This design comes from an exercise in tuning for small area and a short achievable clock period on the open sky130 flow, not from production work.
Where RTL was checked, it was by simulation tests only, not by an equivalence proof against the original.
The series may have gaps, and a smaller design here may also do less where the tests do not look.
No functional check of the RTL was part of runs 2 to 18.

## design/flow/config.mk

```make
export PLATFORM = sky130hd
export DESIGN_NAME = fpa
export DESIGN_NICKNAME = fpa
export VERILOG_FILES = /design/flow/design.v
export SDC_FILE = /design/flow/constraint.sdc
export NUM_CORES = 4
export LEC_CHECK = 0
export CAP_MARGIN = 20
export CORE_MARGIN = 2
export CORE_UTILIZATION = 40
export SLEW_MARGIN = 20
```

## design/flow/design.v

```verilog
module cla4(
  input  wire [3:0] a,b,
  input  wire       cin,
  output wire [3:0] sum,
  output wire       cout,
  output wire       P, G
);
  wire [3:0] p = a ^ b;
  wire [3:0] g = a & b;
  wire c1 = g[0] | (p[0] & cin);
  wire c2 = g[1] | (p[1] & g[0]) | (p[1] & p[0] & cin);
  wire c3 = g[2] | (p[2] & g[1]) | (p[2] & p[1] & g[0]) | (p[2] & p[1] & p[0] & cin);
  wire c4 = g[3] | (p[3] & g[2]) | (p[3] & p[2] & g[1])
                  | (p[3] & p[2] & p[1] & g[0]) | (p[3] & p[2] & p[1] & p[0] & cin);
  assign sum  = { p[3]^c3, p[2]^c2, p[1]^c1, p[0]^cin };
  assign cout = c4;
  assign P = &p;
  assign G = g[3] | (p[3]&g[2]) | (p[3]&p[2]&g[1]) | (p[3]&p[2]&p[1]&g[0]);
endmodule
module cla2(
  input  wire [1:0] a,b,
  input  wire       cin,
  output wire [1:0] sum,
  output wire       cout,
  output wire       P, G
);
  wire [1:0] p = a ^ b;
  wire [1:0] g = a & b;
  wire c1 = g[0] | (p[0] & cin);
  wire c2 = g[1] | (p[1] & g[0]) | (p[1] & p[0] & cin);
  assign sum  = { p[1]^c1, p[0]^cin };
  assign cout = c2;
  assign P = &p;
  assign G = g[1] | (p[1]&g[0]);
endmodule
module cla14(
  input  wire [13:0] a,b,
  input  wire        cin,
  output wire [13:0] sum,
  output wire        cout
);
  wire [3:0] s0; wire c4;  wire P0,G0;
  cla4 u0 (.a(a[3:0]),   .b(b[3:0]),   .cin(cin), .sum(s0), .cout(), .P(P0), .G(G0));
  assign c4 = G0 | (P0 & cin);
  wire [3:0] s1; wire c8;  wire P1,G1;
  cla4 u1 (.a(a[7:4]),   .b(b[7:4]),   .cin(c4),  .sum(s1), .cout(), .P(P1), .G(G1));
  assign c8 = G1 | (P1 & c4);
  wire [3:0] s2; wire c12; wire P2,G2;
  cla4 u2 (.a(a[11:8]),  .b(b[11:8]),  .cin(c8),  .sum(s2), .cout(), .P(P2), .G(G2));
  assign c12 = G2 | (P2 & c8);
  wire [1:0] s3; wire c14; wire P3,G3;
  cla2 u3 (.a(a[13:12]), .b(b[13:12]), .cin(c12), .sum(s3), .cout(c14), .P(P3), .G(G3));
  assign sum  = { s3, s2, s1, s0 };
  assign cout = c14;
endmodule
module fpa(
  input  wire        clk,
  input  wire        reset,
  input  wire [11:0] A,
  input  wire [11:0] B,
  input  wire [11:0] C,
  input  wire [11:0] D,
  input  wire        pushin,
  output reg         pushout,
  output reg  [11:0] Z
);
  reg [11:0] stage1_A, stage1_B, stage1_C, stage1_D;
  reg        stage1_valid;
  always @(posedge clk) begin
    if (reset) begin
      stage1_valid <= 1'b0;
      stage1_A <= 12'b0; stage1_B <= 12'b0;
      stage1_C <= 12'b0; stage1_D <= 12'b0;
    end else begin
      stage1_valid <= pushin;
      stage1_A <= A; stage1_B <= B;
      stage1_C <= C; stage1_D <= D;
    end
  end
  wire [4:0] exp_A = stage1_A[10:6];
  wire [4:0] exp_B = stage1_B[10:6];
  wire [4:0] exp_C = stage1_C[10:6];
  wire [4:0] exp_D = stage1_D[10:6];
  wire [4:0] max_AB  = (exp_A >= exp_B) ? exp_A : exp_B;
  wire [4:0] max_CD  = (exp_C >= exp_D) ? exp_C : exp_D;
  wire [4:0] max_exp = (max_AB >= max_CD) ? max_AB : max_CD;
  wire       A_sign = stage1_A[11];
  wire [5:0] A_frac = stage1_A[5:0];
  wire       B_sign = stage1_B[11];
  wire [5:0] B_frac = stage1_B[5:0];
  wire       C_sign = stage1_C[11];
  wire [5:0] C_frac = stage1_C[5:0];
  wire       D_sign = stage1_D[11];
  wire [5:0] D_frac = stage1_D[5:0];
  wire [4:0] A_sh = (exp_A == 5'd0) ? 5'd31 :
                    (exp_A > max_exp) ? 5'd0 : (max_exp - exp_A);
  wire [4:0] B_sh = (exp_B == 5'd0) ? 5'd31 :
                    (exp_B > max_exp) ? 5'd0 : (max_exp - exp_B);
  wire [4:0] C_sh = (exp_C == 5'd0) ? 5'd31 :
                    (exp_C > max_exp) ? 5'd0 : (max_exp - exp_C);
  wire [4:0] D_sh = (exp_D == 5'd0) ? 5'd31 :
                    (exp_D > max_exp) ? 5'd0 : (max_exp - exp_D);
  wire [13:0] A_mag14 = {3'b000, 1'b1, A_frac, 3'b000, 1'b0};
  wire [13:0] B_mag14 = {3'b000, 1'b1, B_frac, 3'b000, 1'b0};
  wire [13:0] C_mag14 = {3'b000, 1'b1, C_frac, 3'b000, 1'b0};
  wire [13:0] D_mag14 = {3'b000, 1'b1, D_frac, 3'b000, 1'b0};
  reg        stage2_A_sign, stage2_B_sign, stage2_C_sign, stage2_D_sign;
  reg [4:0]  stage2_A_sh,   stage2_B_sh,   stage2_C_sh,   stage2_D_sh;
  reg [13:0] stage2_A_mag,  stage2_B_mag,  stage2_C_mag,  stage2_D_mag;
  reg [4:0]  stage2_max_exp;
  reg        stage2_valid;
  always @(posedge clk) begin
    if (reset) begin
      stage2_valid   <= 1'b0;
      stage2_max_exp <= 5'd0;
      stage2_A_sign <= 1'b0; stage2_B_sign <= 1'b0;
      stage2_C_sign <= 1'b0; stage2_D_sign <= 1'b0;
      stage2_A_sh   <= 5'd0; stage2_B_sh   <= 5'd0;
      stage2_C_sh   <= 5'd0; stage2_D_sh   <= 5'd0;
      stage2_A_mag  <= 14'd0; stage2_B_mag <= 14'd0;
      stage2_C_mag  <= 14'd0; stage2_D_mag <= 14'd0;
    end else begin
      stage2_valid   <= stage1_valid;
      stage2_max_exp <= max_exp;
      stage2_A_sign <= A_sign;
      stage2_B_sign <= B_sign;
      stage2_C_sign <= C_sign;
      stage2_D_sign <= D_sign;
      stage2_A_sh   <= A_sh;
      stage2_B_sh   <= B_sh;
      stage2_C_sh   <= C_sh;
      stage2_D_sh   <= D_sh;
      stage2_A_mag  <= A_mag14;
      stage2_B_mag  <= B_mag14;
      stage2_C_mag  <= C_mag14;
      stage2_D_mag  <= D_mag14;
    end
  end
  function automatic [14:0] do_align_from_pre;
    input        sign_in;
    input [4:0]  sh_in;
    input [13:0] mag_in;
    logic        sticky_local;
    logic [13:0] tmag14, sticky_mask;
    logic signed [13:0] shv_keep14;
    begin
      if (sh_in == 5'd31) begin
        do_align_from_pre = 15'd0;
      end else begin
        if (sh_in == 0) begin
          sticky_local = 1'b0;
        end else if (sh_in >= 14) begin
          sticky_local = |mag_in;
        end else begin
          sticky_mask  = (14'd1 << sh_in) - 14'd1;
          sticky_local = |(mag_in & sticky_mask);
        end
        if (sh_in >= 14) tmag14 = 14'd0;
        else             tmag14 = mag_in >> sh_in;
        if (sh_in >= 11) begin
          shv_keep14 = 14'sd0;
        end else begin
          shv_keep14 = sign_in ? -$signed({1'b0, tmag14})
                               :  $signed({1'b0, tmag14});
        end
        do_align_from_pre = { sticky_local, shv_keep14 };
      end
    end
  endfunction
  wire [14:0] A3 = do_align_from_pre(stage2_A_sign, stage2_A_sh, stage2_A_mag);
  wire [14:0] B3 = do_align_from_pre(stage2_B_sign, stage2_B_sh, stage2_B_mag);
  wire [14:0] C3 = do_align_from_pre(stage2_C_sign, stage2_C_sh, stage2_C_mag);
  wire [14:0] D3 = do_align_from_pre(stage2_D_sign, stage2_D_sh, stage2_D_mag);
  wire [13:0] A3_val = A3[13:0];
  wire [13:0] B3_val = B3[13:0];
  wire [13:0] C3_val = C3[13:0];
  wire [13:0] D3_val = D3[13:0];
  wire A3_stk = A3[14];
  wire B3_stk = B3[14];
  wire C3_stk = C3[14];
  wire D3_stk = D3[14];
  reg  [13:0] stage3_A_aligned, stage3_B_aligned, stage3_C_aligned, stage3_D_aligned;
  reg         stage3_valid;
  reg  [4:0]  stage3_max_exp;
  reg         stage3_sticky;
  always @(posedge clk) begin
    if (reset) begin
      stage3_valid     <= 1'b0;
      stage3_max_exp   <= 5'd0;
      stage3_A_aligned <= 14'd0; stage3_B_aligned <= 14'd0;
      stage3_C_aligned <= 14'd0; stage3_D_aligned <= 14'd0;
      stage3_sticky    <= 1'b0;
    end else begin
      stage3_valid     <= stage2_valid;
      stage3_max_exp   <= stage2_max_exp;
      stage3_A_aligned <= A3_val;
      stage3_B_aligned <= B3_val;
      stage3_C_aligned <= C3_val;
      stage3_D_aligned <= D3_val;
      stage3_sticky    <= (A3_stk | B3_stk | C3_stk | D3_stk);
    end
  end
  wire signed [17:0] A18 = {{4{stage3_A_aligned[13]}}, stage3_A_aligned};
  wire signed [17:0] B18 = {{4{stage3_B_aligned[13]}}, stage3_B_aligned};
  wire signed [17:0] C18 = {{4{stage3_C_aligned[13]}}, stage3_C_aligned};
  wire signed [17:0] D18 = {{4{stage3_D_aligned[13]}}, stage3_D_aligned};
  wire signed [17:0] sAB18 = A18 + B18;
  wire signed [17:0] sCD18 = C18 + D18;
  reg  signed [17:0] stage4_AB, stage4_CD;
  reg         [4:0]  stage4_max_exp;
  reg                stage4_valid;
  reg                stage4_sticky;
  always @(posedge clk) begin
    if (reset) begin
      stage4_valid   <= 1'b0;
      stage4_AB      <= 18'd0;
      stage4_CD      <= 18'd0;
      stage4_max_exp <= 5'd0;
      stage4_sticky  <= 1'b0;
    end else begin
      stage4_valid   <= stage3_valid;
      stage4_AB      <= sAB18;
      stage4_CD      <= sCD18;
      stage4_max_exp <= stage3_max_exp;
      stage4_sticky  <= stage3_sticky;
    end
  end
  wire signed [17:0] final18 = stage4_AB + stage4_CD;
  reg  signed [17:0] stage5_sum18;
  reg         [4:0]  stage5_max_exp;
  reg                stage5_valid;
  reg                stage5_sticky;
  always @(posedge clk) begin
    if (reset) begin
      stage5_valid   <= 1'b0;
      stage5_sum18   <= 18'd0;
      stage5_max_exp <= 5'd0;
      stage5_sticky  <= 1'b0;
    end else begin
      stage5_valid   <= stage4_valid;
      stage5_sum18   <= final18;
      stage5_max_exp <= stage4_max_exp;
      stage5_sticky  <= stage4_sticky;
    end
  end
  function automatic [4:0] lead1_17; input [16:0] v;
    begin
      if (v[16]) lead1_17=5'd16; else if (v[15]) lead1_17=5'd15; else if (v[14]) lead1_17=5'd14;
      else if (v[13]) lead1_17=5'd13; else if (v[12]) lead1_17=5'd12; else if (v[11]) lead1_17=5'd11;
      else if (v[10]) lead1_17=5'd10; else if (v[9])  lead1_17=5'd9;  else if (v[8])  lead1_17=5'd8;
      else if (v[7])  lead1_17=5'd7;  else if (v[6])  lead1_17=5'd6;  else if (v[5])  lead1_17=5'd5;
      else if (v[4])  lead1_17=5'd4;  else if (v[3])  lead1_17=5'd3;  else if (v[2])  lead1_17=5'd2;
      else if (v[1])  lead1_17=5'd1;  else if (v[0])  lead1_17=5'd0;  else lead1_17=5'd17;
    end
  endfunction
  reg         stage6a_sign;
  reg [16:0]  stage6a_mag17;
  reg [4:0]   stage6a_max_exp;
  reg         stage6a_sticky;
  reg         stage6a_valid;
  always @(posedge clk) begin
    if (reset) begin
      stage6a_valid <= 1'b0;
      stage6a_sign <= 1'b0;
      stage6a_mag17 <= 17'd0;
      stage6a_max_exp <= 5'd0;
      stage6a_sticky <= 1'b0;
    end else begin
      stage6a_valid <= stage5_valid;
      stage6a_sign  <= stage5_sum18[17];
      stage6a_max_exp <= stage5_max_exp;
      stage6a_sticky <= stage5_sticky;
      stage6a_mag17 <= stage5_sum18[17] ? (~stage5_sum18[16:0] + 17'd1) 
                                        : stage5_sum18[16:0];
    end
  end
  function automatic [11:0] normalize_from_abs;
    input        sign;
    input [16:0] mag17;
    input [4:0]  max_exp;
    input        sticky_in;
    logic [4:0]  lead_one_pos;
    logic signed [6:0] exp_adjust, new_exp_calc;
    logic [4:0]  new_exp;
    logic [5:0]  new_frac;
    integer s, ls;
    logic [16:0] m, t, mask;
    logic drop_or;
    logic G,R,S;
    begin
      if (mag17 == 17'b0) begin
        normalize_from_abs = 12'b0;
      end else begin
        lead_one_pos = lead1_17(mag17);
        exp_adjust   = $signed({2'b00, lead_one_pos}) - 7'd10;
        new_exp_calc = $signed({2'b00, max_exp}) + exp_adjust;
        m = mag17;
        s = lead_one_pos - 10;
        if (s >= 0) begin
          if (s >= 17) begin
            t = 17'b0; drop_or = |m;
          end else begin
            t = m >> s;
            mask    = (s==0) ? 17'b0 : ((17'h1<<s) - 17'h1);
            drop_or = (s==0) ? 1'b0  : |(m & mask);
          end
          new_frac = t[9:4];
          G = t[3]; R = t[2]; S = t[1] | drop_or | sticky_in;
        end else begin
          ls = -s;
          t  = (ls >= 17) ? 17'b0 : (m << ls);
          new_frac = t[9:4];
          G = 1'b0; R = 1'b0; S = sticky_in;
        end
        if (new_exp_calc < 7'd2 || new_exp_calc[6]) begin
          normalize_from_abs = 12'b0;
        end else if (new_exp_calc > 7'd30) begin
          normalize_from_abs = {sign, 5'b11110, 6'b110000};
        end else begin
          new_exp = new_exp_calc[4:0];
          if (new_exp == 5'b11110 && new_frac > 6'b110000) begin
            normalize_from_abs = {sign, 5'b11110, 6'b110000};
          end else begin
            normalize_from_abs = {sign, new_exp, new_frac};
          end
        end
      end
    end
  endfunction
  reg [11:0] stage6b_result;
  reg        stage6b_valid;
  always @(posedge clk) begin
    if (reset) begin
      stage6b_valid  <= 1'b0;
      stage6b_result <= 12'b0;
    end else begin
      stage6b_valid  <= stage6a_valid;
      stage6b_result <= stage6a_valid
                       ? normalize_from_abs(stage6a_sign, stage6a_mag17, 
                                           stage6a_max_exp, stage6a_sticky)
                       : 12'b0;
    end
  end
  always @(posedge clk) begin
    if (reset) begin
      pushout <= 1'b0;
      Z       <= 12'b0;
    end else begin
      pushout <= stage6b_valid;
      Z       <= stage6b_result;
    end
  end
endmodule
```

## design/flow/run.sh

```bash
#!/bin/bash
# synth_recipe.tcl (not shown) runs the flow's synth.tcl, then flattens the netlist and writes it again
# the make line also repeats each setting of config.mk as NAME=value (left out here)
make -C /OpenROAD-flow-scripts/flow DESIGN_CONFIG=/design/flow/config.mk WORK_HOME=/design/flow/orfs CLKGATE_MAP_FILE= SYNTH_SCRIPT=/design/flow/synth_recipe.tcl finish
```

## design/flow/constraint.sdc

```tcl
create_clock -name core_clock -period 5.0 [get_ports {clk}]
set_input_delay 1.0000 -clock core_clock [delete_from_list [all_inputs] [get_ports {clk}]]
set_output_delay 1.0000 -clock core_clock [all_outputs]
set_load 0.01 [all_outputs]
```

==> flow_metrics.py, run 1 <==
metrics = {
    "yosys": {
        "yosysWarningCount": 1,
        "ys_types": 79,
        "synth_seq_cells": 276,
        "netlist_top_cells_count": "dfxtp_1 (276), nor2_1 (178), nor2b_1 (156)",
        "synth-simple-area-share_pct": 21.6,
        "netlist_area_sq_um": 14800,
        "synth_top_family_by_area": "simple AND/OR/NAND/NOR gates",
        "ys_seq_area_share_pct": 37.2,
        "synth_compound_area_share_pct": 15.3,
    },
    "drt": {
        "routedWlPerCell_um": 14.7,
        "highest_layer": "met4",
        "drc": 0,
        "drt_wl_total_um": 32900,
    },
    "critical_path": {
        "crit_fanout": 5,
        "r2r_setup_slack_ns": 0.34,
        "critPathTopFamily": "compound AO/OA/AOI/OAI gates",
        "critPathCaptureType": "flip-flop",
        "worstSetupPathDepth": 25,
        "start_kind": "flip-flop",
        "worst-setup-path-type": "flip-flop to flip-flop",
        "r2r_cells": 25,
    },
    "global_route": {
        "antenna_found_initial": 0,
        "grt_overflow": 0,
        "grt_pass1_vias": 11500,
        "use_met2_pct": 29.9,
        "use_met1_pct": 22.2,
    },
    "sta": {
        "tightest_slew_ns": 0.948,
        "post-route-period-util_pct": 93.1,
        "fmax_mhz": 215,
        "slew-limit-headroom_pct": 35.2,
    },
    "placed_design": {
        "dp_slack_ns": 0.131,
        "place_area_sq_um": 16200,
    },
    "clock_tree": {
        "tritoncts": "built",
        "ctsResizeCount": 0,
    },
    "layout": {
        "finalNetCount": 1906,
        "largest_register": "stage5_sum18",
        "drive_gt1_share_pct": 10.1,
        "n_all_inverters": 88,
        "reg.largest.list": "stage5_sum18: 18 flops, stage6a_mag17: 17 flops",
        "final_common_cell": "dfxtp_1",
    },
    "outcome": {
        "outcome": "timing/DRC/antenna clean",
    },
    "floorplan": {
        "tap_cells": 468,
        "die_area_sq_um": 38600,
    },
    "min_path": {
        "hold_path_class": "flip-flop to flip-flop",
        "min_from": "stage1_A[3]",
    },
}
**Run 1: placement density heat map**

20 x 20 tiles, from dark purple (low) to yellow (high), 0 to 100% covered.
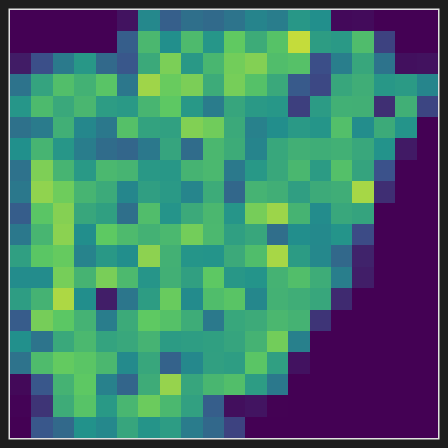
The emptiest ninth of the die: lower right. 8.0% of the tiles are over 75% full. The fullest tile reaches 91%. The mean over all tiles is 43%.
Util after Layout: 47.2%
initial core utilization: 40.5%

**Run 1: ports around the boundary**

Pins as bars across the die edge, other pins in grey.
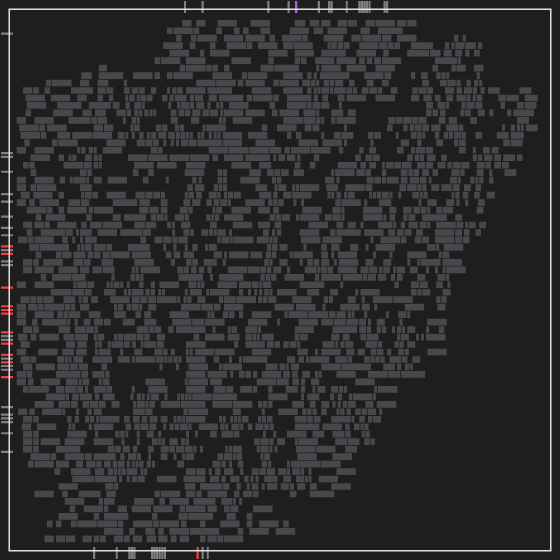
Red marks C, pins 12, direction input, edge 11 left, 1 bottom. Purple marks reset, pins 1, direction input, edge top.
Die Span Y: 197 um
die width: 197 um
IO Port Bufs: 63

**Run 1: PDN straps and rails**

Pins as bars on the die edge.
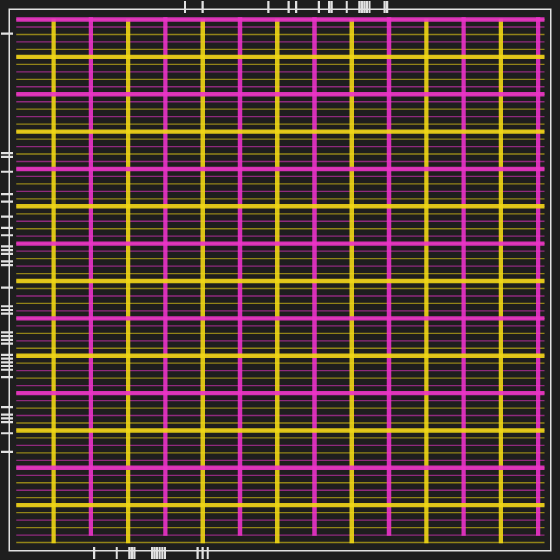
Magenta marks VDD. Yellow marks VSS.
14 straps on met4. 14 straps on met5.
Core Area: 36,600 sq um

## Run 2: what changed since run 1
==> design/flow/design.v (replaced) <==
module fpa(
  input  wire        clk,
  input  wire        reset,
  input  wire [11:0] A,
  input  wire [11:0] B,
  input  wire [11:0] C,
  input  wire [11:0] D,
  input  wire        pushin,
  output reg         pushout,
  output reg  [11:0] Z
);
  localparam CUT_ALIGN = 1;    
  localparam CUT_SUM   = 1;    
  wire [4:0] eA = A[10:6], eB = B[10:6], eC = C[10:6], eD = D[10:6];
  wire [4:0] mAB = (eA >= eB) ? eA : eB;
  wire [4:0] mCD = (eC >= eD) ? eC : eD;
  wire [4:0] mx  = (mAB >= mCD) ? mAB : mCD;
  function automatic [10:0] align(input [11:0] x, input [4:0] m);
    reg [4:0] sh;
    reg [10:0] v;
    begin
      sh = m - x[10:6];
      v  = (|x[10:6]) ? {1'b1, x[5:0], 4'b0000} : 11'd0;
      align = sh[4] ? 11'd0 : (v >> sh[3:0]);
    end
  endfunction
  wire [10:0] tA = align(A, mx), tB = align(B, mx), tC = align(C, mx), tD = align(D, mx);
  wire [3:0]  sg = {A[11], B[11], C[11], D[11]};
  reg  [10:0] tA_r, tB_r, tC_r, tD_r;
  reg  [3:0]  sg_r;
  reg  [4:0]  mx_r;
  reg         v1;
  generate if (CUT_ALIGN) begin : g_c1
    always @(posedge clk) begin
      tA_r <= tA; tB_r <= tB; tC_r <= tC; tD_r <= tD; sg_r <= sg; mx_r <= mx;
    end
    always @(posedge clk) v1 <= reset ? 1'b0 : pushin;
  end else begin : g_n1
    always @* begin
      tA_r = tA; tB_r = tB; tC_r = tC; tD_r = tD; sg_r = sg; mx_r = mx;
      v1 = pushin;
    end
  end endgenerate
  wire [10:0] xA = tA_r ^ {11{sg_r[3]}};
  wire [10:0] xB = tB_r ^ {11{sg_r[2]}};
  wire [10:0] xC = tC_r ^ {11{sg_r[1]}};
  wire [10:0] xD = tD_r ^ {11{sg_r[0]}};
  wire [2:0]  ns = sg_r[3] + sg_r[2] + sg_r[1] + sg_r[0];
  wire [2:0]  nn = 3'd0 - ns;
  wire [13:0] S  = xA + xB + xC + xD + sg_r[3] + sg_r[2] + sg_r[1] + sg_r[0] + {nn, 11'd0};
  reg  [13:0] S_r;
  reg  [4:0]  mx2_r;
  reg         v2;
  generate if (CUT_SUM) begin : g_c2
    always @(posedge clk) begin
      S_r <= S; mx2_r <= mx_r;
    end
    always @(posedge clk) v2 <= reset ? 1'b0 : v1;
  end else begin : g_n2
    always @* begin
      S_r = S; mx2_r = mx_r; v2 = v1;
    end
  end endgenerate
  wire        sgn = S_r[13];
  wire [12:0] M   = sgn ? (13'd0 - S_r[12:0]) : S_r[12:0];
  wire        d3 = ~|M[12:5];
  wire [12:0] M1 = d3 ? {M[4:0], 8'd0} : M;
  wire        d2 = ~|M1[12:9];
  wire [12:0] M2 = d2 ? {M1[8:0], 4'd0} : M1;
  wire        d1 = ~|M2[12:11];
  wire [12:0] M3 = d1 ? {M2[10:0], 2'd0} : M2;
  wire        d0 = ~M3[12];
  wire [12:0] M4 = d0 ? {M3[11:0], 1'b0} : M3;
  wire [3:0]  lz = {d3, d2, d1, d0};
  wire [5:0]  fr = M4[11:6];
  wire        nz = M4[12];
  wire signed [6:0] E = $signed({2'b00, mx2_r}) - $signed({3'b000, lz});
  wire [4:0] ef = E[4:0] + 5'd2;
  wire zero = ~nz | E[6];
  wire sat  = (E > 7'sd28) | ((E == 7'sd28) & fr[5] & fr[4] & (|fr[3:0]));
  wire [11:0] res = zero ? 12'h000 : sat ? {sgn, 5'b11110, 6'b110000} : {sgn, ef, fr};
  always @(posedge clk) begin
    Z <= res;
    pushout <= reset ? 1'b0 : v2;
  end
endmodule
==> flow_metrics.py, run 2 <==
metrics = {
    "yosys": {
        "synth-simple-area-share_pct": 18.7,
        "netlist_area_sq_um": 7370,
        "synth_compound_area_share_pct": 17.1,
        "netlist_top_cells_count": "dfxtp_1 (87), nor2_1 (70), inv_1 (65)",
        "yosysWarningCount": 1,
        "yosys.area_share.xor_xnor_pct": 10.3,
        "synth_cells": 856,
        "synth_seq_cells": 87,
        "synth_top_flop_cell": "dfxtp_1",
        "ys_types": 76,
        "synth_top_family_by_area": "adder cells",
    },
    "sta": {
        "slew-limit-headroom_pct": 41.6,
        "tightest_slew_ns": 0.875,
        "post-route-period-util_pct": 106,
        "period_minus_slack_ns": 5.29,
        "fmax_mhz": 189,
        "whs_ns": 0.319,
        "finalSetupViolations": 33,
        "setup_slack_ns": -0.289,
    },
    "clock_tree": {
        "ctsResizeCount": 101,
        "tritoncts": "built",
        "cts.path.max_buffers": 2,
        "numClockSinks": 87,
    },
    "placed_design": {
        "gp_congestion": 0.976,
        "dp_slack_ns": -1.20,
        "port_buffers": 63,
        "place_area_sq_um": 9240,
    },
    "drt": {
        "drc": 0,
        "highest_layer": "met4",
        "routedWlPerCell_um": 15.2,
    },
    "min_path": {
        "min_from": "mx_r[4]",
        "hold_path_class": "flip-flop to flip-flop",
    },
    "layout": {
        "final_common_cell": "buf_4",
        "drive_gt1_share_pct": 30.2,
        "finalNonFillerCells": 1288,
        "post-route-util_pct": 58.0,
        "reg.largest.list": "S_r: 14 flops, Z: 12 flops",
        "largest_register": "S_r",
        "n_all_inverters": 66,
        "finalNetCount": 1199,
    },
    "global_route": {
        "antenna_found_initial": 0,
        "grt_use_met3_pct": 2.20,
        "use_met2_pct": 35.6,
        "grt_pass1_vias": 6567,
        "use_met1_pct": 24.5,
    },
    "outcome": {
        "so_faults": "setup timing",
        "outcome": "finished with violations",
    },
    "critical_path": {
        "r2r_cells": 20,
        "start_kind": "input port",
        "worstSetupPathDepth": 29,
        "critPathTopFamily": "compound AO/OA/AOI/OAI gates",
        "critPathCaptureType": "flip-flop",
    },
    "floorplan": {
        "tap_cells": 229,
        "die_area_sq_um": 19500,
    },
}
**Run 2: layout detail**

Window x 57 to 82, y 29 to 54 um. Cells in grey, sequential cells in the stronger grey; small squares are vias.
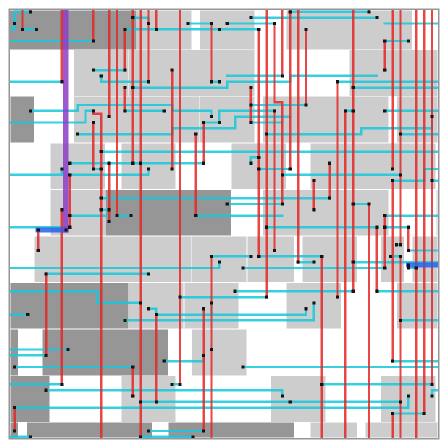
Red marks met2. Blue marks met3. Purple marks met4. Cyan marks met1.
Netlist names of flops here include tC_r (2). 32 logic cells have their middle in the window. Most frequent: xor2_1 (17), fa_1 (7), dfxtp_1 (4). Sequential cells in the window: 4.

**Run 2: placement density heat map**

14 x 14 tiles, from dark purple (low) to yellow (high), 0 to 100% covered.
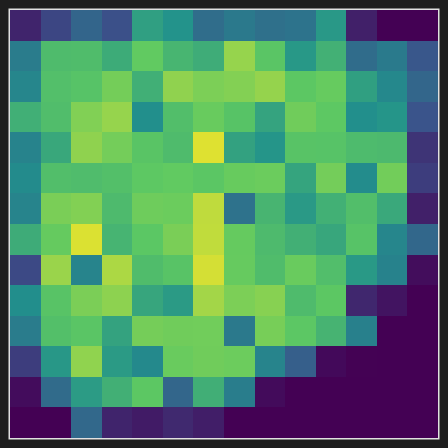
25% of the tiles are over 75% full. The fullest tile reaches 95%. The mean over all tiles is 52%. 11% of the tiles are nearly empty. The densest ninth of the die: centre.
Core Area: 18,000 sq um
initial core utilization: 40.9%

**Run 2: PDN straps and rails**

Pins as bars on the die edge.
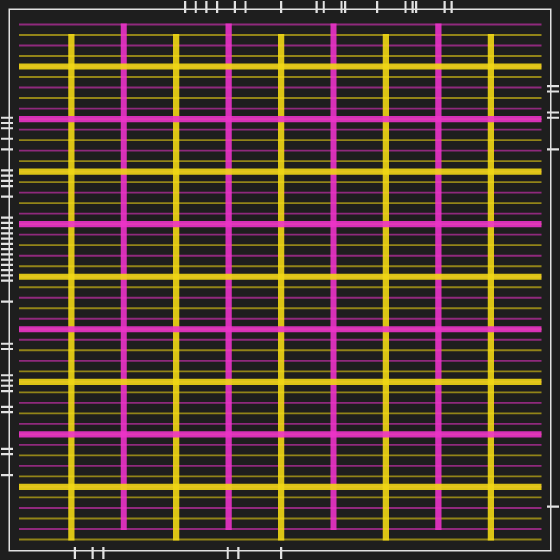
Magenta marks VDD. Yellow marks VSS.
64 signal pins sit on the boundary. 9 straps on met5. 9 straps on met4.
Die Span Y: 140 um
die width: 140 um

## Run 3: what changed since run 2
--- a/design/flow/design.v
+++ b/design/flow/design.v
@@ -9,7 +9,7 @@
   output reg         pushout,
   output reg  [11:0] Z
 );
-  localparam CUT_ALIGN = 1;    
+  localparam CUT_ALIGN = 0;    
   localparam CUT_SUM   = 1;    
   wire [4:0] eA = A[10:6], eB = B[10:6], eC = C[10:6], eD = D[10:6];
   wire [4:0] mAB = (eA >= eB) ? eA : eB;
**Run 3: ports around the boundary**

Pins as bars across the die edge, other pins in grey.
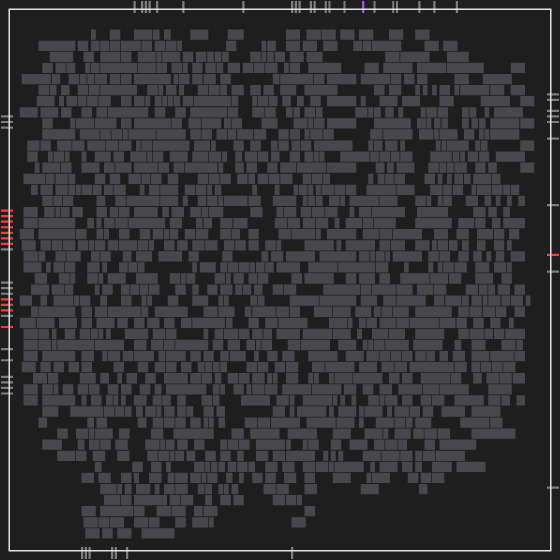
Purple marks reset, pins 1, direction input, edge top. Red marks C, pins 12, direction input, edge 11 left, 1 right.
die width: 133 um
Die Span Y: 133 um

**Run 3: critical path on the layout**

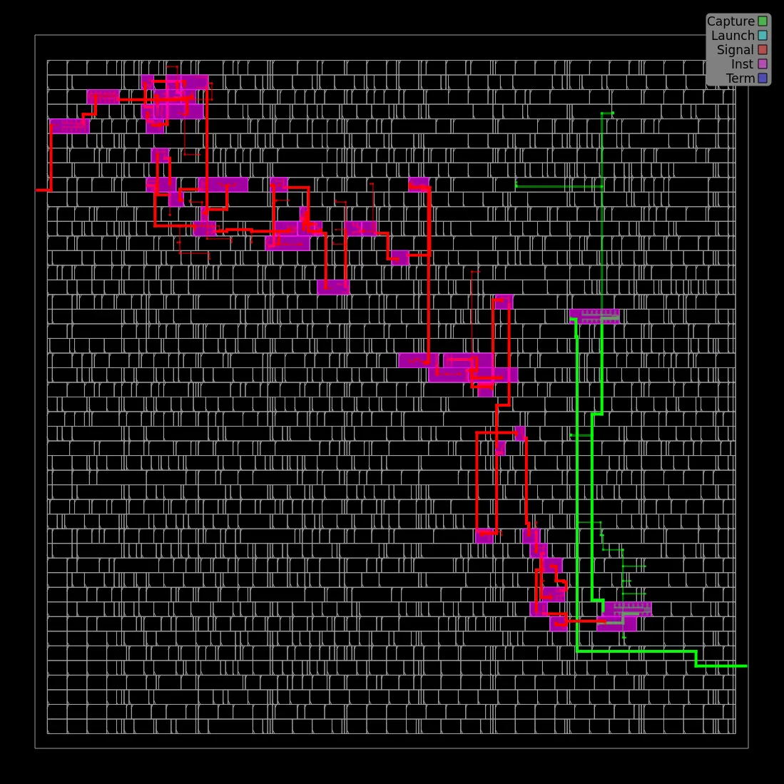
final setup margin: -3.78 ns
final setup TNS: -42.00 ns
fin crit period: 8.78 ns
post-route non-filler standard cell count: 1,356

**Run 3: layout detail**

Window x 54 to 79, y 27 to 52 um. Cells in grey, sequential cells in the stronger grey; small squares are vias.
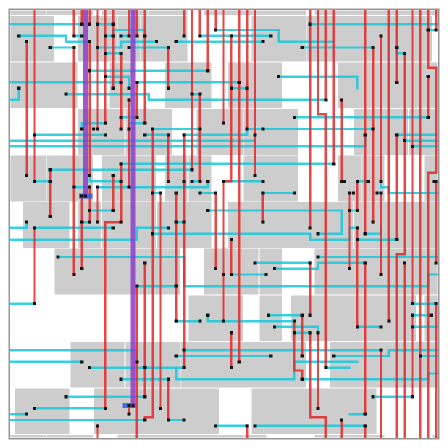
Blue marks met3. Red marks met2. Purple marks met4. Cyan marks met1.
46 logic cells have their middle in the window. Most frequent: xnor2_1 (14), fa_1 (11). Sequential cells in the window: 0.

==> flow_metrics.py, run 3 <==
metrics = {
    "placed_design": {
        "place_area_sq_um": 9390,
        "dp_slack_ns": -4.67,
        "port_buffers": 63,
        "gp_congestion": 0.936,
    },
    "global_route": {
        "antenna_found_initial": 0,
        "grt_use_met3_pct": 1.11,
        "grt_pass1_vias": 7007,
        "use_met2_pct": 41.2,
    },
    "min_path": {
        "hold_path_class": "flip-flop to flip-flop",
    },
    "clock_tree": {
        "numClockSinks": 33,
        "ctsResizeCount": 61,
        "tritoncts": "built",
    },
    "critical_path": {
        "start_kind": "input port",
        "crit_fanout": 6,
        "worst-setup-path-type": "input port to flip-flop",
        "r2r_setup_slack_ns": 0.24,
        "worstSetupPathDepth": 42,
    },
    "sta": {
        "finalSetupViolations": 14,
        "slew-limit-headroom_pct": 55.7,
        "tightest_slew_ns": 0.661,
        "setup_slack_ns": -3.78,
    },
    "yosys": {
        "synth_seq_cells": 33,
        "netlist_area_sq_um": 6610,
        "ys_seq_area_share_pct": 9.99,
        "synth_cells": 815,
        "synth-simple-area-share_pct": 22.8,
        "synth_top_flop_cell": "dfxtp_1",
        "synth_compound_area_share_pct": 19.5,
        "yosysWarningCount": 1,
        "yosys.area_share.xor_xnor_pct": 12.4,
        "ys_types": 98,
    },
    "layout": {
        "finalNetCount": 1280,
        "final_common_cell": "buf_4",
        "largest_register": "S_r",
        "reg.largest.list": "S_r: 14 flops, Z: 12 flops, mx2_r: 5 flops",
    },
    "drt": {
        "drc": 0,
        "highest_layer": "met4",
        "drt_wl_total_um": 20900,
    },
    "outcome": {
        "outcome": "finished with violations",
        "so_faults": "setup timing",
    },
    "floorplan": {
        "die_area_sq_um": 17600,
        "coreArea_sq_um": 16000,
        "start_util_pct": 41.3,
    },
}
## Run 4: files that changed since run 3, shown whole
==> design/flow/design.v <==
module fpa(
  input  wire        clk,
  input  wire        reset,
  input  wire [11:0] A,
  input  wire [11:0] B,
  input  wire [11:0] C,
  input  wire [11:0] D,
  input  wire        pushin,
  output reg         pushout,
  output reg  [11:0] Z
);
  localparam K0 = 1;   
  localparam K1 = 1;   
  localparam K2 = 1;   
  localparam K3 = 1;   
  localparam K4 = 1;   
  function automatic ge5(input [4:0] a, input [4:0] b);
    reg [4:0] g, n; reg g43, n43, g21, n21, g40, n40, g4_1, n4_1;
    begin
      g = ~a & b; n = ~(a & ~b);
      g43 = g[4] | (n[4] & g[3]);  n43 = n[4] & n[3];
      g21 = g[2] | (n[2] & g[1]);  n21 = n[2] & n[1];
      g4_1 = g43 | (n43 & g21);    n4_1 = n43 & n21;
      ge5 = ~(g4_1 | (n4_1 & g[0]));
    end
  endfunction
  wire [4:0] eA = A[10:6], eB = B[10:6], eC = C[10:6], eD = D[10:6];
  wire gAB = ge5(eA, eB), gAC = ge5(eA, eC), gAD = ge5(eA, eD);
  wire gBC = ge5(eB, eC), gBD = ge5(eB, eD), gCD = ge5(eC, eD);
  wire selA = gAB & gAC & gAD;
  wire selB = ~gAB & gBC & gBD;
  wire selC = ~gAC & ~gBC & gCD;
  wire selD = ~gAD & ~gBD & ~gCD;
  wire [4:0] mx0 = ({5{selA}} & eA) | ({5{selB}} & eB) | ({5{selC}} & eC) | ({5{selD}} & eD);
  function automatic [6:0] mant(input [11:0] x);
    mant = ((|x[10:6]) ? {1'b1, x[5:0]} : 7'd0) ^ {7{x[11]}};
  endfunction
  wire [47:0] p0 = {mant(A), mant(B), mant(C), mant(D), eA, eB, eC, eD};
  wire [3:0]  s0 = {A[11], B[11], C[11], D[11]};
  reg  [47:0] p1; reg [3:0] s1; reg [4:0] mx1; reg v1;
  generate if (K0) begin : g_k0
    always @(posedge clk) begin p1 <= p0; s1 <= s0; mx1 <= mx0; end
    always @(posedge clk) v1 <= reset ? 1'b0 : pushin;
  end else begin : g_n0
    always @* begin p1 = p0; s1 = s0; mx1 = mx0; v1 = pushin; end
  end endgenerate
  function automatic [10:0] align(input [6:0] m, input s, input [4:0] e, input [4:0] mx);
    reg [4:0] sh; reg [10:0] v;
    begin
      sh = mx - e;
      v = {m, {4{s}}};
      v = sh[0] ? {s, v[10:1]}        : v;
      v = sh[1] ? {{2{s}}, v[10:2]}   : v;
      v = sh[2] ? {{4{s}}, v[10:4]}   : v;
      v = sh[3] ? {{8{s}}, v[10:8]}   : v;
      align = sh[4] ? {11{s}} : v;
    end
  endfunction
  wire [10:0] xA = align(p1[47:41], s1[3], p1[19:15], mx1);
  wire [10:0] xB = align(p1[40:34], s1[2], p1[14:10], mx1);
  wire [10:0] xC = align(p1[33:27], s1[1], p1[9:5],   mx1);
  wire [10:0] xD = align(p1[26:20], s1[0], p1[4:0],   mx1);
  wire [2:0]  ns1 = s1[3] + s1[2] + s1[1] + s1[0];
  wire [2:0]  nn1 = 3'd0 - ns1;
  wire [13:0] r4  = {nn1, 8'd0, ns1};
  reg [43:0] x2; reg [13:0] r42; reg [4:0] mx2; reg v2;
  generate if (K1) begin : g_k1
    always @(posedge clk) begin x2 <= {xA, xB, xC, xD}; r42 <= r4; mx2 <= mx1; end
    always @(posedge clk) v2 <= reset ? 1'b0 : v1;
  end else begin : g_n1
    always @* begin x2 = {xA, xB, xC, xD}; r42 = r4; mx2 = mx1; v2 = v1; end
  end endgenerate
  wire [13:0] q0 = {3'b0, x2[43:33]}, q1 = {3'b0, x2[32:22]}, q2 = {3'b0, x2[21:11]}, q3 = {3'b0, x2[10:0]};
  wire [13:0] a1 = q0 ^ q1 ^ q2;
  wire [13:0] b1 = {(q0 & q1) | (q0 & q2) | (q1 & q2), 1'b0};
  wire [13:0] a2 = a1 ^ b1 ^ q3;
  wire [13:0] b2 = {(a1 & b1) | (a1 & q3) | (b1 & q3), 1'b0};
  wire [13:0] a3 = a2 ^ b2 ^ r42;
  wire [13:0] b3 = {(a2 & b2) | (a2 & r42) | (b2 & r42), 1'b0};
  reg [13:0] a3r, b3r; reg [4:0] mx3; reg v3;
  generate if (K2) begin : g_k2
    always @(posedge clk) begin a3r <= a3; b3r <= b3; mx3 <= mx2; end
    always @(posedge clk) v3 <= reset ? 1'b0 : v2;
  end else begin : g_n2
    always @* begin a3r = a3; b3r = b3; mx3 = mx2; v3 = v2; end
  end endgenerate
  wire [13:0] S = a3r + b3r;
  reg [13:0] S4; reg [4:0] mx4; reg v4;
  generate if (K3) begin : g_k3
    always @(posedge clk) begin S4 <= S; mx4 <= mx3; end
    always @(posedge clk) v4 <= reset ? 1'b0 : v3;
  end else begin : g_n3
    always @* begin S4 = S; mx4 = mx3; v4 = v3; end
  end endgenerate
  wire        sgn = S4[13];
  wire [12:0] M   = sgn ? (13'd0 - S4[12:0]) : S4[12:0];
  wire        d3 = ~|M[12:5];
  wire [12:0] M1 = d3 ? {M[4:0], 8'd0} : M;
  wire        d2 = ~|M1[12:9];
  wire [12:0] M2 = d2 ? {M1[8:0], 4'd0} : M1;
  wire        d1 = ~|M2[12:11];
  wire [12:0] M3 = d1 ? {M2[10:0], 2'd0} : M2;
  wire        d0 = ~M3[12];
  wire [12:0] M4 = d0 ? {M3[11:0], 1'b0} : M3;
  reg sgn5, nz5; reg [5:0] fr5; reg [3:0] lz5; reg [4:0] mx5; reg v5;
  generate if (K4) begin : g_k4
    always @(posedge clk) begin sgn5 <= sgn; nz5 <= M4[12]; fr5 <= M4[11:6]; lz5 <= {d3, d2, d1, d0}; mx5 <= mx4; end
    always @(posedge clk) v5 <= reset ? 1'b0 : v4;
  end else begin : g_n4
    always @* begin sgn5 = sgn; nz5 = M4[12]; fr5 = M4[11:6]; lz5 = {d3, d2, d1, d0}; mx5 = mx4; v5 = v4; end
  end endgenerate
  wire signed [6:0] E = $signed({2'b00, mx5}) - $signed({3'b000, lz5});
  wire [4:0] ef = E[4:0] + 5'd2;
  wire zero = ~nz5 | E[6];
  wire sat  = (E > 7'sd28) | ((E == 7'sd28) & fr5[5] & fr5[4] & (|fr5[3:0]));
  wire [11:0] res = zero ? 12'h000 : sat ? {sgn5, 5'b11110, 6'b110000} : {sgn5, ef, fr5};
  always @(posedge clk) begin
    Z <= res;
    pushout <= reset ? 1'b0 : v5;
  end
endmodule
==> flow_metrics.py, run 4 <==
metrics = {
    "outcome": {
        "outcome": "timing/DRC/antenna clean",
    },
    "placed_design": {
        "dp_slack_ns": 1.05,
        "gp_congestion": 0.876,
    },
    "layout": {
        "reg.largest.list": "p1: 48 flops, x2: 44 flops",
        "n_all_inverters": 56,
        "final_common_cell": "dfxtp_1",
        "post-route-util_pct": 47.6,
    },
    "yosys": {
        "ys_types": 63,
        "synth_top_flop_cell": "dfxtp_1",
        "synth_compound_area_share_pct": 14.2,
        "ys_seq_area_share_pct": 42.6,
        "synth_top_family_by_area": "adder cells",
        "netlist_top_cells_count": "dfxtp_1 (196), nor2_1 (62), inv_1 (55)",
        "yosys.area_share.xor_xnor_pct": 4.75,
    },
    "drt": {
        "drc": 0,
        "routedWlPerCell_um": 14.5,
        "highest_layer": "met4",
    },
    "sta": {
        "finalSetupViolations": 0,
        "whs_ns": 0.323,
        "post-route-period-util_pct": 80.4,
        "fin_setup_tns_ns": 0,
        "setup_slack_ns": 0.979,
    },
    "floorplan": {
        "die_area_sq_um": 24300,
        "tap_cells": 285,
    },
    "min_path": {
        "min_from": "mx3[2]",
    },
    "global_route": {
        "use_met2_pct": 26.6,
        "antenna_found_initial": 0,
        "use_met1_pct": 19.4,
    },
    "clock_tree": {
        "numClockSinks": 196,
        "ctsResizeCount": 0,
    },
    "critical_path": {
        "worstSetupPathDepth": 11,
        "r2r_setup_slack_ns": 0.98,
        "crit_fanout": 9,
        "worst-setup-path-type": "flip-flop to flip-flop",
    },
}
**Run 4: placement density heat map**

16 x 16 tiles, from dark purple (low) to yellow (high), 0 to 100% covered.
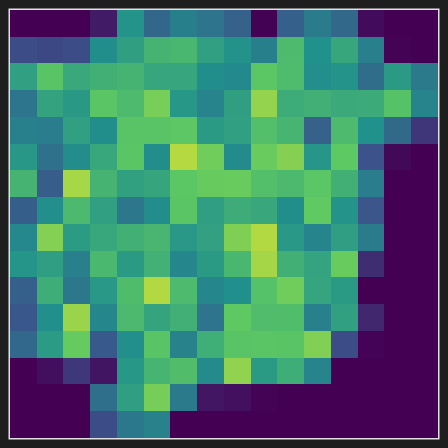
The mean over all tiles is 43%. 21% of the tiles are nearly empty. The emptiest ninth of the die: lower right. 9.0% of the tiles are over 75% full.
Core Area: 22,600 sq um
initial core utilization: 40.7%

**Run 4: layout detail**

Window x 65 to 90, y 34 to 59 um. Cells in grey, sequential cells in the stronger grey; small squares are vias.
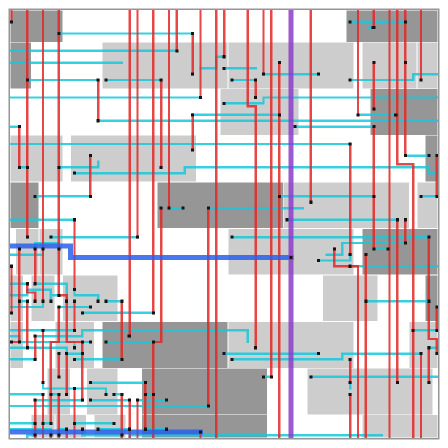
Red marks met2. Cyan marks met1. Purple marks met4. Blue marks met3.
Most frequent: fa_1 (8), dfxtp_1 (7), nor2_1 (5). Sequential cells in the window: 7. Netlist names of flops here include x2 (4), r42 (2). 29 logic cells have their middle in the window.

**Run 4: ports around the boundary**

Pins as bars across the die edge, other pins in grey.
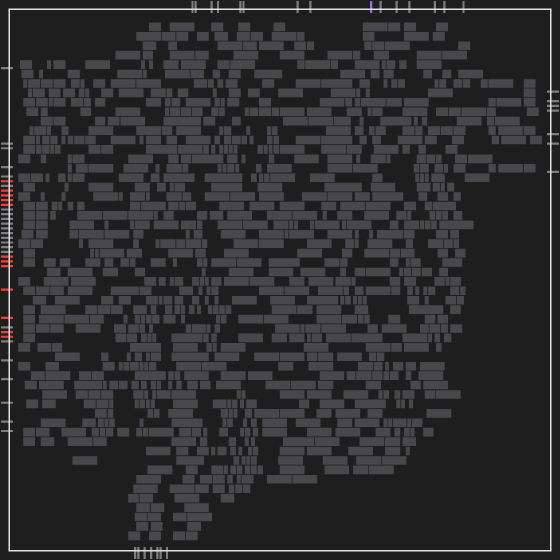
Purple marks reset, pins 1, direction input, edge top. Red marks C, pins 12, direction input, edge left.
All pins by edge: 35 left, 15 top, 7 bottom, 7 right.
Die Span Y: 156 um
die width: 156 um

## Run 5: what changed since run 4
--- a/design/flow/config.mk
+++ b/design/flow/config.mk
@@ -5,6 +5,7 @@
 export SDC_FILE = /design/flow/constraint.sdc
 export NUM_CORES = 4
 export LEC_CHECK = 0
+export ABC_AREA = 1
 export CAP_MARGIN = 20
 export CORE_MARGIN = 2
 export CORE_UTILIZATION = 40
**Run 5: ports around the boundary**

Pins as bars across the die edge, other pins in grey.
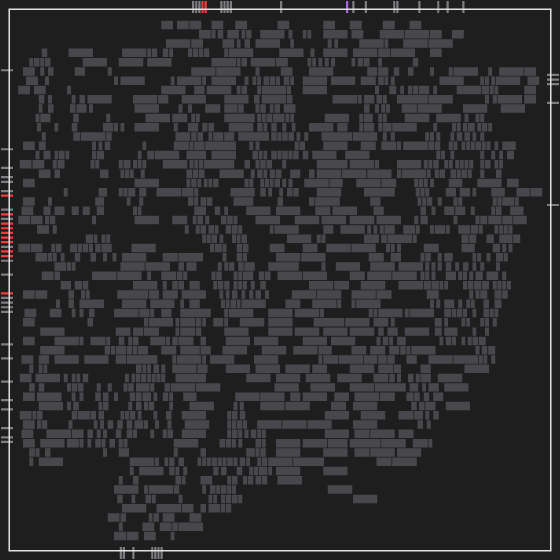
Red marks C, pins 12, direction input, edge 10 left, 2 top. Purple marks reset, pins 1, direction input, edge top.
All pins by edge: 33 left, 19 top, 7 bottom, 5 right.
die width: 158 um
Die Span Y: 158 um

**Run 5: PDN straps and rails**

Pins as bars on the die edge.
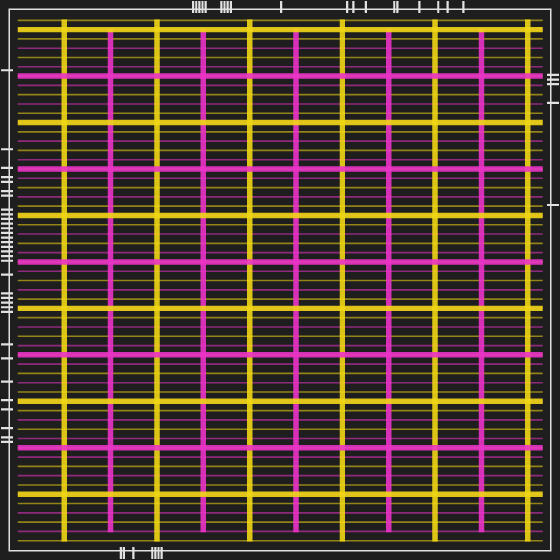
Yellow marks VSS. Magenta marks VDD.
The core has 56 rows. 64 signal pins sit on the boundary.
Core Area: 23,400 sq um

==> flow_metrics.py, run 5 <==
metrics = {
    "layout": {
        "finalNetCount": 1368,
        "drive_gt1_share_pct": 6.71,
        "n_all_inverters": 158,
        "reg.largest.list": "p1: 48 flops, x2: 44 flops",
    },
    "global_route": {
        "use_met1_pct": 20.9,
        "grt_pass1_vias": 7091,
        "use_met2_pct": 30.9,
        "grt_overflow": 0,
    },
    "yosys": {
        "synth_compound_area_share_pct": 12.9,
        "netlist_top_cells_count": "nand2_1 (241), dfxtp_1 (196), inv_1 (142)",
        "synth-simple-area-share_pct": 20.8,
        "synth_top_family_by_area": "simple AND/OR/NAND/NOR gates",
        "ys_seq_area_share_pct": 41.3,
        "yosys.area_share.xor_xnor_pct": 3.41,
        "ys_types": 42,
        "netlist_area_sq_um": 9490,
        "synth_cells": 1180,
        "synth_top_flop_cell": "dfxtp_1",
        "yosysWarningCount": 1,
    },
    "clock_tree": {
        "numClockSinks": 196,
        "ctsResizeCount": 0,
        "cts.path.max_buffers": 2,
        "tritoncts": "built",
    },
    "sta": {
        "slew-limit-headroom_pct": 55.8,
        "tightest_slew_ns": 0.660,
        "post-route-period-util_pct": 54.3,
        "period_minus_slack_ns": 2.72,
        "whs_ns": 0.313,
    },
    "min_path": {
        "min_from": "mx4[2]",
        "hold_path_class": "flip-flop to flip-flop",
    },
    "outcome": {
        "outcome": "timing/DRC/antenna clean",
    },
    "drt": {
        "drc": 0,
        "highest_layer": "met4",
        "drt_wl_total_um": 20400,
    },
    "placed_design": {
        "dp_slack_ns": 1.88,
        "place_area_sq_um": 10400,
        "port_buffers": 63,
    },
    "critical_path": {
        "worst-setup-path-type": "flip-flop to flip-flop",
        "start_kind": "flip-flop",
        "worstSetupPathDepth": 11,
        "crit_fanout": 11,
        "critPathTopFamily": "adder cells",
        "r2r_setup_slack_ns": 2.28,
        "r2r_cells": 11,
    },
    "floorplan": {
        "die_area_sq_um": 25000,
        "tap_cells": 319,
    },
}
**Run 5: placement density heat map**

16 x 16 tiles, from dark purple (low) to yellow (high), 0 to 100% covered.
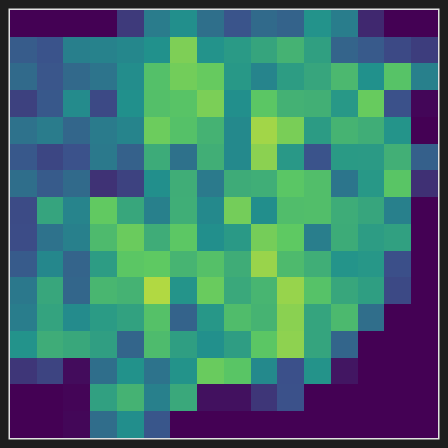
The fullest tile reaches 88%. The emptiest ninth of the die: lower right. 8.6% of the tiles are over 75% full. The mean over all tiles is 43%.
initial core utilization: 40.6%
Util after Layout: 47.0%

## Run 6: what changed since run 5
--- a/design/flow/design.v
+++ b/design/flow/design.v
@@ -11,7 +11,7 @@
 );
   localparam K0 = 1;   
   localparam K1 = 1;   
-  localparam K2 = 1;   
+  localparam K2 = 0;   
   localparam K3 = 1;   
   localparam K4 = 1;   
   function automatic ge5(input [4:0] a, input [4:0] b);
**Run 6: placement density heat map**

15 x 15 tiles, from dark purple (low) to yellow (high), 0 to 100% covered.
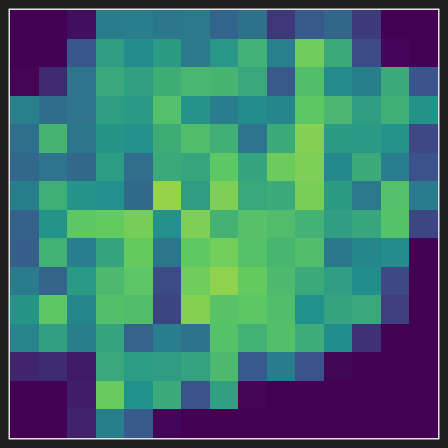
The fullest tile reaches 84%. The densest ninth of the die: centre. The emptiest ninth of the die: lower right. The mean over all tiles is 43%.
Core Area: 21,900 sq um
Util after Layout: 47.5%
initial core utilization: 40.8%

**Run 6: critical path on the layout**

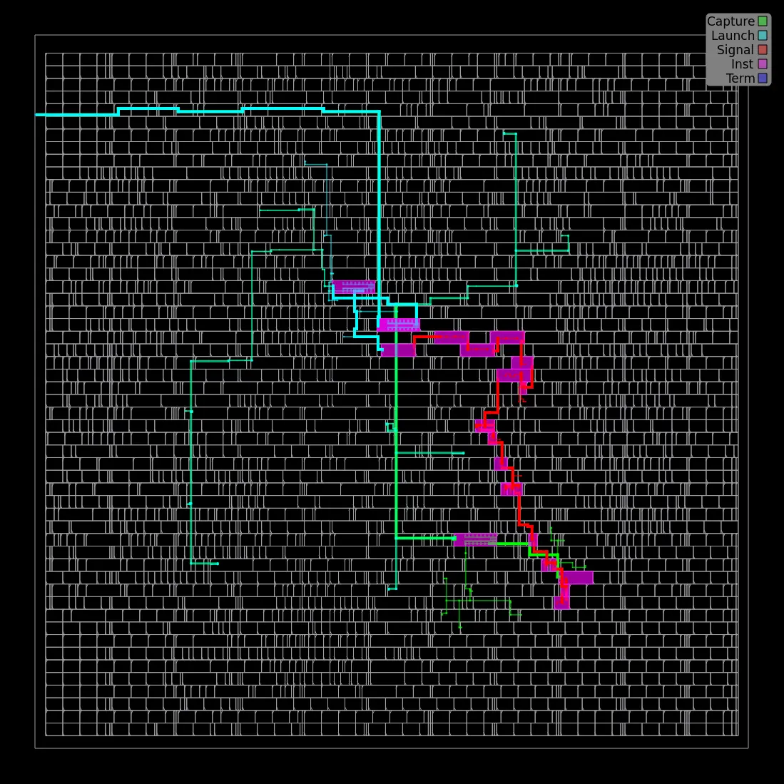
final setup margin: 1.10 ns
post-route non-filler standard cell count: 1,533

==> flow_metrics.py, run 6 <==
metrics = {
    "outcome": {
        "outcome": "timing/DRC/antenna clean",
    },
    "placed_design": {
        "dp_slack_ns": 1.06,
        "gp_congestion": 0.946,
        "port_buffers": 63,
        "place_area_sq_um": 9810,
    },
    "yosys": {
        "netlist_area_sq_um": 8940,
        "yosys.area_share.xor_xnor_pct": 3.62,
        "synth-simple-area-share_pct": 20.5,
        "synth_seq_cells": 164,
        "ys_seq_area_share_pct": 36.7,
        "synth_compound_area_share_pct": 14.5,
        "ys_types": 41,
        "synth_top_flop_cell": "dfxtp_1",
        "synth_cells": 1180,
        "synth_top_family_by_area": "simple AND/OR/NAND/NOR gates",
    },
    "clock_tree": {
        "tritoncts": "built",
        "cts.path.max_buffers": 2,
        "clkTransAtPathRegs_ns": 0.07,
        "numClockSinks": 164,
    },
    "sta": {
        "tightest_slew_ns": 0.677,
        "post-route-period-util_pct": 78.1,
        "whs_ns": 0.328,
        "finalSetupViolations": 0,
        "fmax_mhz": 256,
        "fin_setup_tns_ns": 0,
    },
    "global_route": {
        "grt_use_met3_pct": 2.68,
        "use_met1_pct": 19.9,
        "antenna_found_initial": 0,
        "grt_pass1_vias": 6613,
        "grt_overflow": 0,
        "use_met2_pct": 28.0,
    },
    "drt": {
        "routedWlPerCell_um": 12.2,
        "antenna_left": 0,
        "drt_wl_total_um": 18600,
        "highest_layer": "met4",
    },
    "layout": {
        "finalNetCount": 1369,
        "drive_gt1_share_pct": 5.99,
        "largest_register": "p1",
        "n_all_inverters": 198,
        "final_common_cell": "nand2_1",
    },
    "critical_path": {
        "start_kind": "flip-flop",
        "critPathCaptureType": "flip-flop",
        "r2r_cells": 18,
        "worst-setup-path-type": "flip-flop to flip-flop",
        "worstSetupPathDepth": 18,
    },
    "floorplan": {
        "die_area_sq_um": 23600,
        "die_w_um": 154,
        "tap_cells": 280,
    },
    "min_path": {
        "hold_path_class": "flip-flop to flip-flop",
        "min_path_cells": 0,
    },
}
**Run 6: PDN straps and rails**

Pins as bars on the die edge.
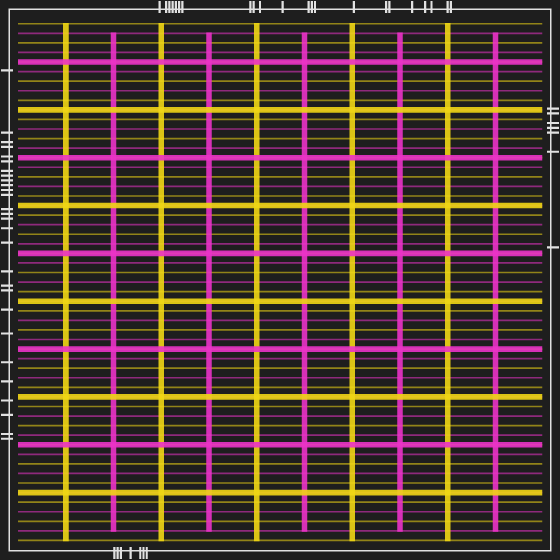
Magenta marks VDD. Yellow marks VSS.
10 straps on met5. The core has 54 rows.
Die Span Y: 154 um

## Run 7: what changed since run 6
--- a/design/flow/design.v
+++ b/design/flow/design.v
@@ -12,7 +12,7 @@
   localparam K0 = 1;   
   localparam K1 = 1;   
   localparam K2 = 0;   
-  localparam K3 = 1;   
+  localparam K3 = 0;   
   localparam K4 = 1;   
   function automatic ge5(input [4:0] a, input [4:0] b);
     reg [4:0] g, n; reg g43, n43, g21, n21, g40, n40, g4_1, n4_1;
==> flow_metrics.py, run 7 <==
metrics = {
    "drt": {
        "drt_wl_total_um": 20000,
        "antenna_left": 0,
        "highest_layer": "met4",
        "routedWlPerCell_um": 12.8,
        "drc": 0,
    },
    "critical_path": {
        "start_kind": "flip-flop",
        "r2r_setup_slack_ns": 0.30,
        "cp-endpoint": "fr5[4]",
        "r2r_cells": 25,
        "crit_fanout": 12,
        "worst-setup-path-type": "flip-flop to flip-flop",
        "critPathTopFamily": "adder cells",
        "critPathCaptureType": "flip-flop",
    },
    "placed_design": {
        "gp_congestion": 0.932,
        "port_buffers": 63,
        "dp_slack_ns": 0.146,
    },
    "sta": {
        "setup_slack_ns": 0.300,
        "whs_ns": 0.351,
        "slew-limit-headroom_pct": 51.8,
        "finalSetupViolations": 0,
        "post-route-period-util_pct": 94.0,
        "fin_setup_tns_ns": 0,
    },
    "layout": {
        "n_fill_cell": 2149,
        "largest_register": "p1",
        "drive_gt1_share_pct": 7.35,
        "n_all_inverters": 199,
    },
    "global_route": {
        "grt_pass1_vias": 7039,
        "grt_use_met3_pct": 2.60,
        "use_met2_pct": 32.0,
        "grt_overflow": 0,
        "antenna_found_initial": 0,
        "use_met1_pct": 23.1,
    },
    "yosys": {
        "ys_seq_area_share_pct": 33.0,
        "ys_types": 45,
        "yosys.area_share.xor_xnor_pct": 2.81,
        "synth-simple-area-share_pct": 24.8,
        "yosysWarningCount": 1,
        "synth_top_family_by_area": "simple AND/OR/NAND/NOR gates",
        "netlist_top_cells_count": "nand2_1 (274), inv_1 (190), dfxtp_1 (144)",
        "netlist_area_sq_um": 8720,
    },
    "min_path": {
        "hold_path_class": "flip-flop to flip-flop",
        "min_from": "mx1[0]",
    },
    "clock_tree": {
        "cts.path.max_buffers": 2,
        "tritoncts": "built",
        "numClockSinks": 144,
        "ctsResizeCount": 0,
    },
    "floorplan": {
        "die_area_sq_um": 23000,
        "start_util_pct": 40.4,
    },
    "outcome": {
        "outcome": "timing/DRC/antenna clean",
    },
}
**Run 7: critical path on the layout**

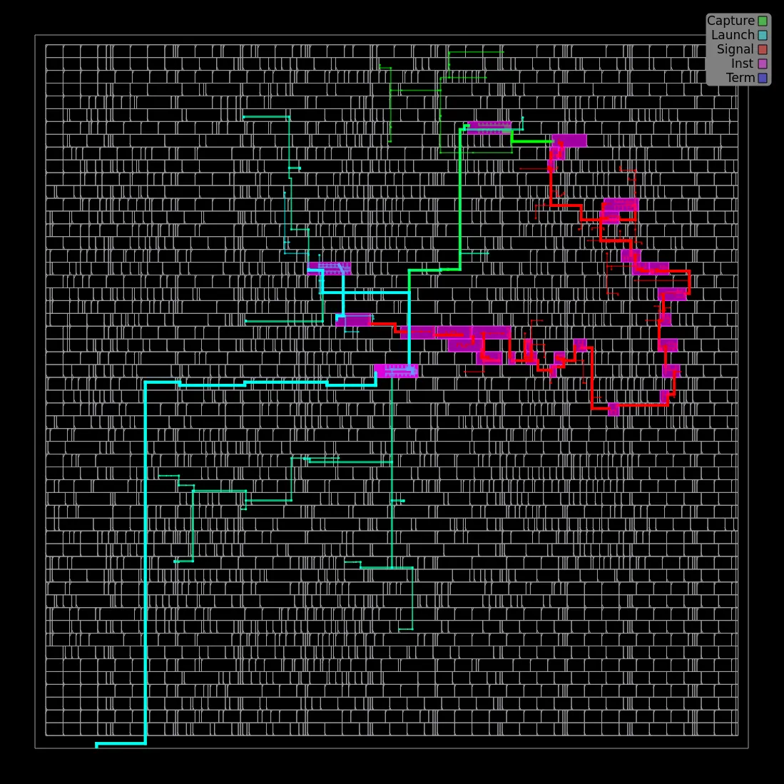
Util after Layout: 47.6%
fin crit period: 4.70 ns
post-route non-filler standard cell count: 1,559

**Run 7: layout detail**

Window x 63 to 88, y 33 to 58 um. Cells in grey, sequential cells in the stronger grey; small squares are vias.
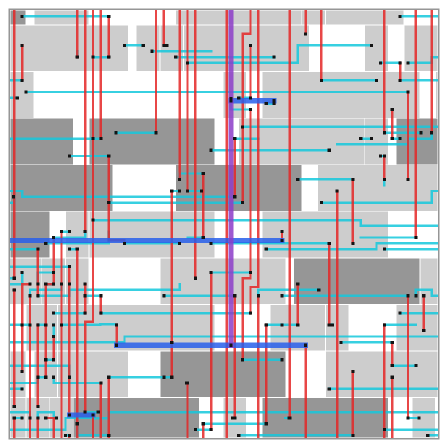
Blue marks met3. Purple marks met4. Cyan marks met1. Red marks met2.
Sequential cells in the window: 8. 39 logic cells have their middle in the window. Netlist names of flops here include x2 (8). Most frequent: inv_1 (10), fa_1 (8), dfxtp_1 (8).

**Run 7: ports around the boundary**

Pins as bars across the die edge, other pins in grey.
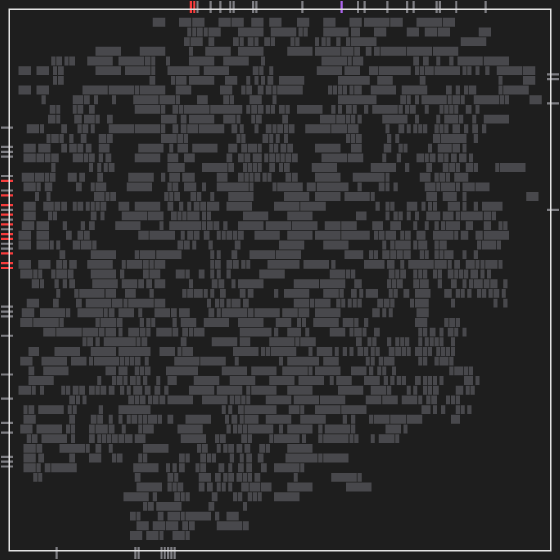
Purple marks reset, pins 1, direction input, edge top. Red marks C, pins 12, direction input, edge 10 left, 2 top.
Die Span Y: 152 um
die width: 152 um

**Run 7: PDN straps and rails**

Pins as bars on the die edge.
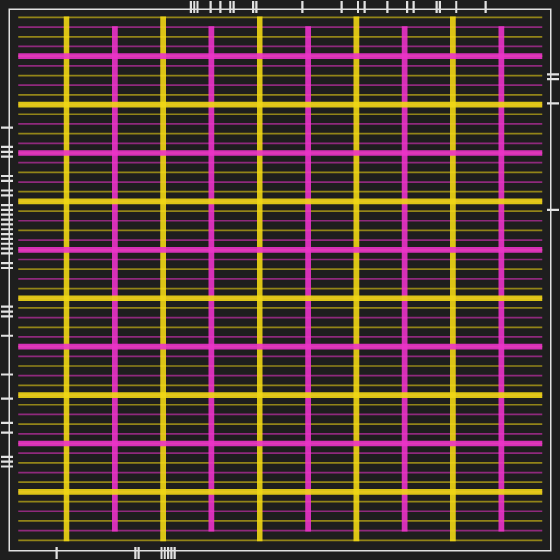

## Run 8: what changed since run 7
--- a/design/flow/design.v
+++ b/design/flow/design.v
@@ -11,7 +11,7 @@
 );
   localparam K0 = 1;   
   localparam K1 = 1;   
-  localparam K2 = 0;   
+  localparam K2 = 1;   
   localparam K3 = 0;   
   localparam K4 = 1;   
   function automatic ge5(input [4:0] a, input [4:0] b);
**Run 8: PDN straps and rails**

Pins as bars on the die edge.
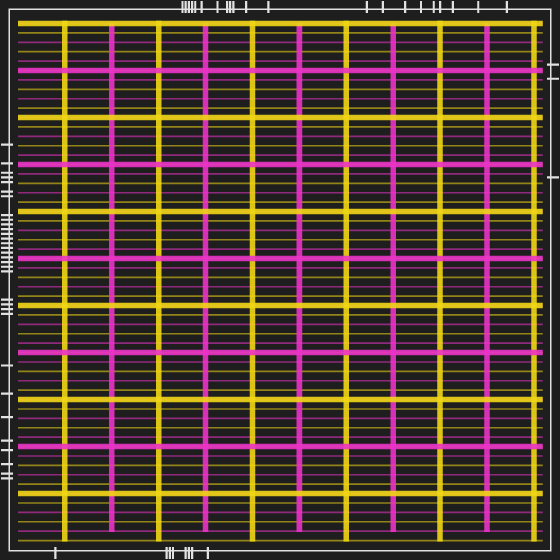
Magenta marks VDD. Yellow marks VSS.
56 met1 rails follow the rows. 11 straps on met4. 11 straps on met5. 64 signal pins sit on the boundary.
Die Span Y: 156 um
Core Area: 22,700 sq um

**Run 8: placement density heat map**

16 x 16 tiles, from dark purple (low) to yellow (high), 0 to 100% covered.
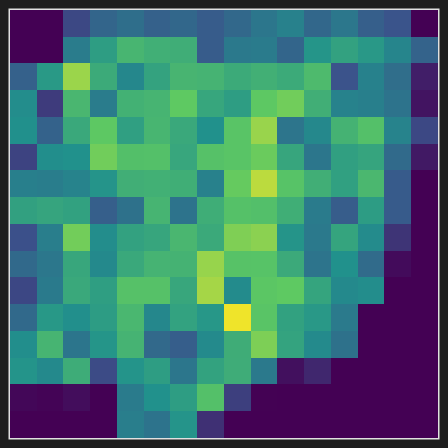
17% of the tiles are nearly empty. The emptiest ninth of the die: lower right. The fullest tile reaches 98%. 6.2% of the tiles are over 75% full. The densest ninth of the die: centre.
Util after Layout: 47.3%
initial core utilization: 40.8%

**Run 8: critical path on the layout**

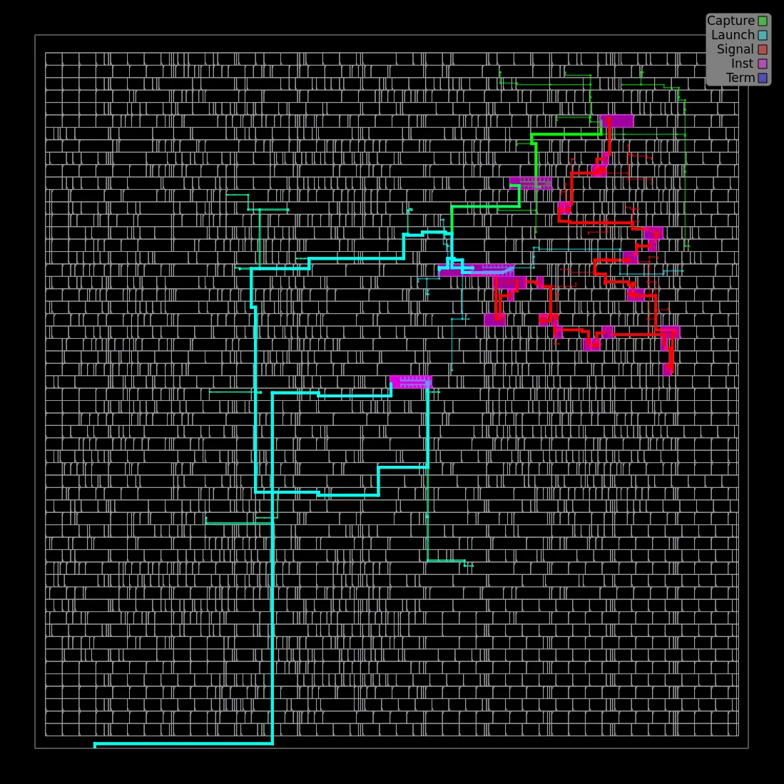
final setup TNS: 0 ns
final setup margin: 1.57 ns
fin crit period: 3.43 ns

==> flow_metrics.py, run 8 <==
metrics = {
    "critical_path": {
        "r2r_setup_slack_ns": 1.57,
        "start_kind": "flip-flop",
        "worst-setup-path-type": "flip-flop to flip-flop",
        "critPathCaptureType": "flip-flop",
        "worstSetupPathDepth": 22,
        "crit_fanout": 8,
    },
    "outcome": {
        "outcome": "timing/DRC/antenna clean",
    },
    "floorplan": {
        "die_area_sq_um": 24400,
    },
    "global_route": {
        "use_met1_pct": 21.2,
        "antenna_found_initial": 0,
        "use_met2_pct": 30.7,
        "grt_use_met3_pct": 2.96,
    },
    "sta": {
        "post-route-period-util_pct": 68.6,
        "fmax_mhz": 292,
    },
    "yosys": {
        "ys_types": 44,
        "netlist_area_sq_um": 9270,
        "synth_cells": 1221,
        "synth_seq_cells": 176,
        "yosys.area_share.xor_xnor_pct": 2.74,
    },
    "layout": {
        "n_all_inverters": 180,
        "largest_register": "p1",
        "reg.largest.list": "p1: 48 flops, x2: 44 flops, a3r: 14 flops",
        "finalNetCount": 1412,
    },
    "placed_design": {
        "port_buffers": 63,
        "gp_congestion": 0.961,
    },
    "clock_tree": {
        "clkTransAtPathRegs_ns": 0.08,
        "ctsResizeCount": 0,
        "numClockSinks": 176,
    },
    "min_path": {
        "min_from": "mx3[4]",
    },
    "drt": {
        "highest_layer": "met4",
        "drt_wl_total_um": 20500,
        "antenna_left": 0,
        "routedWlPerCell_um": 13.0,
    },
}
## Run 9: what changed since run 8
--- a/design/flow/design.v
+++ b/design/flow/design.v
@@ -13,7 +13,7 @@
   localparam K1 = 1;   
   localparam K2 = 1;   
   localparam K3 = 0;   
-  localparam K4 = 1;   
+  localparam K4 = 0;   
   function automatic ge5(input [4:0] a, input [4:0] b);
     reg [4:0] g, n; reg g43, n43, g21, n21, g40, n40, g4_1, n4_1;
     begin
==> flow_metrics.py, run 9 <==
metrics = {
    "outcome": {
        "outcome": "timing/DRC/antenna clean",
    },
    "yosys": {
        "synth_top_family_by_area": "simple AND/OR/NAND/NOR gates",
        "synth_seq_cells": 158,
        "synth-simple-area-share_pct": 25.5,
        "ys_seq_area_share_pct": 35.0,
        "yosysWarningCount": 1,
        "synth_cells": 1208,
        "netlist_area_sq_um": 9030,
        "ys_types": 45,
        "synth_top_flop_cell": "dfxtp_1",
        "netlist_top_cells_count": "nand2_1 (283), inv_1 (170), dfxtp_1 (158)",
    },
    "clock_tree": {
        "cts.path.max_buffers": 2,
        "tritoncts": "built",
        "numClockSinks": 158,
        "clkTransAtPathRegs_ns": 0.07,
        "ctsResizeCount": 4,
    },
    "min_path": {
        "min_from": "r42[12]",
    },
    "global_route": {
        "use_met1_pct": 21.7,
        "use_met2_pct": 31.7,
        "antenna_found_initial": 0,
        "grt_overflow": 0,
        "grt_pass1_vias": 7120,
    },
    "floorplan": {
        "die_h_um": 154,
        "die_w_um": 154,
        "die_area_sq_um": 23800,
    },
    "layout": {
        "largest_register": "p1",
        "finalNetCount": 1417,
        "drive_gt1_share_pct": 11.5,
        "reg.largest.list": "p1: 48 flops, x2: 44 flops, a3r: 14 flops",
        "final_common_cell": "nand2_1",
        "n_all_inverters": 184,
    },
    "sta": {
        "tightest_slew_ns": 0.680,
        "fin_setup_tns_ns": 0,
        "fmax_mhz": 207,
        "whs_ns": 0.337,
        "finalSetupViolations": 0,
    },
    "critical_path": {
        "worstSetupPathDepth": 36,
        "crit_fanout": 7,
        "critPathTopFamily": "simple AND/OR/NAND/NOR gates",
        "worst-setup-path-type": "flip-flop to flip-flop",
    },
    "placed_design": {
        "place_area_sq_um": 9930,
        "port_buffers": 63,
    },
    "drt": {
        "drc": 0,
        "drt_wl_total_um": 20700,
        "highest_layer": "met4",
    },
}
**Run 9: layout detail**

Window x 65 to 90, y 34 to 59 um. Cells in grey, sequential cells in the stronger grey; small squares are vias.
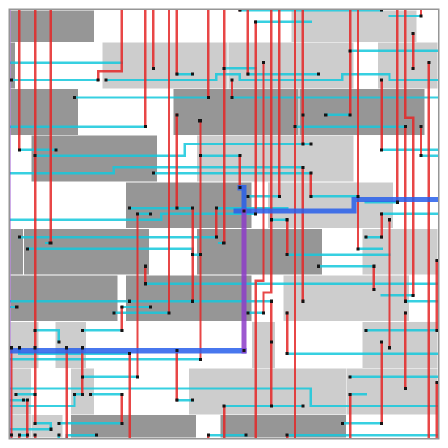
Blue marks met3. Red marks met2. Cyan marks met1. Purple marks met4.
Most frequent: dfxtp_1 (12), fa_1 (8). Netlist names of flops here include x2 (11), r42 (1). 29 logic cells have their middle in the window. Sequential cells in the window: 12.

**Run 9: critical path on the layout**

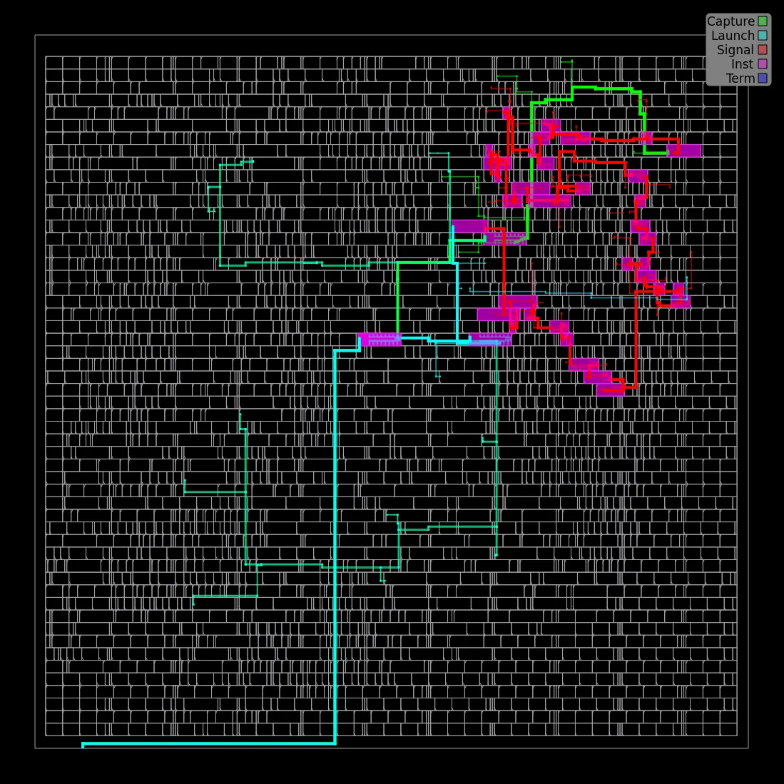
final setup margin: 0.178 ns
fin crit period: 4.82 ns
Util after Layout: 49.3%
post-route non-filler standard cell count: 1,580

**Run 9: placement density heat map**

15 x 15 tiles, from dark purple (low) to yellow (high), 0 to 100% covered.
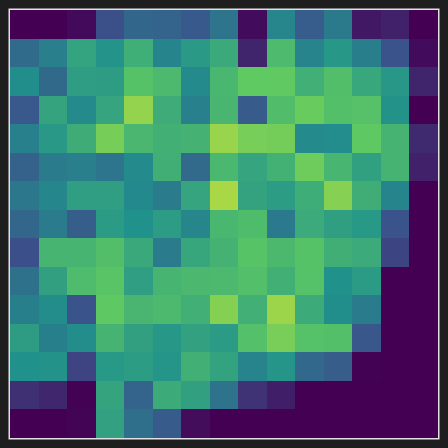
15% of the tiles are nearly empty. 6.2% of the tiles are over 75% full. The mean over all tiles is 44%. The densest ninth of the die: centre. The emptiest ninth of the die: lower right. The fullest tile reaches 87%.
initial core utilization: 41.1%
Core Area: 22,000 sq um

## Run 10: what changed since run 9
--- a/design/flow/design.v
+++ b/design/flow/design.v
@@ -12,7 +12,7 @@
   localparam K0 = 1;   
   localparam K1 = 1;   
   localparam K2 = 1;   
-  localparam K3 = 0;   
+  localparam K3 = 1;   
   localparam K4 = 0;   
   function automatic ge5(input [4:0] a, input [4:0] b);
     reg [4:0] g, n; reg g43, n43, g21, n21, g40, n40, g4_1, n4_1;
==> flow_metrics.py, run 10 <==
metrics = {
    "clock_tree": {
        "tritoncts": "built",
        "ctsResizeCount": 0,
        "clkTransAtPathRegs_ns": 0.07,
        "numClockSinks": 178,
    },
    "sta": {
        "fmax_mhz": 246,
        "post-route-period-util_pct": 81.3,
        "whs_ns": 0.322,
    },
    "layout": {
        "drive_gt1_share_pct": 6.88,
        "n_all_inverters": 159,
    },
    "critical_path": {
        "critPathCaptureType": "flip-flop",
        "worst-setup-path-type": "flip-flop to flip-flop",
        "start_kind": "flip-flop",
        "r2r_setup_slack_ns": 0.93,
        "critPathTopFamily": "simple AND/OR/NAND/NOR gates",
        "cp-endpoint": "Z[0]",
        "worstSetupPathDepth": 33,
    },
    "yosys": {
        "synth_seq_cells": 178,
        "synth_cells": 1132,
        "ys_types": 43,
        "netlist_area_sq_um": 9070,
        "synth_top_flop_cell": "dfxtp_1",
    },
    "global_route": {
        "use_met2_pct": 28.6,
        "grt_pass1_vias": 6591,
        "use_met1_pct": 18.8,
    },
    "min_path": {
        "min_from": "mx3[1]",
        "hold_path_class": "flip-flop to flip-flop",
    },
    "placed_design": {
        "dp_slack_ns": 0.890,
        "place_area_sq_um": 9960,
    },
    "outcome": {
        "outcome": "timing/DRC/antenna clean",
    },
    "floorplan": {
        "start_util_pct": 40.4,
    },
    "drt": {
        "routedWlPerCell_um": 12.3,
    },
}
**Run 10: PDN straps and rails**

Pins as bars on the die edge.
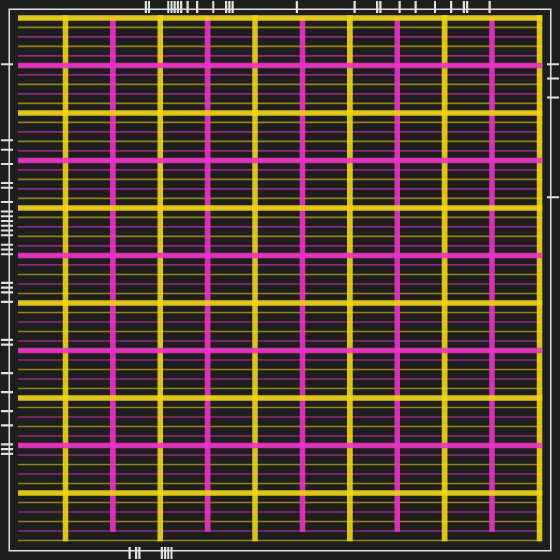
Magenta marks VDD. Yellow marks VSS.
64 signal pins sit on the boundary. 56 met1 rails follow the rows. The core has 55 rows. 11 straps on met5.
die width: 155 um
Die Span Y: 155 um
Core Area: 22,400 sq um

**Run 10: layout detail**

Window x 65 to 90, y 34 to 59 um. Cells in grey, sequential cells in the stronger grey; small squares are vias.
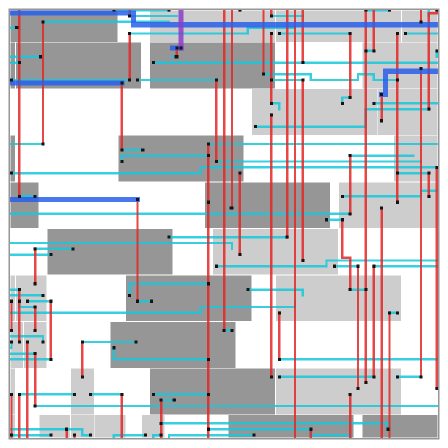
Purple marks met4. Blue marks met3. Red marks met2. Cyan marks met1.
26 logic cells have their middle in the window. Most frequent: dfxtp_1 (11), fa_1 (7). Netlist names of flops here include x2 (11). Sequential cells in the window: 11.

**Run 10: critical path on the layout**

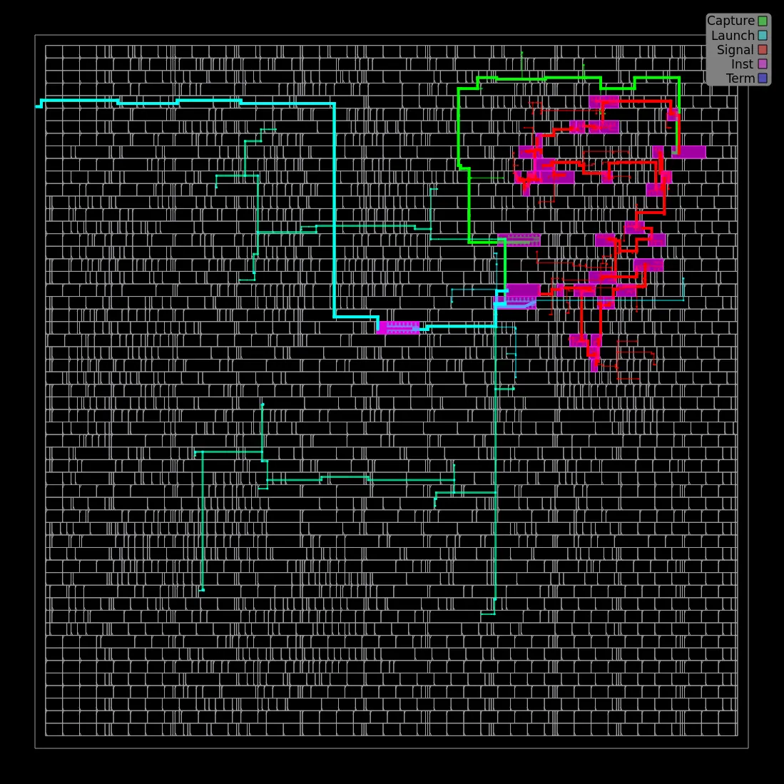
fin crit period: 4.07 ns
Util after Layout: 47.2%
post-route non-filler standard cell count: 1,492
final setup margin: 0.935 ns

## Run 11: what changed since run 10
--- a/design/flow/design.v
+++ b/design/flow/design.v
@@ -11,7 +11,7 @@
 );
   localparam K0 = 1;   
   localparam K1 = 1;   
-  localparam K2 = 1;   
+  localparam K2 = 0;   
   localparam K3 = 1;   
   localparam K4 = 0;   
   function automatic ge5(input [4:0] a, input [4:0] b);
**Run 11: critical path on the layout**

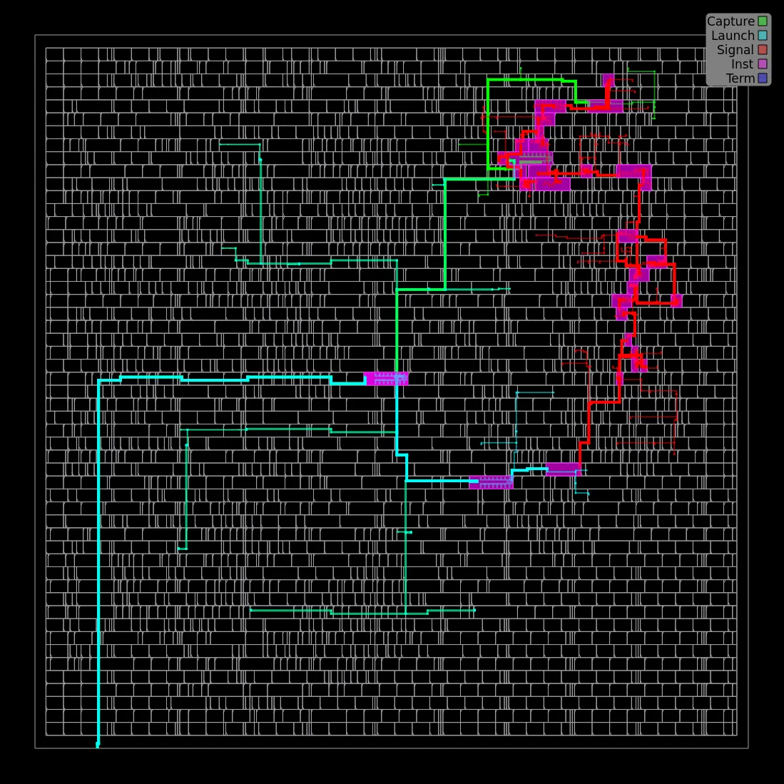
final setup margin: 0.720 ns
Util after Layout: 47.4%

**Run 11: layout detail**

Window x 62 to 87, y 32 to 57 um. Cells in grey, sequential cells in the stronger grey; small squares are vias.
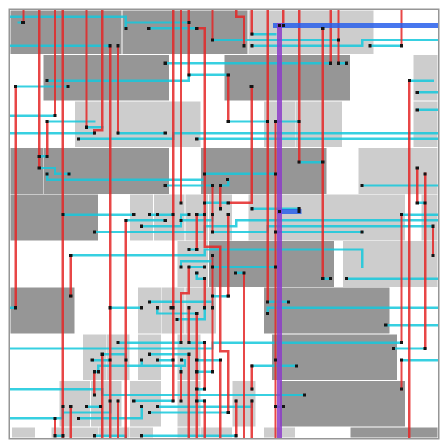
Purple marks met4. Blue marks met3. Cyan marks met1. Red marks met2.
Netlist names of flops here include x2 (12). Most frequent: dfxtp_1 (12), nand2_1 (8), fa_1 (4). 36 logic cells have their middle in the window. Sequential cells in the window: 12.

==> flow_metrics.py, run 11 <==
metrics = {
    "global_route": {
        "use_met1_pct": 21.7,
        "grt_overflow": 0,
        "use_met2_pct": 30.3,
        "grt_use_met3_pct": 3.45,
    },
    "clock_tree": {
        "ctsResizeCount": 0,
        "numClockSinks": 146,
    },
    "drt": {
        "highest_layer": "met4",
        "routedWlPerCell_um": 12.8,
    },
    "min_path": {
        "hold_path_class": "flip-flop to flip-flop",
        "min_from": "mx2[1]",
    },
    "critical_path": {
        "start_kind": "flip-flop",
        "worstSetupPathDepth": 27,
        "critPathTopFamily": "simple AND/OR/NAND/NOR gates",
        "worst-setup-path-type": "flip-flop to flip-flop",
    },
    "yosys": {
        "ys_seq_area_share_pct": 34.5,
        "synth_cells": 1102,
        "synth_seq_cells": 146,
        "ys_types": 44,
        "yosys.area_share.xor_xnor_pct": 3.92,
        "synth_compound_area_share_pct": 14.6,
        "synth-simple-area-share_pct": 22.9,
    },
    "layout": {
        "reg.largest.list": "p1: 48 flops, x2: 44 flops, S4: 14 flops",
        "finalNonFillerCells": 1451,
        "n_fill_cell": 2064,
        "n_all_inverters": 154,
    },
    "floorplan": {
        "die_area_sq_um": 22400,
        "start_util_pct": 40.6,
    },
    "placed_design": {
        "place_area_sq_um": 9340,
        "gp_congestion": 0.939,
    },
    "outcome": {
        "outcome": "timing/DRC/antenna clean",
    },
    "sta": {
        "fmax_mhz": 234,
        "period_minus_slack_ns": 4.28,
        "finalSetupViolations": 0,
    },
}
**Run 11: PDN straps and rails**

Pins as bars on the die edge.
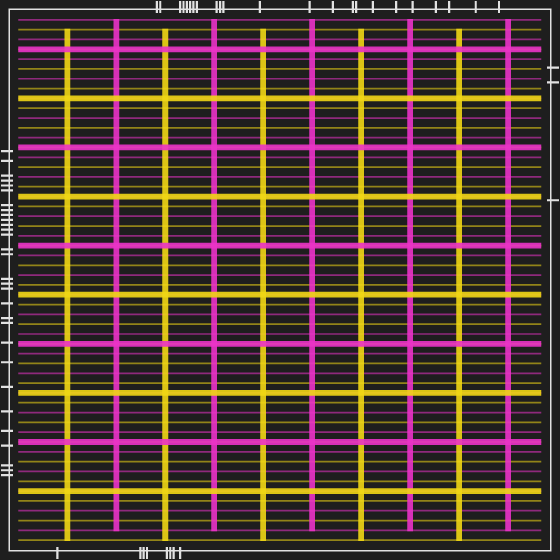
Yellow marks VSS. Magenta marks VDD.
54 met1 rails follow the rows. 10 straps on met4. 10 straps on met5. The core has 53 rows.
Core Area: 20,900 sq um
Die Span Y: 150 um
die width: 150 um

**Run 11: ports around the boundary**

Pins as bars across the die edge, other pins in grey.
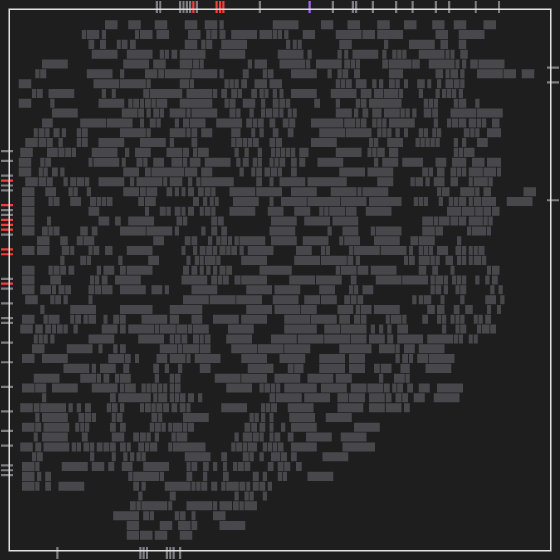

## Run 12: what changed since run 11
--- a/design/flow/design.v
+++ b/design/flow/design.v
@@ -10,8 +10,8 @@
   output reg  [11:0] Z
 );
   localparam K0 = 1;   
-  localparam K1 = 1;   
-  localparam K2 = 0;   
+  localparam K1 = 0;   
+  localparam K2 = 1;   
   localparam K3 = 1;   
   localparam K4 = 0;   
   function automatic ge5(input [4:0] a, input [4:0] b);
**Run 12: ports around the boundary**

Pins as bars across the die edge, other pins in grey.
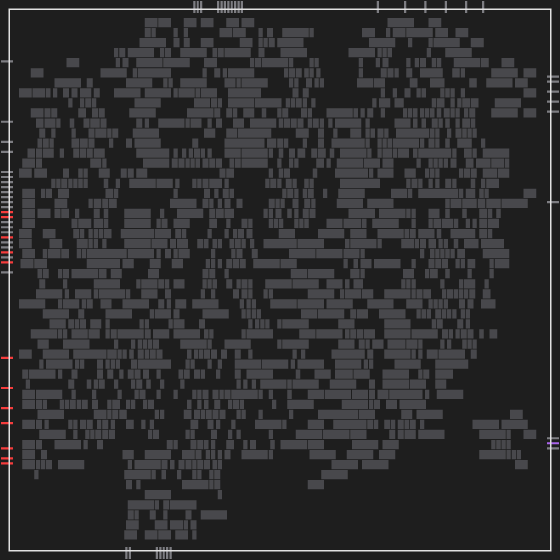
Red marks C, pins 12, direction input, edge left. Purple marks reset, pins 1, direction input, edge right.
die width: 146 um
Die Span Y: 146 um

**Run 12: layout detail**

Window x 61 to 86, y 31 to 56 um. Cells in grey, sequential cells in the stronger grey; small squares are vias.
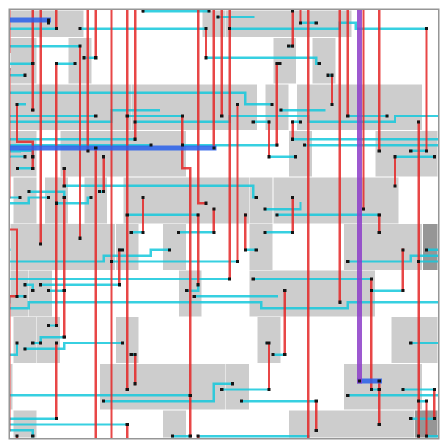
Purple marks met4. Blue marks met3. Cyan marks met1. Red marks met2.
Most frequent: inv_1 (17), fa_1 (12), nand2_1 (5). 40 logic cells have their middle in the window. Sequential cells in the window: 0.

**Run 12: PDN straps and rails**

Pins as bars on the die edge.
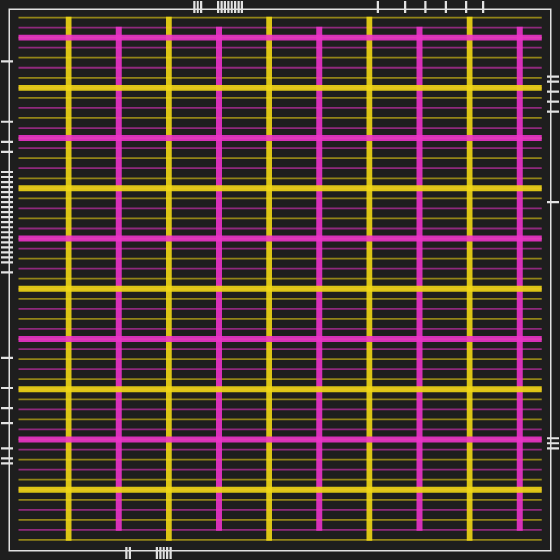
Magenta marks VDD. Yellow marks VSS.
64 signal pins sit on the boundary. 10 straps on met4.
Core Area: 20,000 sq um

==> flow_metrics.py, run 12 <==
metrics = {
    "outcome": {
        "outcome": "timing/DRC/antenna clean",
    },
    "min_path": {
        "min_from": "mx3[3]",
    },
    "placed_design": {
        "port_buffers": 63,
        "gp_congestion": 0.902,
        "place_area_sq_um": 8950,
        "dp_slack_ns": 0.682,
    },
    "sta": {
        "fmax_mhz": 232,
        "slew-limit-headroom_pct": 59.7,
        "period_minus_slack_ns": 4.31,
        "tightest_slew_ns": 0.597,
        "finalSetupViolations": 0,
        "setup_slack_ns": 0.685,
        "fin_setup_tns_ns": 0,
        "whs_ns": 0.325,
        "post-route-period-util_pct": 86.3,
    },
    "layout": {
        "n_all_inverters": 187,
        "n_fill_cell": 2072,
        "largest_register": "p1",
        "final_common_cell": "nand2_1",
        "finalNetCount": 1318,
        "reg.largest.list": "p1: 48 flops, S4: 14 flops, a3r: 14 flops",
    },
    "floorplan": {
        "die_area_sq_um": 21400,
        "tap_cells": 270,
    },
    "drt": {
        "antenna_left": 0,
        "drt_wl_total_um": 18100,
        "routedWlPerCell_um": 12.3,
        "highest_layer": "met4",
    },
    "yosys": {
        "netlist_area_sq_um": 8090,
        "ys_types": 43,
        "synth_seq_cells": 123,
        "synth_compound_area_share_pct": 15.0,
        "yosysWarningCount": 1,
        "synth_top_family_by_area": "simple AND/OR/NAND/NOR gates",
        "synth_top_flop_cell": "dfxtp_1",
        "ys_seq_area_share_pct": 30.4,
        "synth-simple-area-share_pct": 24.9,
    },
    "clock_tree": {
        "tritoncts": "built",
        "numClockSinks": 123,
        "cts.path.max_buffers": 2,
        "clkTransAtPathRegs_ns": 0.05,
    },
    "global_route": {
        "grt_overflow": 0,
        "grt_use_met3_pct": 3.31,
        "grt_pass1_vias": 6696,
        "antenna_found_initial": 0,
        "use_met2_pct": 31.3,
    },
    "critical_path": {
        "crit_fanout": 8,
        "worst-setup-path-type": "flip-flop to flip-flop",
        "start_kind": "flip-flop",
        "r2r_cells": 32,
        "critPathTopFamily": "simple AND/OR/NAND/NOR gates",
        "worstSetupPathDepth": 32,
        "critPathCaptureType": "flip-flop",
        "r2r_setup_slack_ns": 0.69,
    },
}
## Run 13: what changed since run 12
--- a/design/flow/design.v
+++ b/design/flow/design.v
@@ -13,7 +13,7 @@
   localparam K1 = 0;   
   localparam K2 = 1;   
   localparam K3 = 1;   
-  localparam K4 = 0;   
+  localparam K4 = 1;   
   function automatic ge5(input [4:0] a, input [4:0] b);
     reg [4:0] g, n; reg g43, n43, g21, n21, g40, n40, g4_1, n4_1;
     begin
==> flow_metrics.py, run 13 <==
metrics = {
    "critical_path": {
        "crit_fanout": 8,
        "r2r_cells": 14,
        "r2r_setup_slack_ns": 0.75,
        "worstSetupPathDepth": 14,
        "worst-setup-path-type": "flip-flop to flip-flop",
        "critPathCaptureType": "flip-flop",
        "cp-endpoint": "a3r[2]",
    },
    "sta": {
        "fin_setup_tns_ns": 0,
        "post-route-period-util_pct": 85.0,
        "fmax_mhz": 235,
        "setup_slack_ns": 0.750,
        "period_minus_slack_ns": 4.25,
    },
    "yosys": {
        "netlist_top_cells_count": "nand2_1 (229), inv_1 (166), dfxtp_1 (141)",
        "ys_seq_area_share_pct": 33.3,
        "synth_seq_cells": 141,
        "synth_cells": 1147,
        "synth_top_flop_cell": "dfxtp_1",
        "yosysWarningCount": 1,
        "yosys.area_share.xor_xnor_pct": 3.83,
    },
    "global_route": {
        "antenna_found_initial": 0,
        "grt_overflow": 0,
        "grt_pass1_vias": 6812,
        "grt_use_met3_pct": 3.20,
        "use_met2_pct": 30.9,
    },
    "min_path": {
        "hold_path_class": "flip-flop to flip-flop",
        "min_path_cells": 0,
        "min_from": "mx3[4]",
    },
    "layout": {
        "n_fill_cell": 2048,
        "finalNonFillerCells": 1495,
        "n_all_inverters": 183,
        "final_common_cell": "nand2_1",
        "reg.largest.list": "p1: 48 flops, S4: 14 flops, a3r: 14 flops",
    },
    "drt": {
        "highest_layer": "met4",
        "antenna_left": 0,
        "drc": 0,
    },
    "outcome": {
        "outcome": "timing/DRC/antenna clean",
    },
    "placed_design": {
        "gp_congestion": 0.938,
        "dp_slack_ns": 0.762,
        "port_buffers": 63,
        "place_area_sq_um": 9330,
    },
    "clock_tree": {
        "clkTransAtPathRegs_ns": 0.06,
        "cts.path.max_buffers": 2,
        "numClockSinks": 141,
    },
    "floorplan": {
        "die_area_sq_um": 22300,
    },
}
**Run 13: placement density heat map**

15 x 15 tiles, from dark purple (low) to yellow (high), 0 to 100% covered.
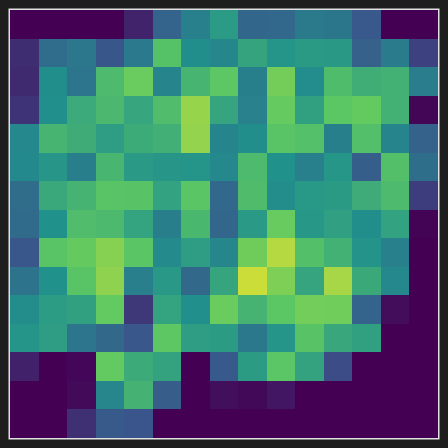
17% of the tiles are nearly empty. The fullest tile reaches 92%. The mean over all tiles is 43%. 8.9% of the tiles are over 75% full. The emptiest ninth of the die: lower right.
Util after Layout: 47.8%
Core Area: 20,900 sq um
initial core utilization: 40.5%

**Run 13: PDN straps and rails**

Pins as bars on the die edge.
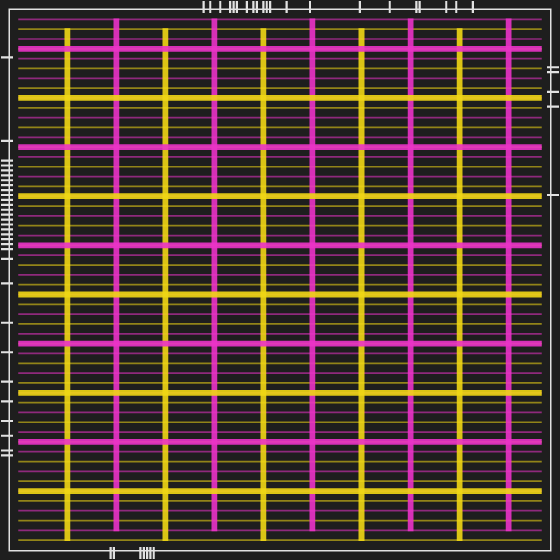
Yellow marks VSS. Magenta marks VDD.
54 met1 rails follow the rows. The core has 53 rows. 64 signal pins sit on the boundary. 10 straps on met5. 10 straps on met4.
die width: 149 um
Die Span Y: 149 um

**Run 13: layout detail**

Window x 62 to 87, y 32 to 57 um. Cells in grey, sequential cells in the stronger grey; small squares are vias.
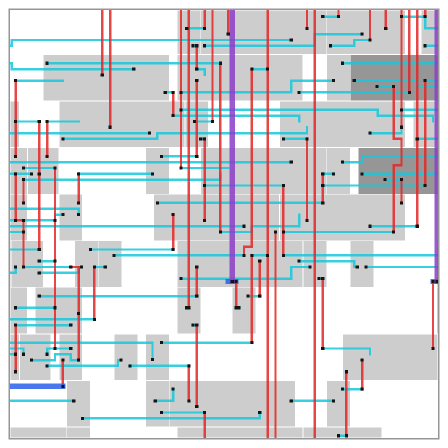
Purple marks met4. Cyan marks met1. Blue marks met3. Red marks met2.
38 logic cells have their middle in the window. Sequential cells in the window: 2. Netlist names of flops here include a3r (1), b3r (1). Most frequent: inv_1 (16), fa_1 (11), o21ai_0 (5).

**Run 13: ports around the boundary**

Pins as bars across the die edge, other pins in grey.
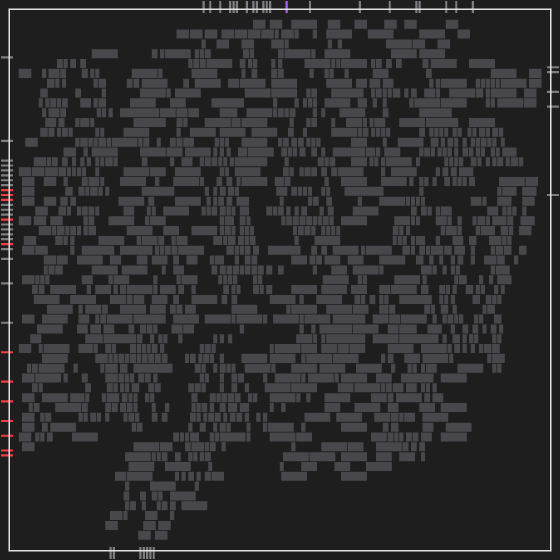

## Run 14: what changed since run 13
--- a/design/flow/design.v
+++ b/design/flow/design.v
@@ -12,7 +12,7 @@
   localparam K0 = 1;   
   localparam K1 = 0;   
   localparam K2 = 1;   
-  localparam K3 = 1;   
+  localparam K3 = 0;   
   localparam K4 = 1;   
   function automatic ge5(input [4:0] a, input [4:0] b);
     reg [4:0] g, n; reg g43, n43, g21, n21, g40, n40, g4_1, n4_1;
**Run 14: ports around the boundary**

Pins as bars across the die edge, other pins in grey.
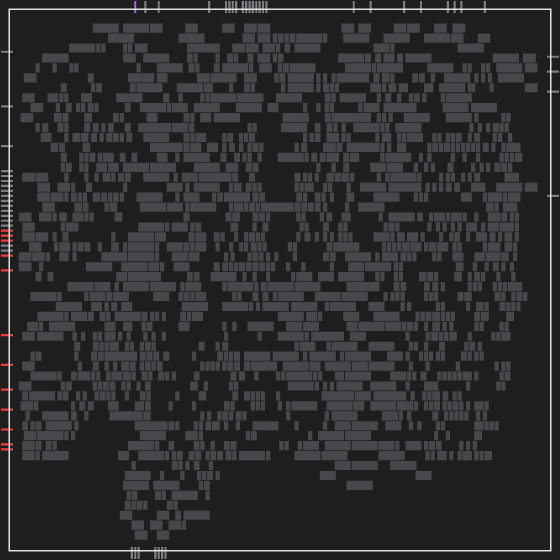
Red marks C, pins 12, direction input, edge left. Purple marks reset, pins 1, direction input, edge top.
die width: 148 um
Die Span Y: 148 um

**Run 14: critical path on the layout**

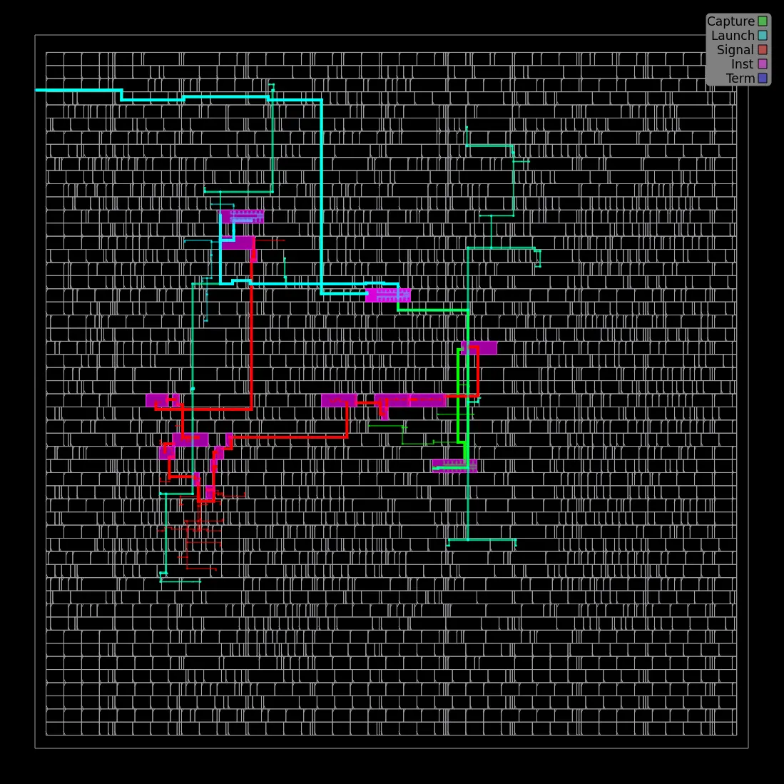
post-route non-filler standard cell count: 1,551
Util after Layout: 47.9%
fin crit period: 4.02 ns
final setup margin: 0.979 ns

==> flow_metrics.py, run 14 <==
metrics = {
    "floorplan": {
        "rows": 52,
        "die_area_sq_um": 21800,
        "tap_cells": 270,
        "start_util_pct": 40.9,
    },
    "layout": {
        "finalNetCount": 1397,
        "largest_register": "p1",
        "final_common_cell": "nand2_1",
        "n_all_inverters": 222,
        "reg.largest.list": "p1: 48 flops, a3r: 14 flops",
        "n_fill_cell": 2053,
    },
    "critical_path": {
        "start_kind": "flip-flop",
        "critPathCaptureType": "flip-flop",
        "crit_fanout": 13,
        "worst-setup-path-type": "flip-flop to flip-flop",
        "worstSetupPathDepth": 14,
        "r2r_setup_slack_ns": 0.98,
        "cp-endpoint": "a3r[1]",
        "r2r_cells": 14,
        "critPathTopFamily": "adder cells",
    },
    "global_route": {
        "grt_pass1_vias": 7079,
        "antenna_found_initial": 0,
        "track_usage_pct": 17.8,
        "grt_overflow": 0,
        "grt_max_degree": 18,
        "use_met1_pct": 21.2,
        "grt_use_met3_pct": 3.06,
    },
    "clock_tree": {
        "ctsResizeCount": 0,
        "cts.path.max_buffers": 2,
        "numClockSinks": 121,
        "clkTransAtPathRegs_ns": 0.06,
    },
    "min_path": {
        "hold_path_class": "flip-flop to flip-flop",
        "min_path_cells": 0,
        "min_from": "mx3[0]",
    },
    "yosys": {
        "synth_seq_cells": 121,
        "netlist_area_sq_um": 8270,
        "ys_seq_area_share_pct": 29.3,
        "yosysWarningCount": 1,
        "netlist_top_cells_count": "nand2_1 (279), inv_1 (206), dfxtp_1 (121)",
        "synth-simple-area-share_pct": 26.1,
        "synth_cells": 1207,
        "yosys.area_share.xor_xnor_pct": 2.97,
        "synth_compound_area_share_pct": 14.9,
    },
    "placed_design": {
        "gp_congestion": 0.946,
        "port_buffers": 63,
        "place_area_sq_um": 9130,
        "dp_slack_ns": 1.06,
    },
    "sta": {
        "tightest_slew_ns": 0.508,
        "slew-limit-headroom_pct": 65.9,
        "whs_ns": 0.345,
        "fmax_mhz": 249,
        "fin_setup_tns_ns": 0,
    },
    "drt": {
        "drt_wl_total_um": 18700,
        "drc": 0,
        "routedWlPerCell_um": 12.1,
        "highest_layer": "met4",
        "antenna_left": 0,
    },
    "outcome": {
        "outcome": "timing/DRC/antenna clean",
    },
}
**Run 14: PDN straps and rails**

Pins as bars on the die edge.
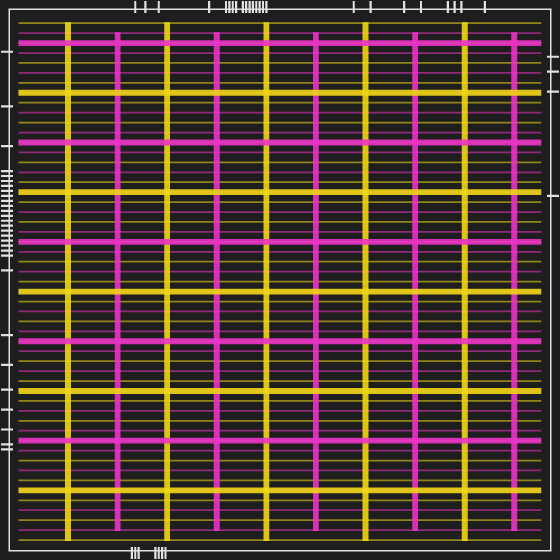
Magenta marks VDD. Yellow marks VSS.
10 straps on met5. 10 straps on met4.
Core Area: 20,200 sq um

**Run 14: layout detail**

Window x 61 to 86, y 32 to 57 um. Cells in grey, sequential cells in the stronger grey; small squares are vias.
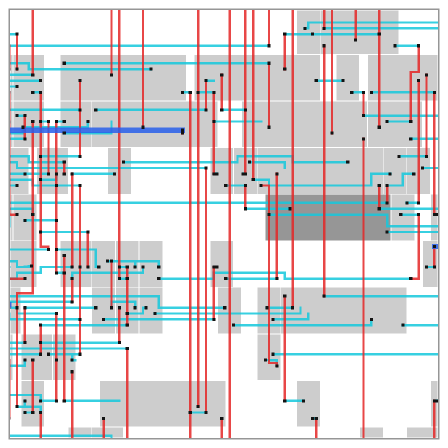

## Run 15: what changed since run 14
--- a/design/flow/design.v
+++ b/design/flow/design.v
@@ -10,9 +10,9 @@
   output reg  [11:0] Z
 );
   localparam K0 = 1;   
-  localparam K1 = 0;   
+  localparam K1 = 1;   
   localparam K2 = 1;   
-  localparam K3 = 0;   
+  localparam K3 = 1;   
   localparam K4 = 1;   
   function automatic ge5(input [4:0] a, input [4:0] b);
     reg [4:0] g, n; reg g43, n43, g21, n21, g40, n40, g4_1, n4_1;
--- a/design/flow/config.mk
+++ b/design/flow/config.mk
@@ -9,4 +9,5 @@
 export CAP_MARGIN = 20
 export CORE_MARGIN = 2
 export CORE_UTILIZATION = 40
+export SETUP_SLACK_MARGIN = 2.5
 export SLEW_MARGIN = 20
**Run 15: layout detail**

Window x 67 to 92, y 35 to 60 um. Cells in grey, sequential cells in the stronger grey; small squares are vias.
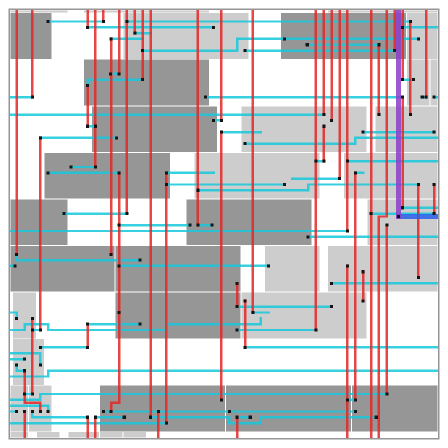
Cyan marks met1. Red marks met2. Purple marks met4. Blue marks met3.
Netlist names of flops here include x2 (10), a3r (1). Sequential cells in the window: 11. 25 logic cells have their middle in the window. Most frequent: dfxtp_1 (11), fa_1 (7).

**Run 15: ports around the boundary**

Pins as bars across the die edge, other pins in grey.
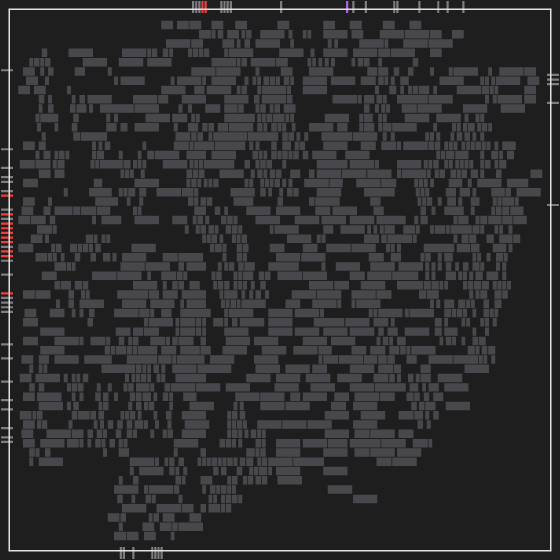
Purple marks reset, pins 1, direction input, edge top. Red marks C, pins 12, direction input, edge 10 left, 2 top.
Die Span Y: 158 um
die width: 158 um

==> flow_metrics.py, run 15 <==
metrics = {
    "outcome": {
        "outcome": "timing/DRC/antenna clean",
    },
    "yosys": {
        "synth_top_flop_cell": "dfxtp_1",
        "ys_seq_area_share_pct": 41.3,
        "ys_types": 42,
        "synth-simple-area-share_pct": 20.8,
        "yosys.area_share.xor_xnor_pct": 3.41,
        "netlist_top_cells_count": "nand2_1 (241), dfxtp_1 (196), inv_1 (142)",
    },
    "global_route": {
        "grt_overflow": 0,
        "grt_pass1_vias": 7088,
        "antenna_found_initial": 0,
        "grt_use_met3_pct": 3.01,
    },
    "placed_design": {
        "port_buffers": 63,
    },
    "floorplan": {
        "rows": 56,
        "die_area_sq_um": 25000,
    },
    "critical_path": {
        "r2r_setup_slack_ns": 2.70,
        "start_kind": "input port",
        "r2r_cells": 12,
        "crit_fanout": 6,
    },
    "sta": {
        "slew-limit-headroom_pct": 69.6,
        "fin_setup_tns_ns": 0,
        "post-route-period-util_pct": 48.2,
        "period_minus_slack_ns": 2.41,
    },
    "min_path": {
        "hold_path_class": "flip-flop to flip-flop",
        "min_path_cells": 0,
    },
    "drt": {
        "antenna_left": 0,
        "drc": 0,
        "routedWlPerCell_um": 13.1,
        "drt_wl_total_um": 20700,
    },
    "clock_tree": {
        "numClockSinks": 196,
    },
    "layout": {
        "drive_gt1_share_pct": 11.2,
        "reg.largest.list": "p1: 48 flops, x2: 44 flops",
        "finalNonFillerCells": 1581,
    },
}
**Run 15: placement density heat map**

16 x 16 tiles, from dark purple (low) to yellow (high), 0 to 100% covered.
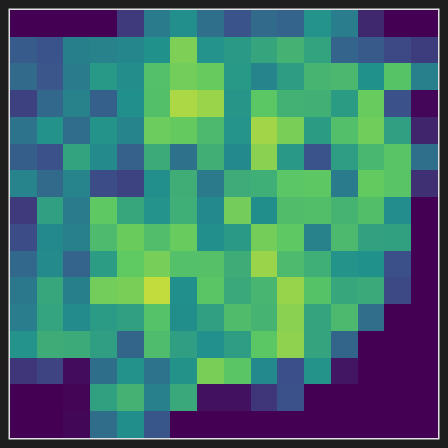
The mean over all tiles is 44%. 11% of the tiles are over 75% full. The fullest tile reaches 91%. 16% of the tiles are nearly empty. The emptiest ninth of the die: lower right.
Util after Layout: 48.7%
Core Area: 23,400 sq um
initial core utilization: 40.6%

## Run 16: what changed since run 15
--- a/design/flow/config.mk
+++ b/design/flow/config.mk
@@ -9,5 +9,5 @@
 export CAP_MARGIN = 20
 export CORE_MARGIN = 2
 export CORE_UTILIZATION = 40
-export SETUP_SLACK_MARGIN = 2.5
+export SETUP_SLACK_MARGIN = 2.2
 export SLEW_MARGIN = 20
**Run 16: placement density heat map**

16 x 16 tiles, from dark purple (low) to yellow (high), 0 to 100% covered.
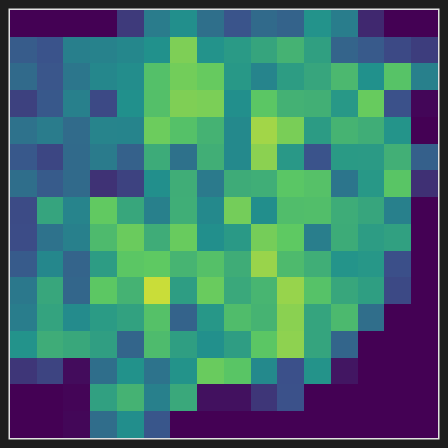
The emptiest ninth of the die: lower right. The mean over all tiles is 43%. 9.4% of the tiles are over 75% full. The fullest tile reaches 92%. 16% of the tiles are nearly empty.
Util after Layout: 47.3%

**Run 16: layout detail**

Window x 67 to 92, y 35 to 60 um. Cells in grey, sequential cells in the stronger grey; small squares are vias.
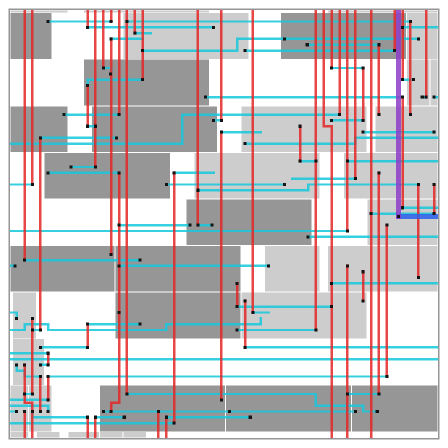
Cyan marks met1. Blue marks met3. Purple marks met4. Red marks met2.
Sequential cells in the window: 11. Most frequent: dfxtp_1 (11), fa_1 (7). Netlist names of flops here include x2 (10), a3r (1). 25 logic cells have their middle in the window.

**Run 16: ports around the boundary**

Pins as bars across the die edge, other pins in grey.
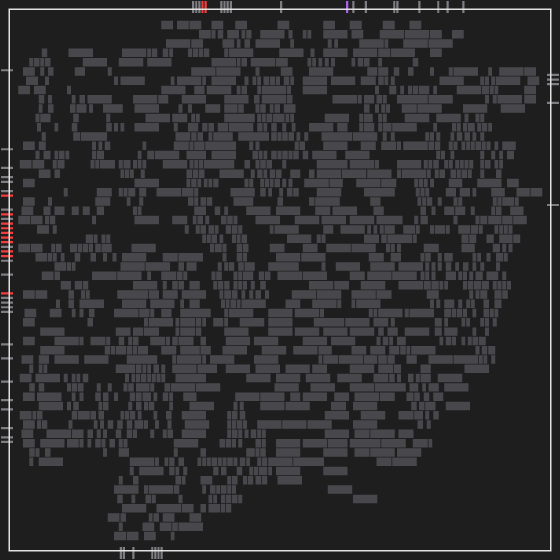
Red marks C, pins 12, direction input, edge 10 left, 2 top. Purple marks reset, pins 1, direction input, edge top.

==> flow_metrics.py, run 16 <==
metrics = {
    "outcome": {
        "outcome": "timing/DRC/antenna clean",
    },
    "layout": {
        "reg.largest.list": "p1: 48 flops, x2: 44 flops",
        "finalNetCount": 1368,
        "finalNonFillerCells": 1571,
        "n_all_inverters": 158,
        "largest_register": "p1",
    },
    "yosys": {
        "ys_seq_area_share_pct": 41.3,
        "ys_types": 42,
        "synth-simple-area-share_pct": 20.8,
        "netlist_area_sq_um": 9490,
        "synth_cells": 1180,
        "synth_compound_area_share_pct": 12.9,
    },
    "placed_design": {
        "gp_congestion": 0.888,
        "port_buffers": 63,
        "dp_slack_ns": 1.88,
    },
    "clock_tree": {
        "cts.path.max_buffers": 2,
        "tritoncts": "built",
        "ctsResizeCount": 0,
    },
    "global_route": {
        "track_usage_pct": 17.1,
        "use_met2_pct": 30.9,
        "grt_pass1_vias": 7091,
        "grt_use_met3_pct": 2.93,
    },
    "sta": {
        "slew-limit-headroom_pct": 66.0,
        "finalSetupViolations": 0,
        "post-route-period-util_pct": 51.9,
        "period_minus_slack_ns": 2.59,
    },
    "critical_path": {
        "worstSetupPathDepth": 8,
        "start_kind": "input port",
        "critPathCaptureType": "flip-flop",
        "critPathTopFamily": "buffers and inverters",
    },
    "min_path": {
        "hold_path_class": "flip-flop to flip-flop",
    },
    "drt": {
        "drc": 0,
        "drt_wl_total_um": 20400,
        "routedWlPerCell_um": 13.0,
    },
    "floorplan": {
        "die_w_um": 158,
        "start_util_pct": 40.6,
        "die_h_um": 158,
        "rows": 56,
    },
}
## Run 17: large edit since run 16, in outline
design/flow/design.v: 121 -> 121 lines; modules unchanged: 0
  fpa: edited, 121 -> 121 lines
--- a/design/flow/config.mk
+++ b/design/flow/config.mk
@@ -10,4 +10,3 @@
 export CORE_MARGIN = 2
 export CORE_UTILIZATION = 40
-export SETUP_SLACK_MARGIN = 2.2
 export SLEW_MARGIN = 20
**Run 17: PDN straps and rails**

Pins as bars on the die edge.
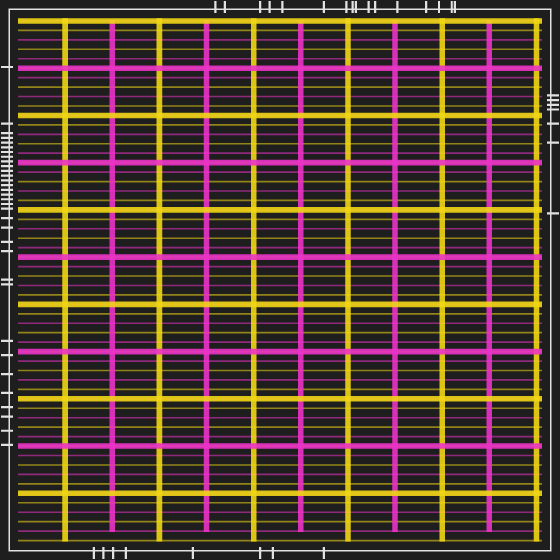
Magenta marks VDD. Yellow marks VSS.
11 straps on met4. 64 signal pins sit on the boundary. 56 met1 rails follow the rows.
die width: 155 um
Core Area: 22,600 sq um

**Run 17: placement density heat map**

16 x 16 tiles, from dark purple (low) to yellow (high), 0 to 100% covered.
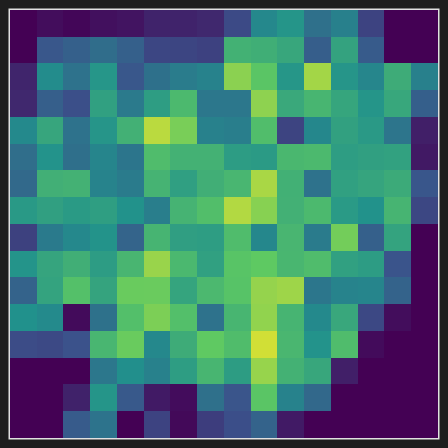
13% of the tiles are nearly empty. 8.2% of the tiles are over 75% full. The densest ninth of the die: centre.
initial core utilization: 40.7%
Util after Layout: 47.1%

==> flow_metrics.py, run 17 <==
metrics = {
    "outcome": {
        "outcome": "timing/DRC/antenna clean",
    },
    "yosys": {
        "yosys.area_share.xor_xnor_pct": 7.25,
        "ys_seq_area_share_pct": 43.2,
        "ys_types": 45,
        "synth_top_family_by_area": "simple AND/OR/NAND/NOR gates",
        "yosysWarningCount": 1,
        "synth-simple-area-share_pct": 18.1,
        "synth_compound_area_share_pct": 10.7,
    },
    "layout": {
        "final_common_cell": "nand2_1",
        "n_all_inverters": 162,
        "drive_gt1_share_pct": 6.23,
        "reg.largest.list": "p1: 44 flops, x2: 44 flops",
    },
    "critical_path": {
        "critPathCaptureType": "flip-flop",
        "r2r_cells": 19,
        "critPathTopFamily": "simple AND/OR/NAND/NOR gates",
        "start_kind": "flip-flop",
        "r2r_setup_slack_ns": 2.07,
        "worstSetupPathDepth": 19,
        "cp-endpoint": "fr5[4]",
    },
    "floorplan": {
        "rows": 55,
    },
    "drt": {
        "drt_wl_total_um": 18000,
        "antenna_left": 0,
    },
    "global_route": {
        "use_met2_pct": 28.7,
        "grt_overflow": 0,
        "antenna_found_initial": 0,
        "track_usage_pct": 16.2,
    },
    "placed_design": {
        "place_area_sq_um": 10100,
        "port_buffers": 63,
        "dp_slack_ns": 1.90,
        "gp_congestion": 0.840,
    },
    "sta": {
        "setup_slack_ns": 2.07,
        "finalSetupViolations": 0,
        "fin_setup_tns_ns": 0,
        "post-route-period-util_pct": 58.6,
    },
    "clock_tree": {
        "clkTransAtPathRegs_ns": 0.08,
        "cts.path.max_buffers": 2,
        "ctsResizeCount": 0,
    },
    "min_path": {
        "hold_path_class": "flip-flop to flip-flop",
        "min_path_cells": 0,
    },
}
**Run 17: layout detail**

Window x 65 to 90, y 34 to 59 um. Cells in grey, sequential cells in the stronger grey; small squares are vias.
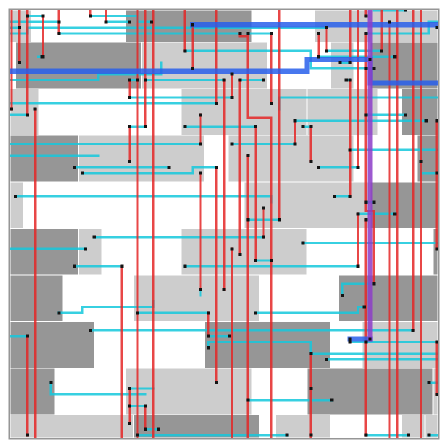
Red marks met2. Blue marks met3. Purple marks met4. Cyan marks met1.
Netlist names of flops here include x2 (5), b3r (4), a3r (2). Sequential cells in the window: 11. Most frequent: dfxtp_1 (11), fa_1 (10), inv_1 (4). 28 logic cells have their middle in the window.

**Run 17: ports around the boundary**

Pins as bars across the die edge, other pins in grey.
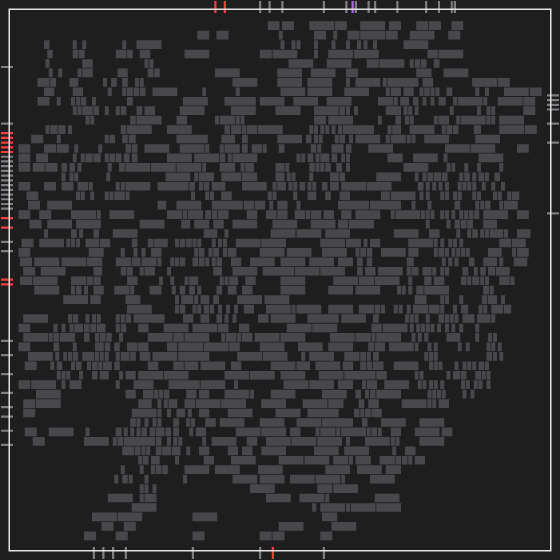

## Run 18: what changed since run 17
--- a/design/flow/config.mk
+++ b/design/flow/config.mk
@@ -9,4 +9,5 @@
 export CAP_MARGIN = 20
 export CORE_MARGIN = 2
 export CORE_UTILIZATION = 40
+export SETUP_SLACK_MARGIN = 2.5
 export SLEW_MARGIN = 20
**Run 18: ports around the boundary**

Pins as bars across the die edge, other pins in grey.
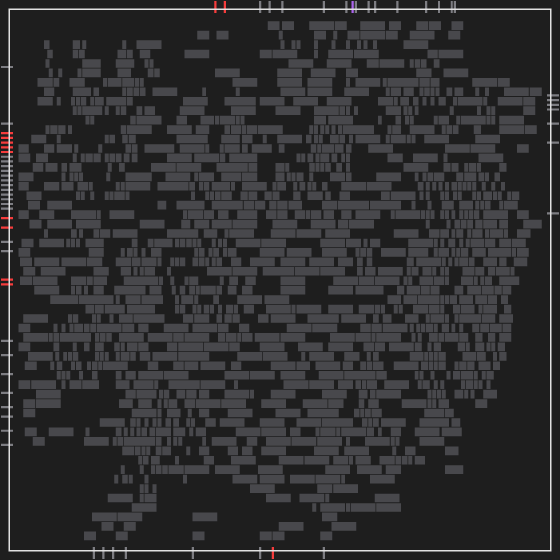
Purple marks reset, pins 1, direction input, edge top. Red marks C, pins 12, direction input, edge 9 left, 2 top, 1 bottom.
Die Span Y: 155 um

**Run 18: placement density heat map**

16 x 16 tiles, from dark purple (low) to yellow (high), 0 to 100% covered.
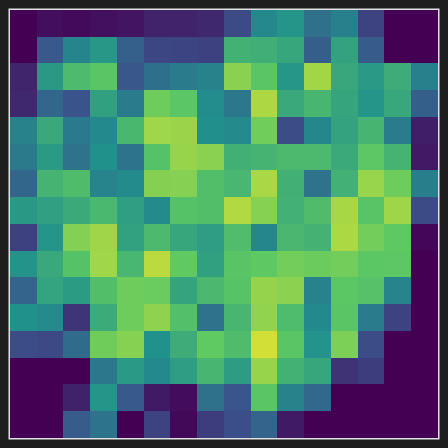
The densest ninth of the die: centre. 17% of the tiles are over 75% full. 12% of the tiles are nearly empty. The mean over all tiles is 47%. The emptiest ninth of the die: lower right.
Util after Layout: 52.0%

==> flow_metrics.py, run 18 <==
metrics = {
    "yosys": {
        "synth_top_flop_cell": "dfxtp_1",
        "netlist_area_sq_um": 9180,
        "netlist_top_cells_count": "nand2_1 (229), dfxtp_1 (198), inv_1 (153)",
        "ys_types": 45,
        "synth_cells": 1082,
        "synth_top_family_by_area": "simple AND/OR/NAND/NOR gates",
        "yosysWarningCount": 1,
        "ys_seq_area_share_pct": 43.2,
        "yosys.area_share.xor_xnor_pct": 7.25,
    },
    "global_route": {
        "grt_use_met3_pct": 3.37,
        "grt_pass1_vias": 6866,
        "grt_overflow": 0,
        "antenna_found_initial": 0,
        "grt_max_degree": 20,
        "track_usage_pct": 16.7,
        "use_met1_pct": 20.0,
    },
    "floorplan": {
        "rows": 55,
        "die_w_um": 155,
        "start_util_pct": 40.7,
        "coreArea_sq_um": 22600,
    },
    "placed_design": {
        "port_buffers": 63,
        "gp_congestion": 0.840,
        "dp_slack_ns": 1.90,
    },
    "sta": {
        "finalSetupViolations": 0,
        "post-route-period-util_pct": 51.2,
        "fmax_mhz": 391,
        "tightest_slew_ns": 0.500,
        "slew-limit-headroom_pct": 66.6,
    },
    "min_path": {
        "min_path_cells": 0,
        "hold_path_class": "flip-flop to flip-flop",
        "min_from": "mx2[3]",
    },
    "drt": {
        "antenna_left": 0,
        "highest_layer": "met4",
        "routedWlPerCell_um": 13.2,
        "drc": 0,
    },
    "critical_path": {
        "r2r_cells": 21,
        "r2r_setup_slack_ns": 2.44,
        "worstSetupPathDepth": 21,
        "critPathTopFamily": "simple AND/OR/NAND/NOR gates",
        "crit_fanout": 8,
        "critPathCaptureType": "flip-flop",
        "start_kind": "flip-flop",
        "cp-endpoint": "fr5[5]",
        "worst-setup-path-type": "flip-flop to flip-flop",
    },
    "layout": {
        "finalNetCount": 1298,
        "final_common_cell": "dfxtp_1",
        "drive_gt1_share_pct": 21.1,
        "n_fill_cell": 2073,
        "n_all_inverters": 163,
    },
    "clock_tree": {
        "clkTransAtPathRegs_ns": 0.08,
        "ctsResizeCount": 93,
        "tritoncts": "built",
        "numClockSinks": 198,
    },
    "outcome": {
        "outcome": "timing/DRC/antenna clean",
    },
}
**Run 18: critical path on the layout**

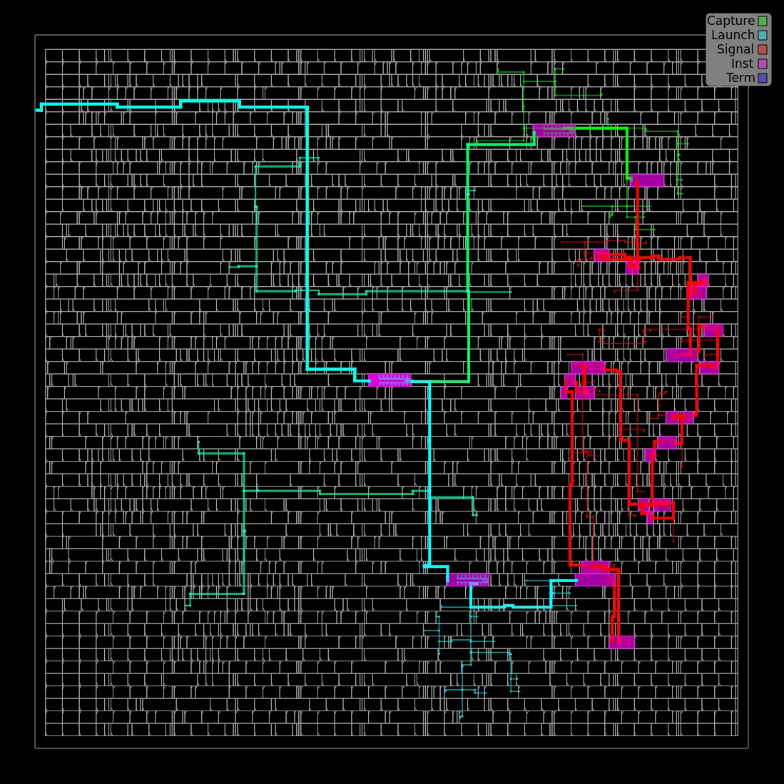
post-route non-filler standard cell count: 1,477
fin crit period: 2.56 ns
final setup margin: 2.44 ns

what the ideal ports hide:
The results above use ideal ports. As a check the final layouts listed here were re-extracted and re-timed, cells and wires unchanged. Step 1 (the two cells are an assumption about what drives the block):
set clk [get_ports {clk}]
set_driving_cell -lib_cell sky130_fd_sc_hd__clkbuf_16 $clk
set_driving_cell -lib_cell sky130_fd_sc_hd__buf_2 [delete_from_list [all_inputs] $clk]
Step 2 times the ports against the registers' clock, not the clock port: input delays grow and output delays shrink by t, the midpoint of the rising clock arrivals with the driver on. Three values: ideal, step 1, step 2; two values: the first two.
| run | t, ns | setup WS [ns] | clock arrival spread, ns | slew at the worst register clock pin (ns) | worst slew at a driven data input, ns |
|---|---|---|---|---|---|
| run 1 | 0.593 | 0.343 / 0.343 / 0.343 | 0.011 / 0.011 | 0.06 / 0.06 | 0.05 |
| run 2 | 0.379 | -0.289 / -0.292 / -0.671 | 0.008 / 0.008 | 0.07 / 0.07 | 0.05 |
| run 3 | 0.318 | -3.782 / -3.794 / -4.112 | 0.007 / 0.007 | 0.05 / 0.05 | 0.06 |
| run 4 | 0.469 | 0.979 / 0.979 / 0.979 | 0.008 / 0.008 | 0.07 / 0.07 | 0.05 |
| run 5 | 0.480 | 2.283 / 2.283 / 1.846 | 0.018 / 0.018 | 0.08 / 0.08 | 0.06 |
| run 6 | 0.467 | 1.095 / 1.095 / 1.095 | 0.012 / 0.012 | 0.07 / 0.07 | 0.04 |
| run 7 | 0.465 | 0.300 / 0.300 / 0.300 | 0.011 / 0.011 | 0.07 / 0.07 | 0.05 |
| run 8 | 0.468 | 1.572 / 1.572 / 1.572 | 0.022 / 0.022 | 0.08 / 0.08 | 0.05 |
| run 9 | 0.467 | 0.178 / 0.178 / 0.178 | 0.014 / 0.013 | 0.07 / 0.07 | 0.05 |
| run 10 | 0.467 | 0.935 / 0.935 / 0.935 | 0.014 / 0.014 | 0.07 / 0.07 | 0.05 |
| run 11 | 0.467 | 0.720 / 0.720 / 0.720 | 0.010 / 0.011 | 0.06 / 0.06 | 0.05 |
| run 12 | 0.457 | 0.685 / 0.685 / 0.685 | 0.011 / 0.011 | 0.06 / 0.06 | 0.06 |
| run 13 | 0.456 | 0.750 / 0.750 / 0.750 | 0.014 / 0.014 | 0.06 / 0.06 | 0.04 |
| run 14 | 0.458 | 0.979 / 0.979 / 0.979 | 0.009 / 0.008 | 0.06 / 0.06 | 0.04 |
| run 15 | 0.481 | 2.590 / 2.606 / 2.125 | 0.017 / 0.017 | 0.08 / 0.08 | 0.06 |
| run 16 | 0.481 | 2.407 / 2.430 / 1.949 | 0.016 / 0.016 | 0.08 / 0.08 | 0.06 |
| run 17 | 0.475 | 2.072 / 2.072 / 1.852 | 0.014 / 0.013 | 0.08 / 0.08 | 0.04 |
| run 18 | 0.477 | 2.442 / 2.442 / 2.156 | 0.012 / 0.012 | 0.08 / 0.08 | 0.04 |
For run 15, which loses most, drivers alone change the setup slack by +0.016 ns; drivers and shift together by -0.465 ns.
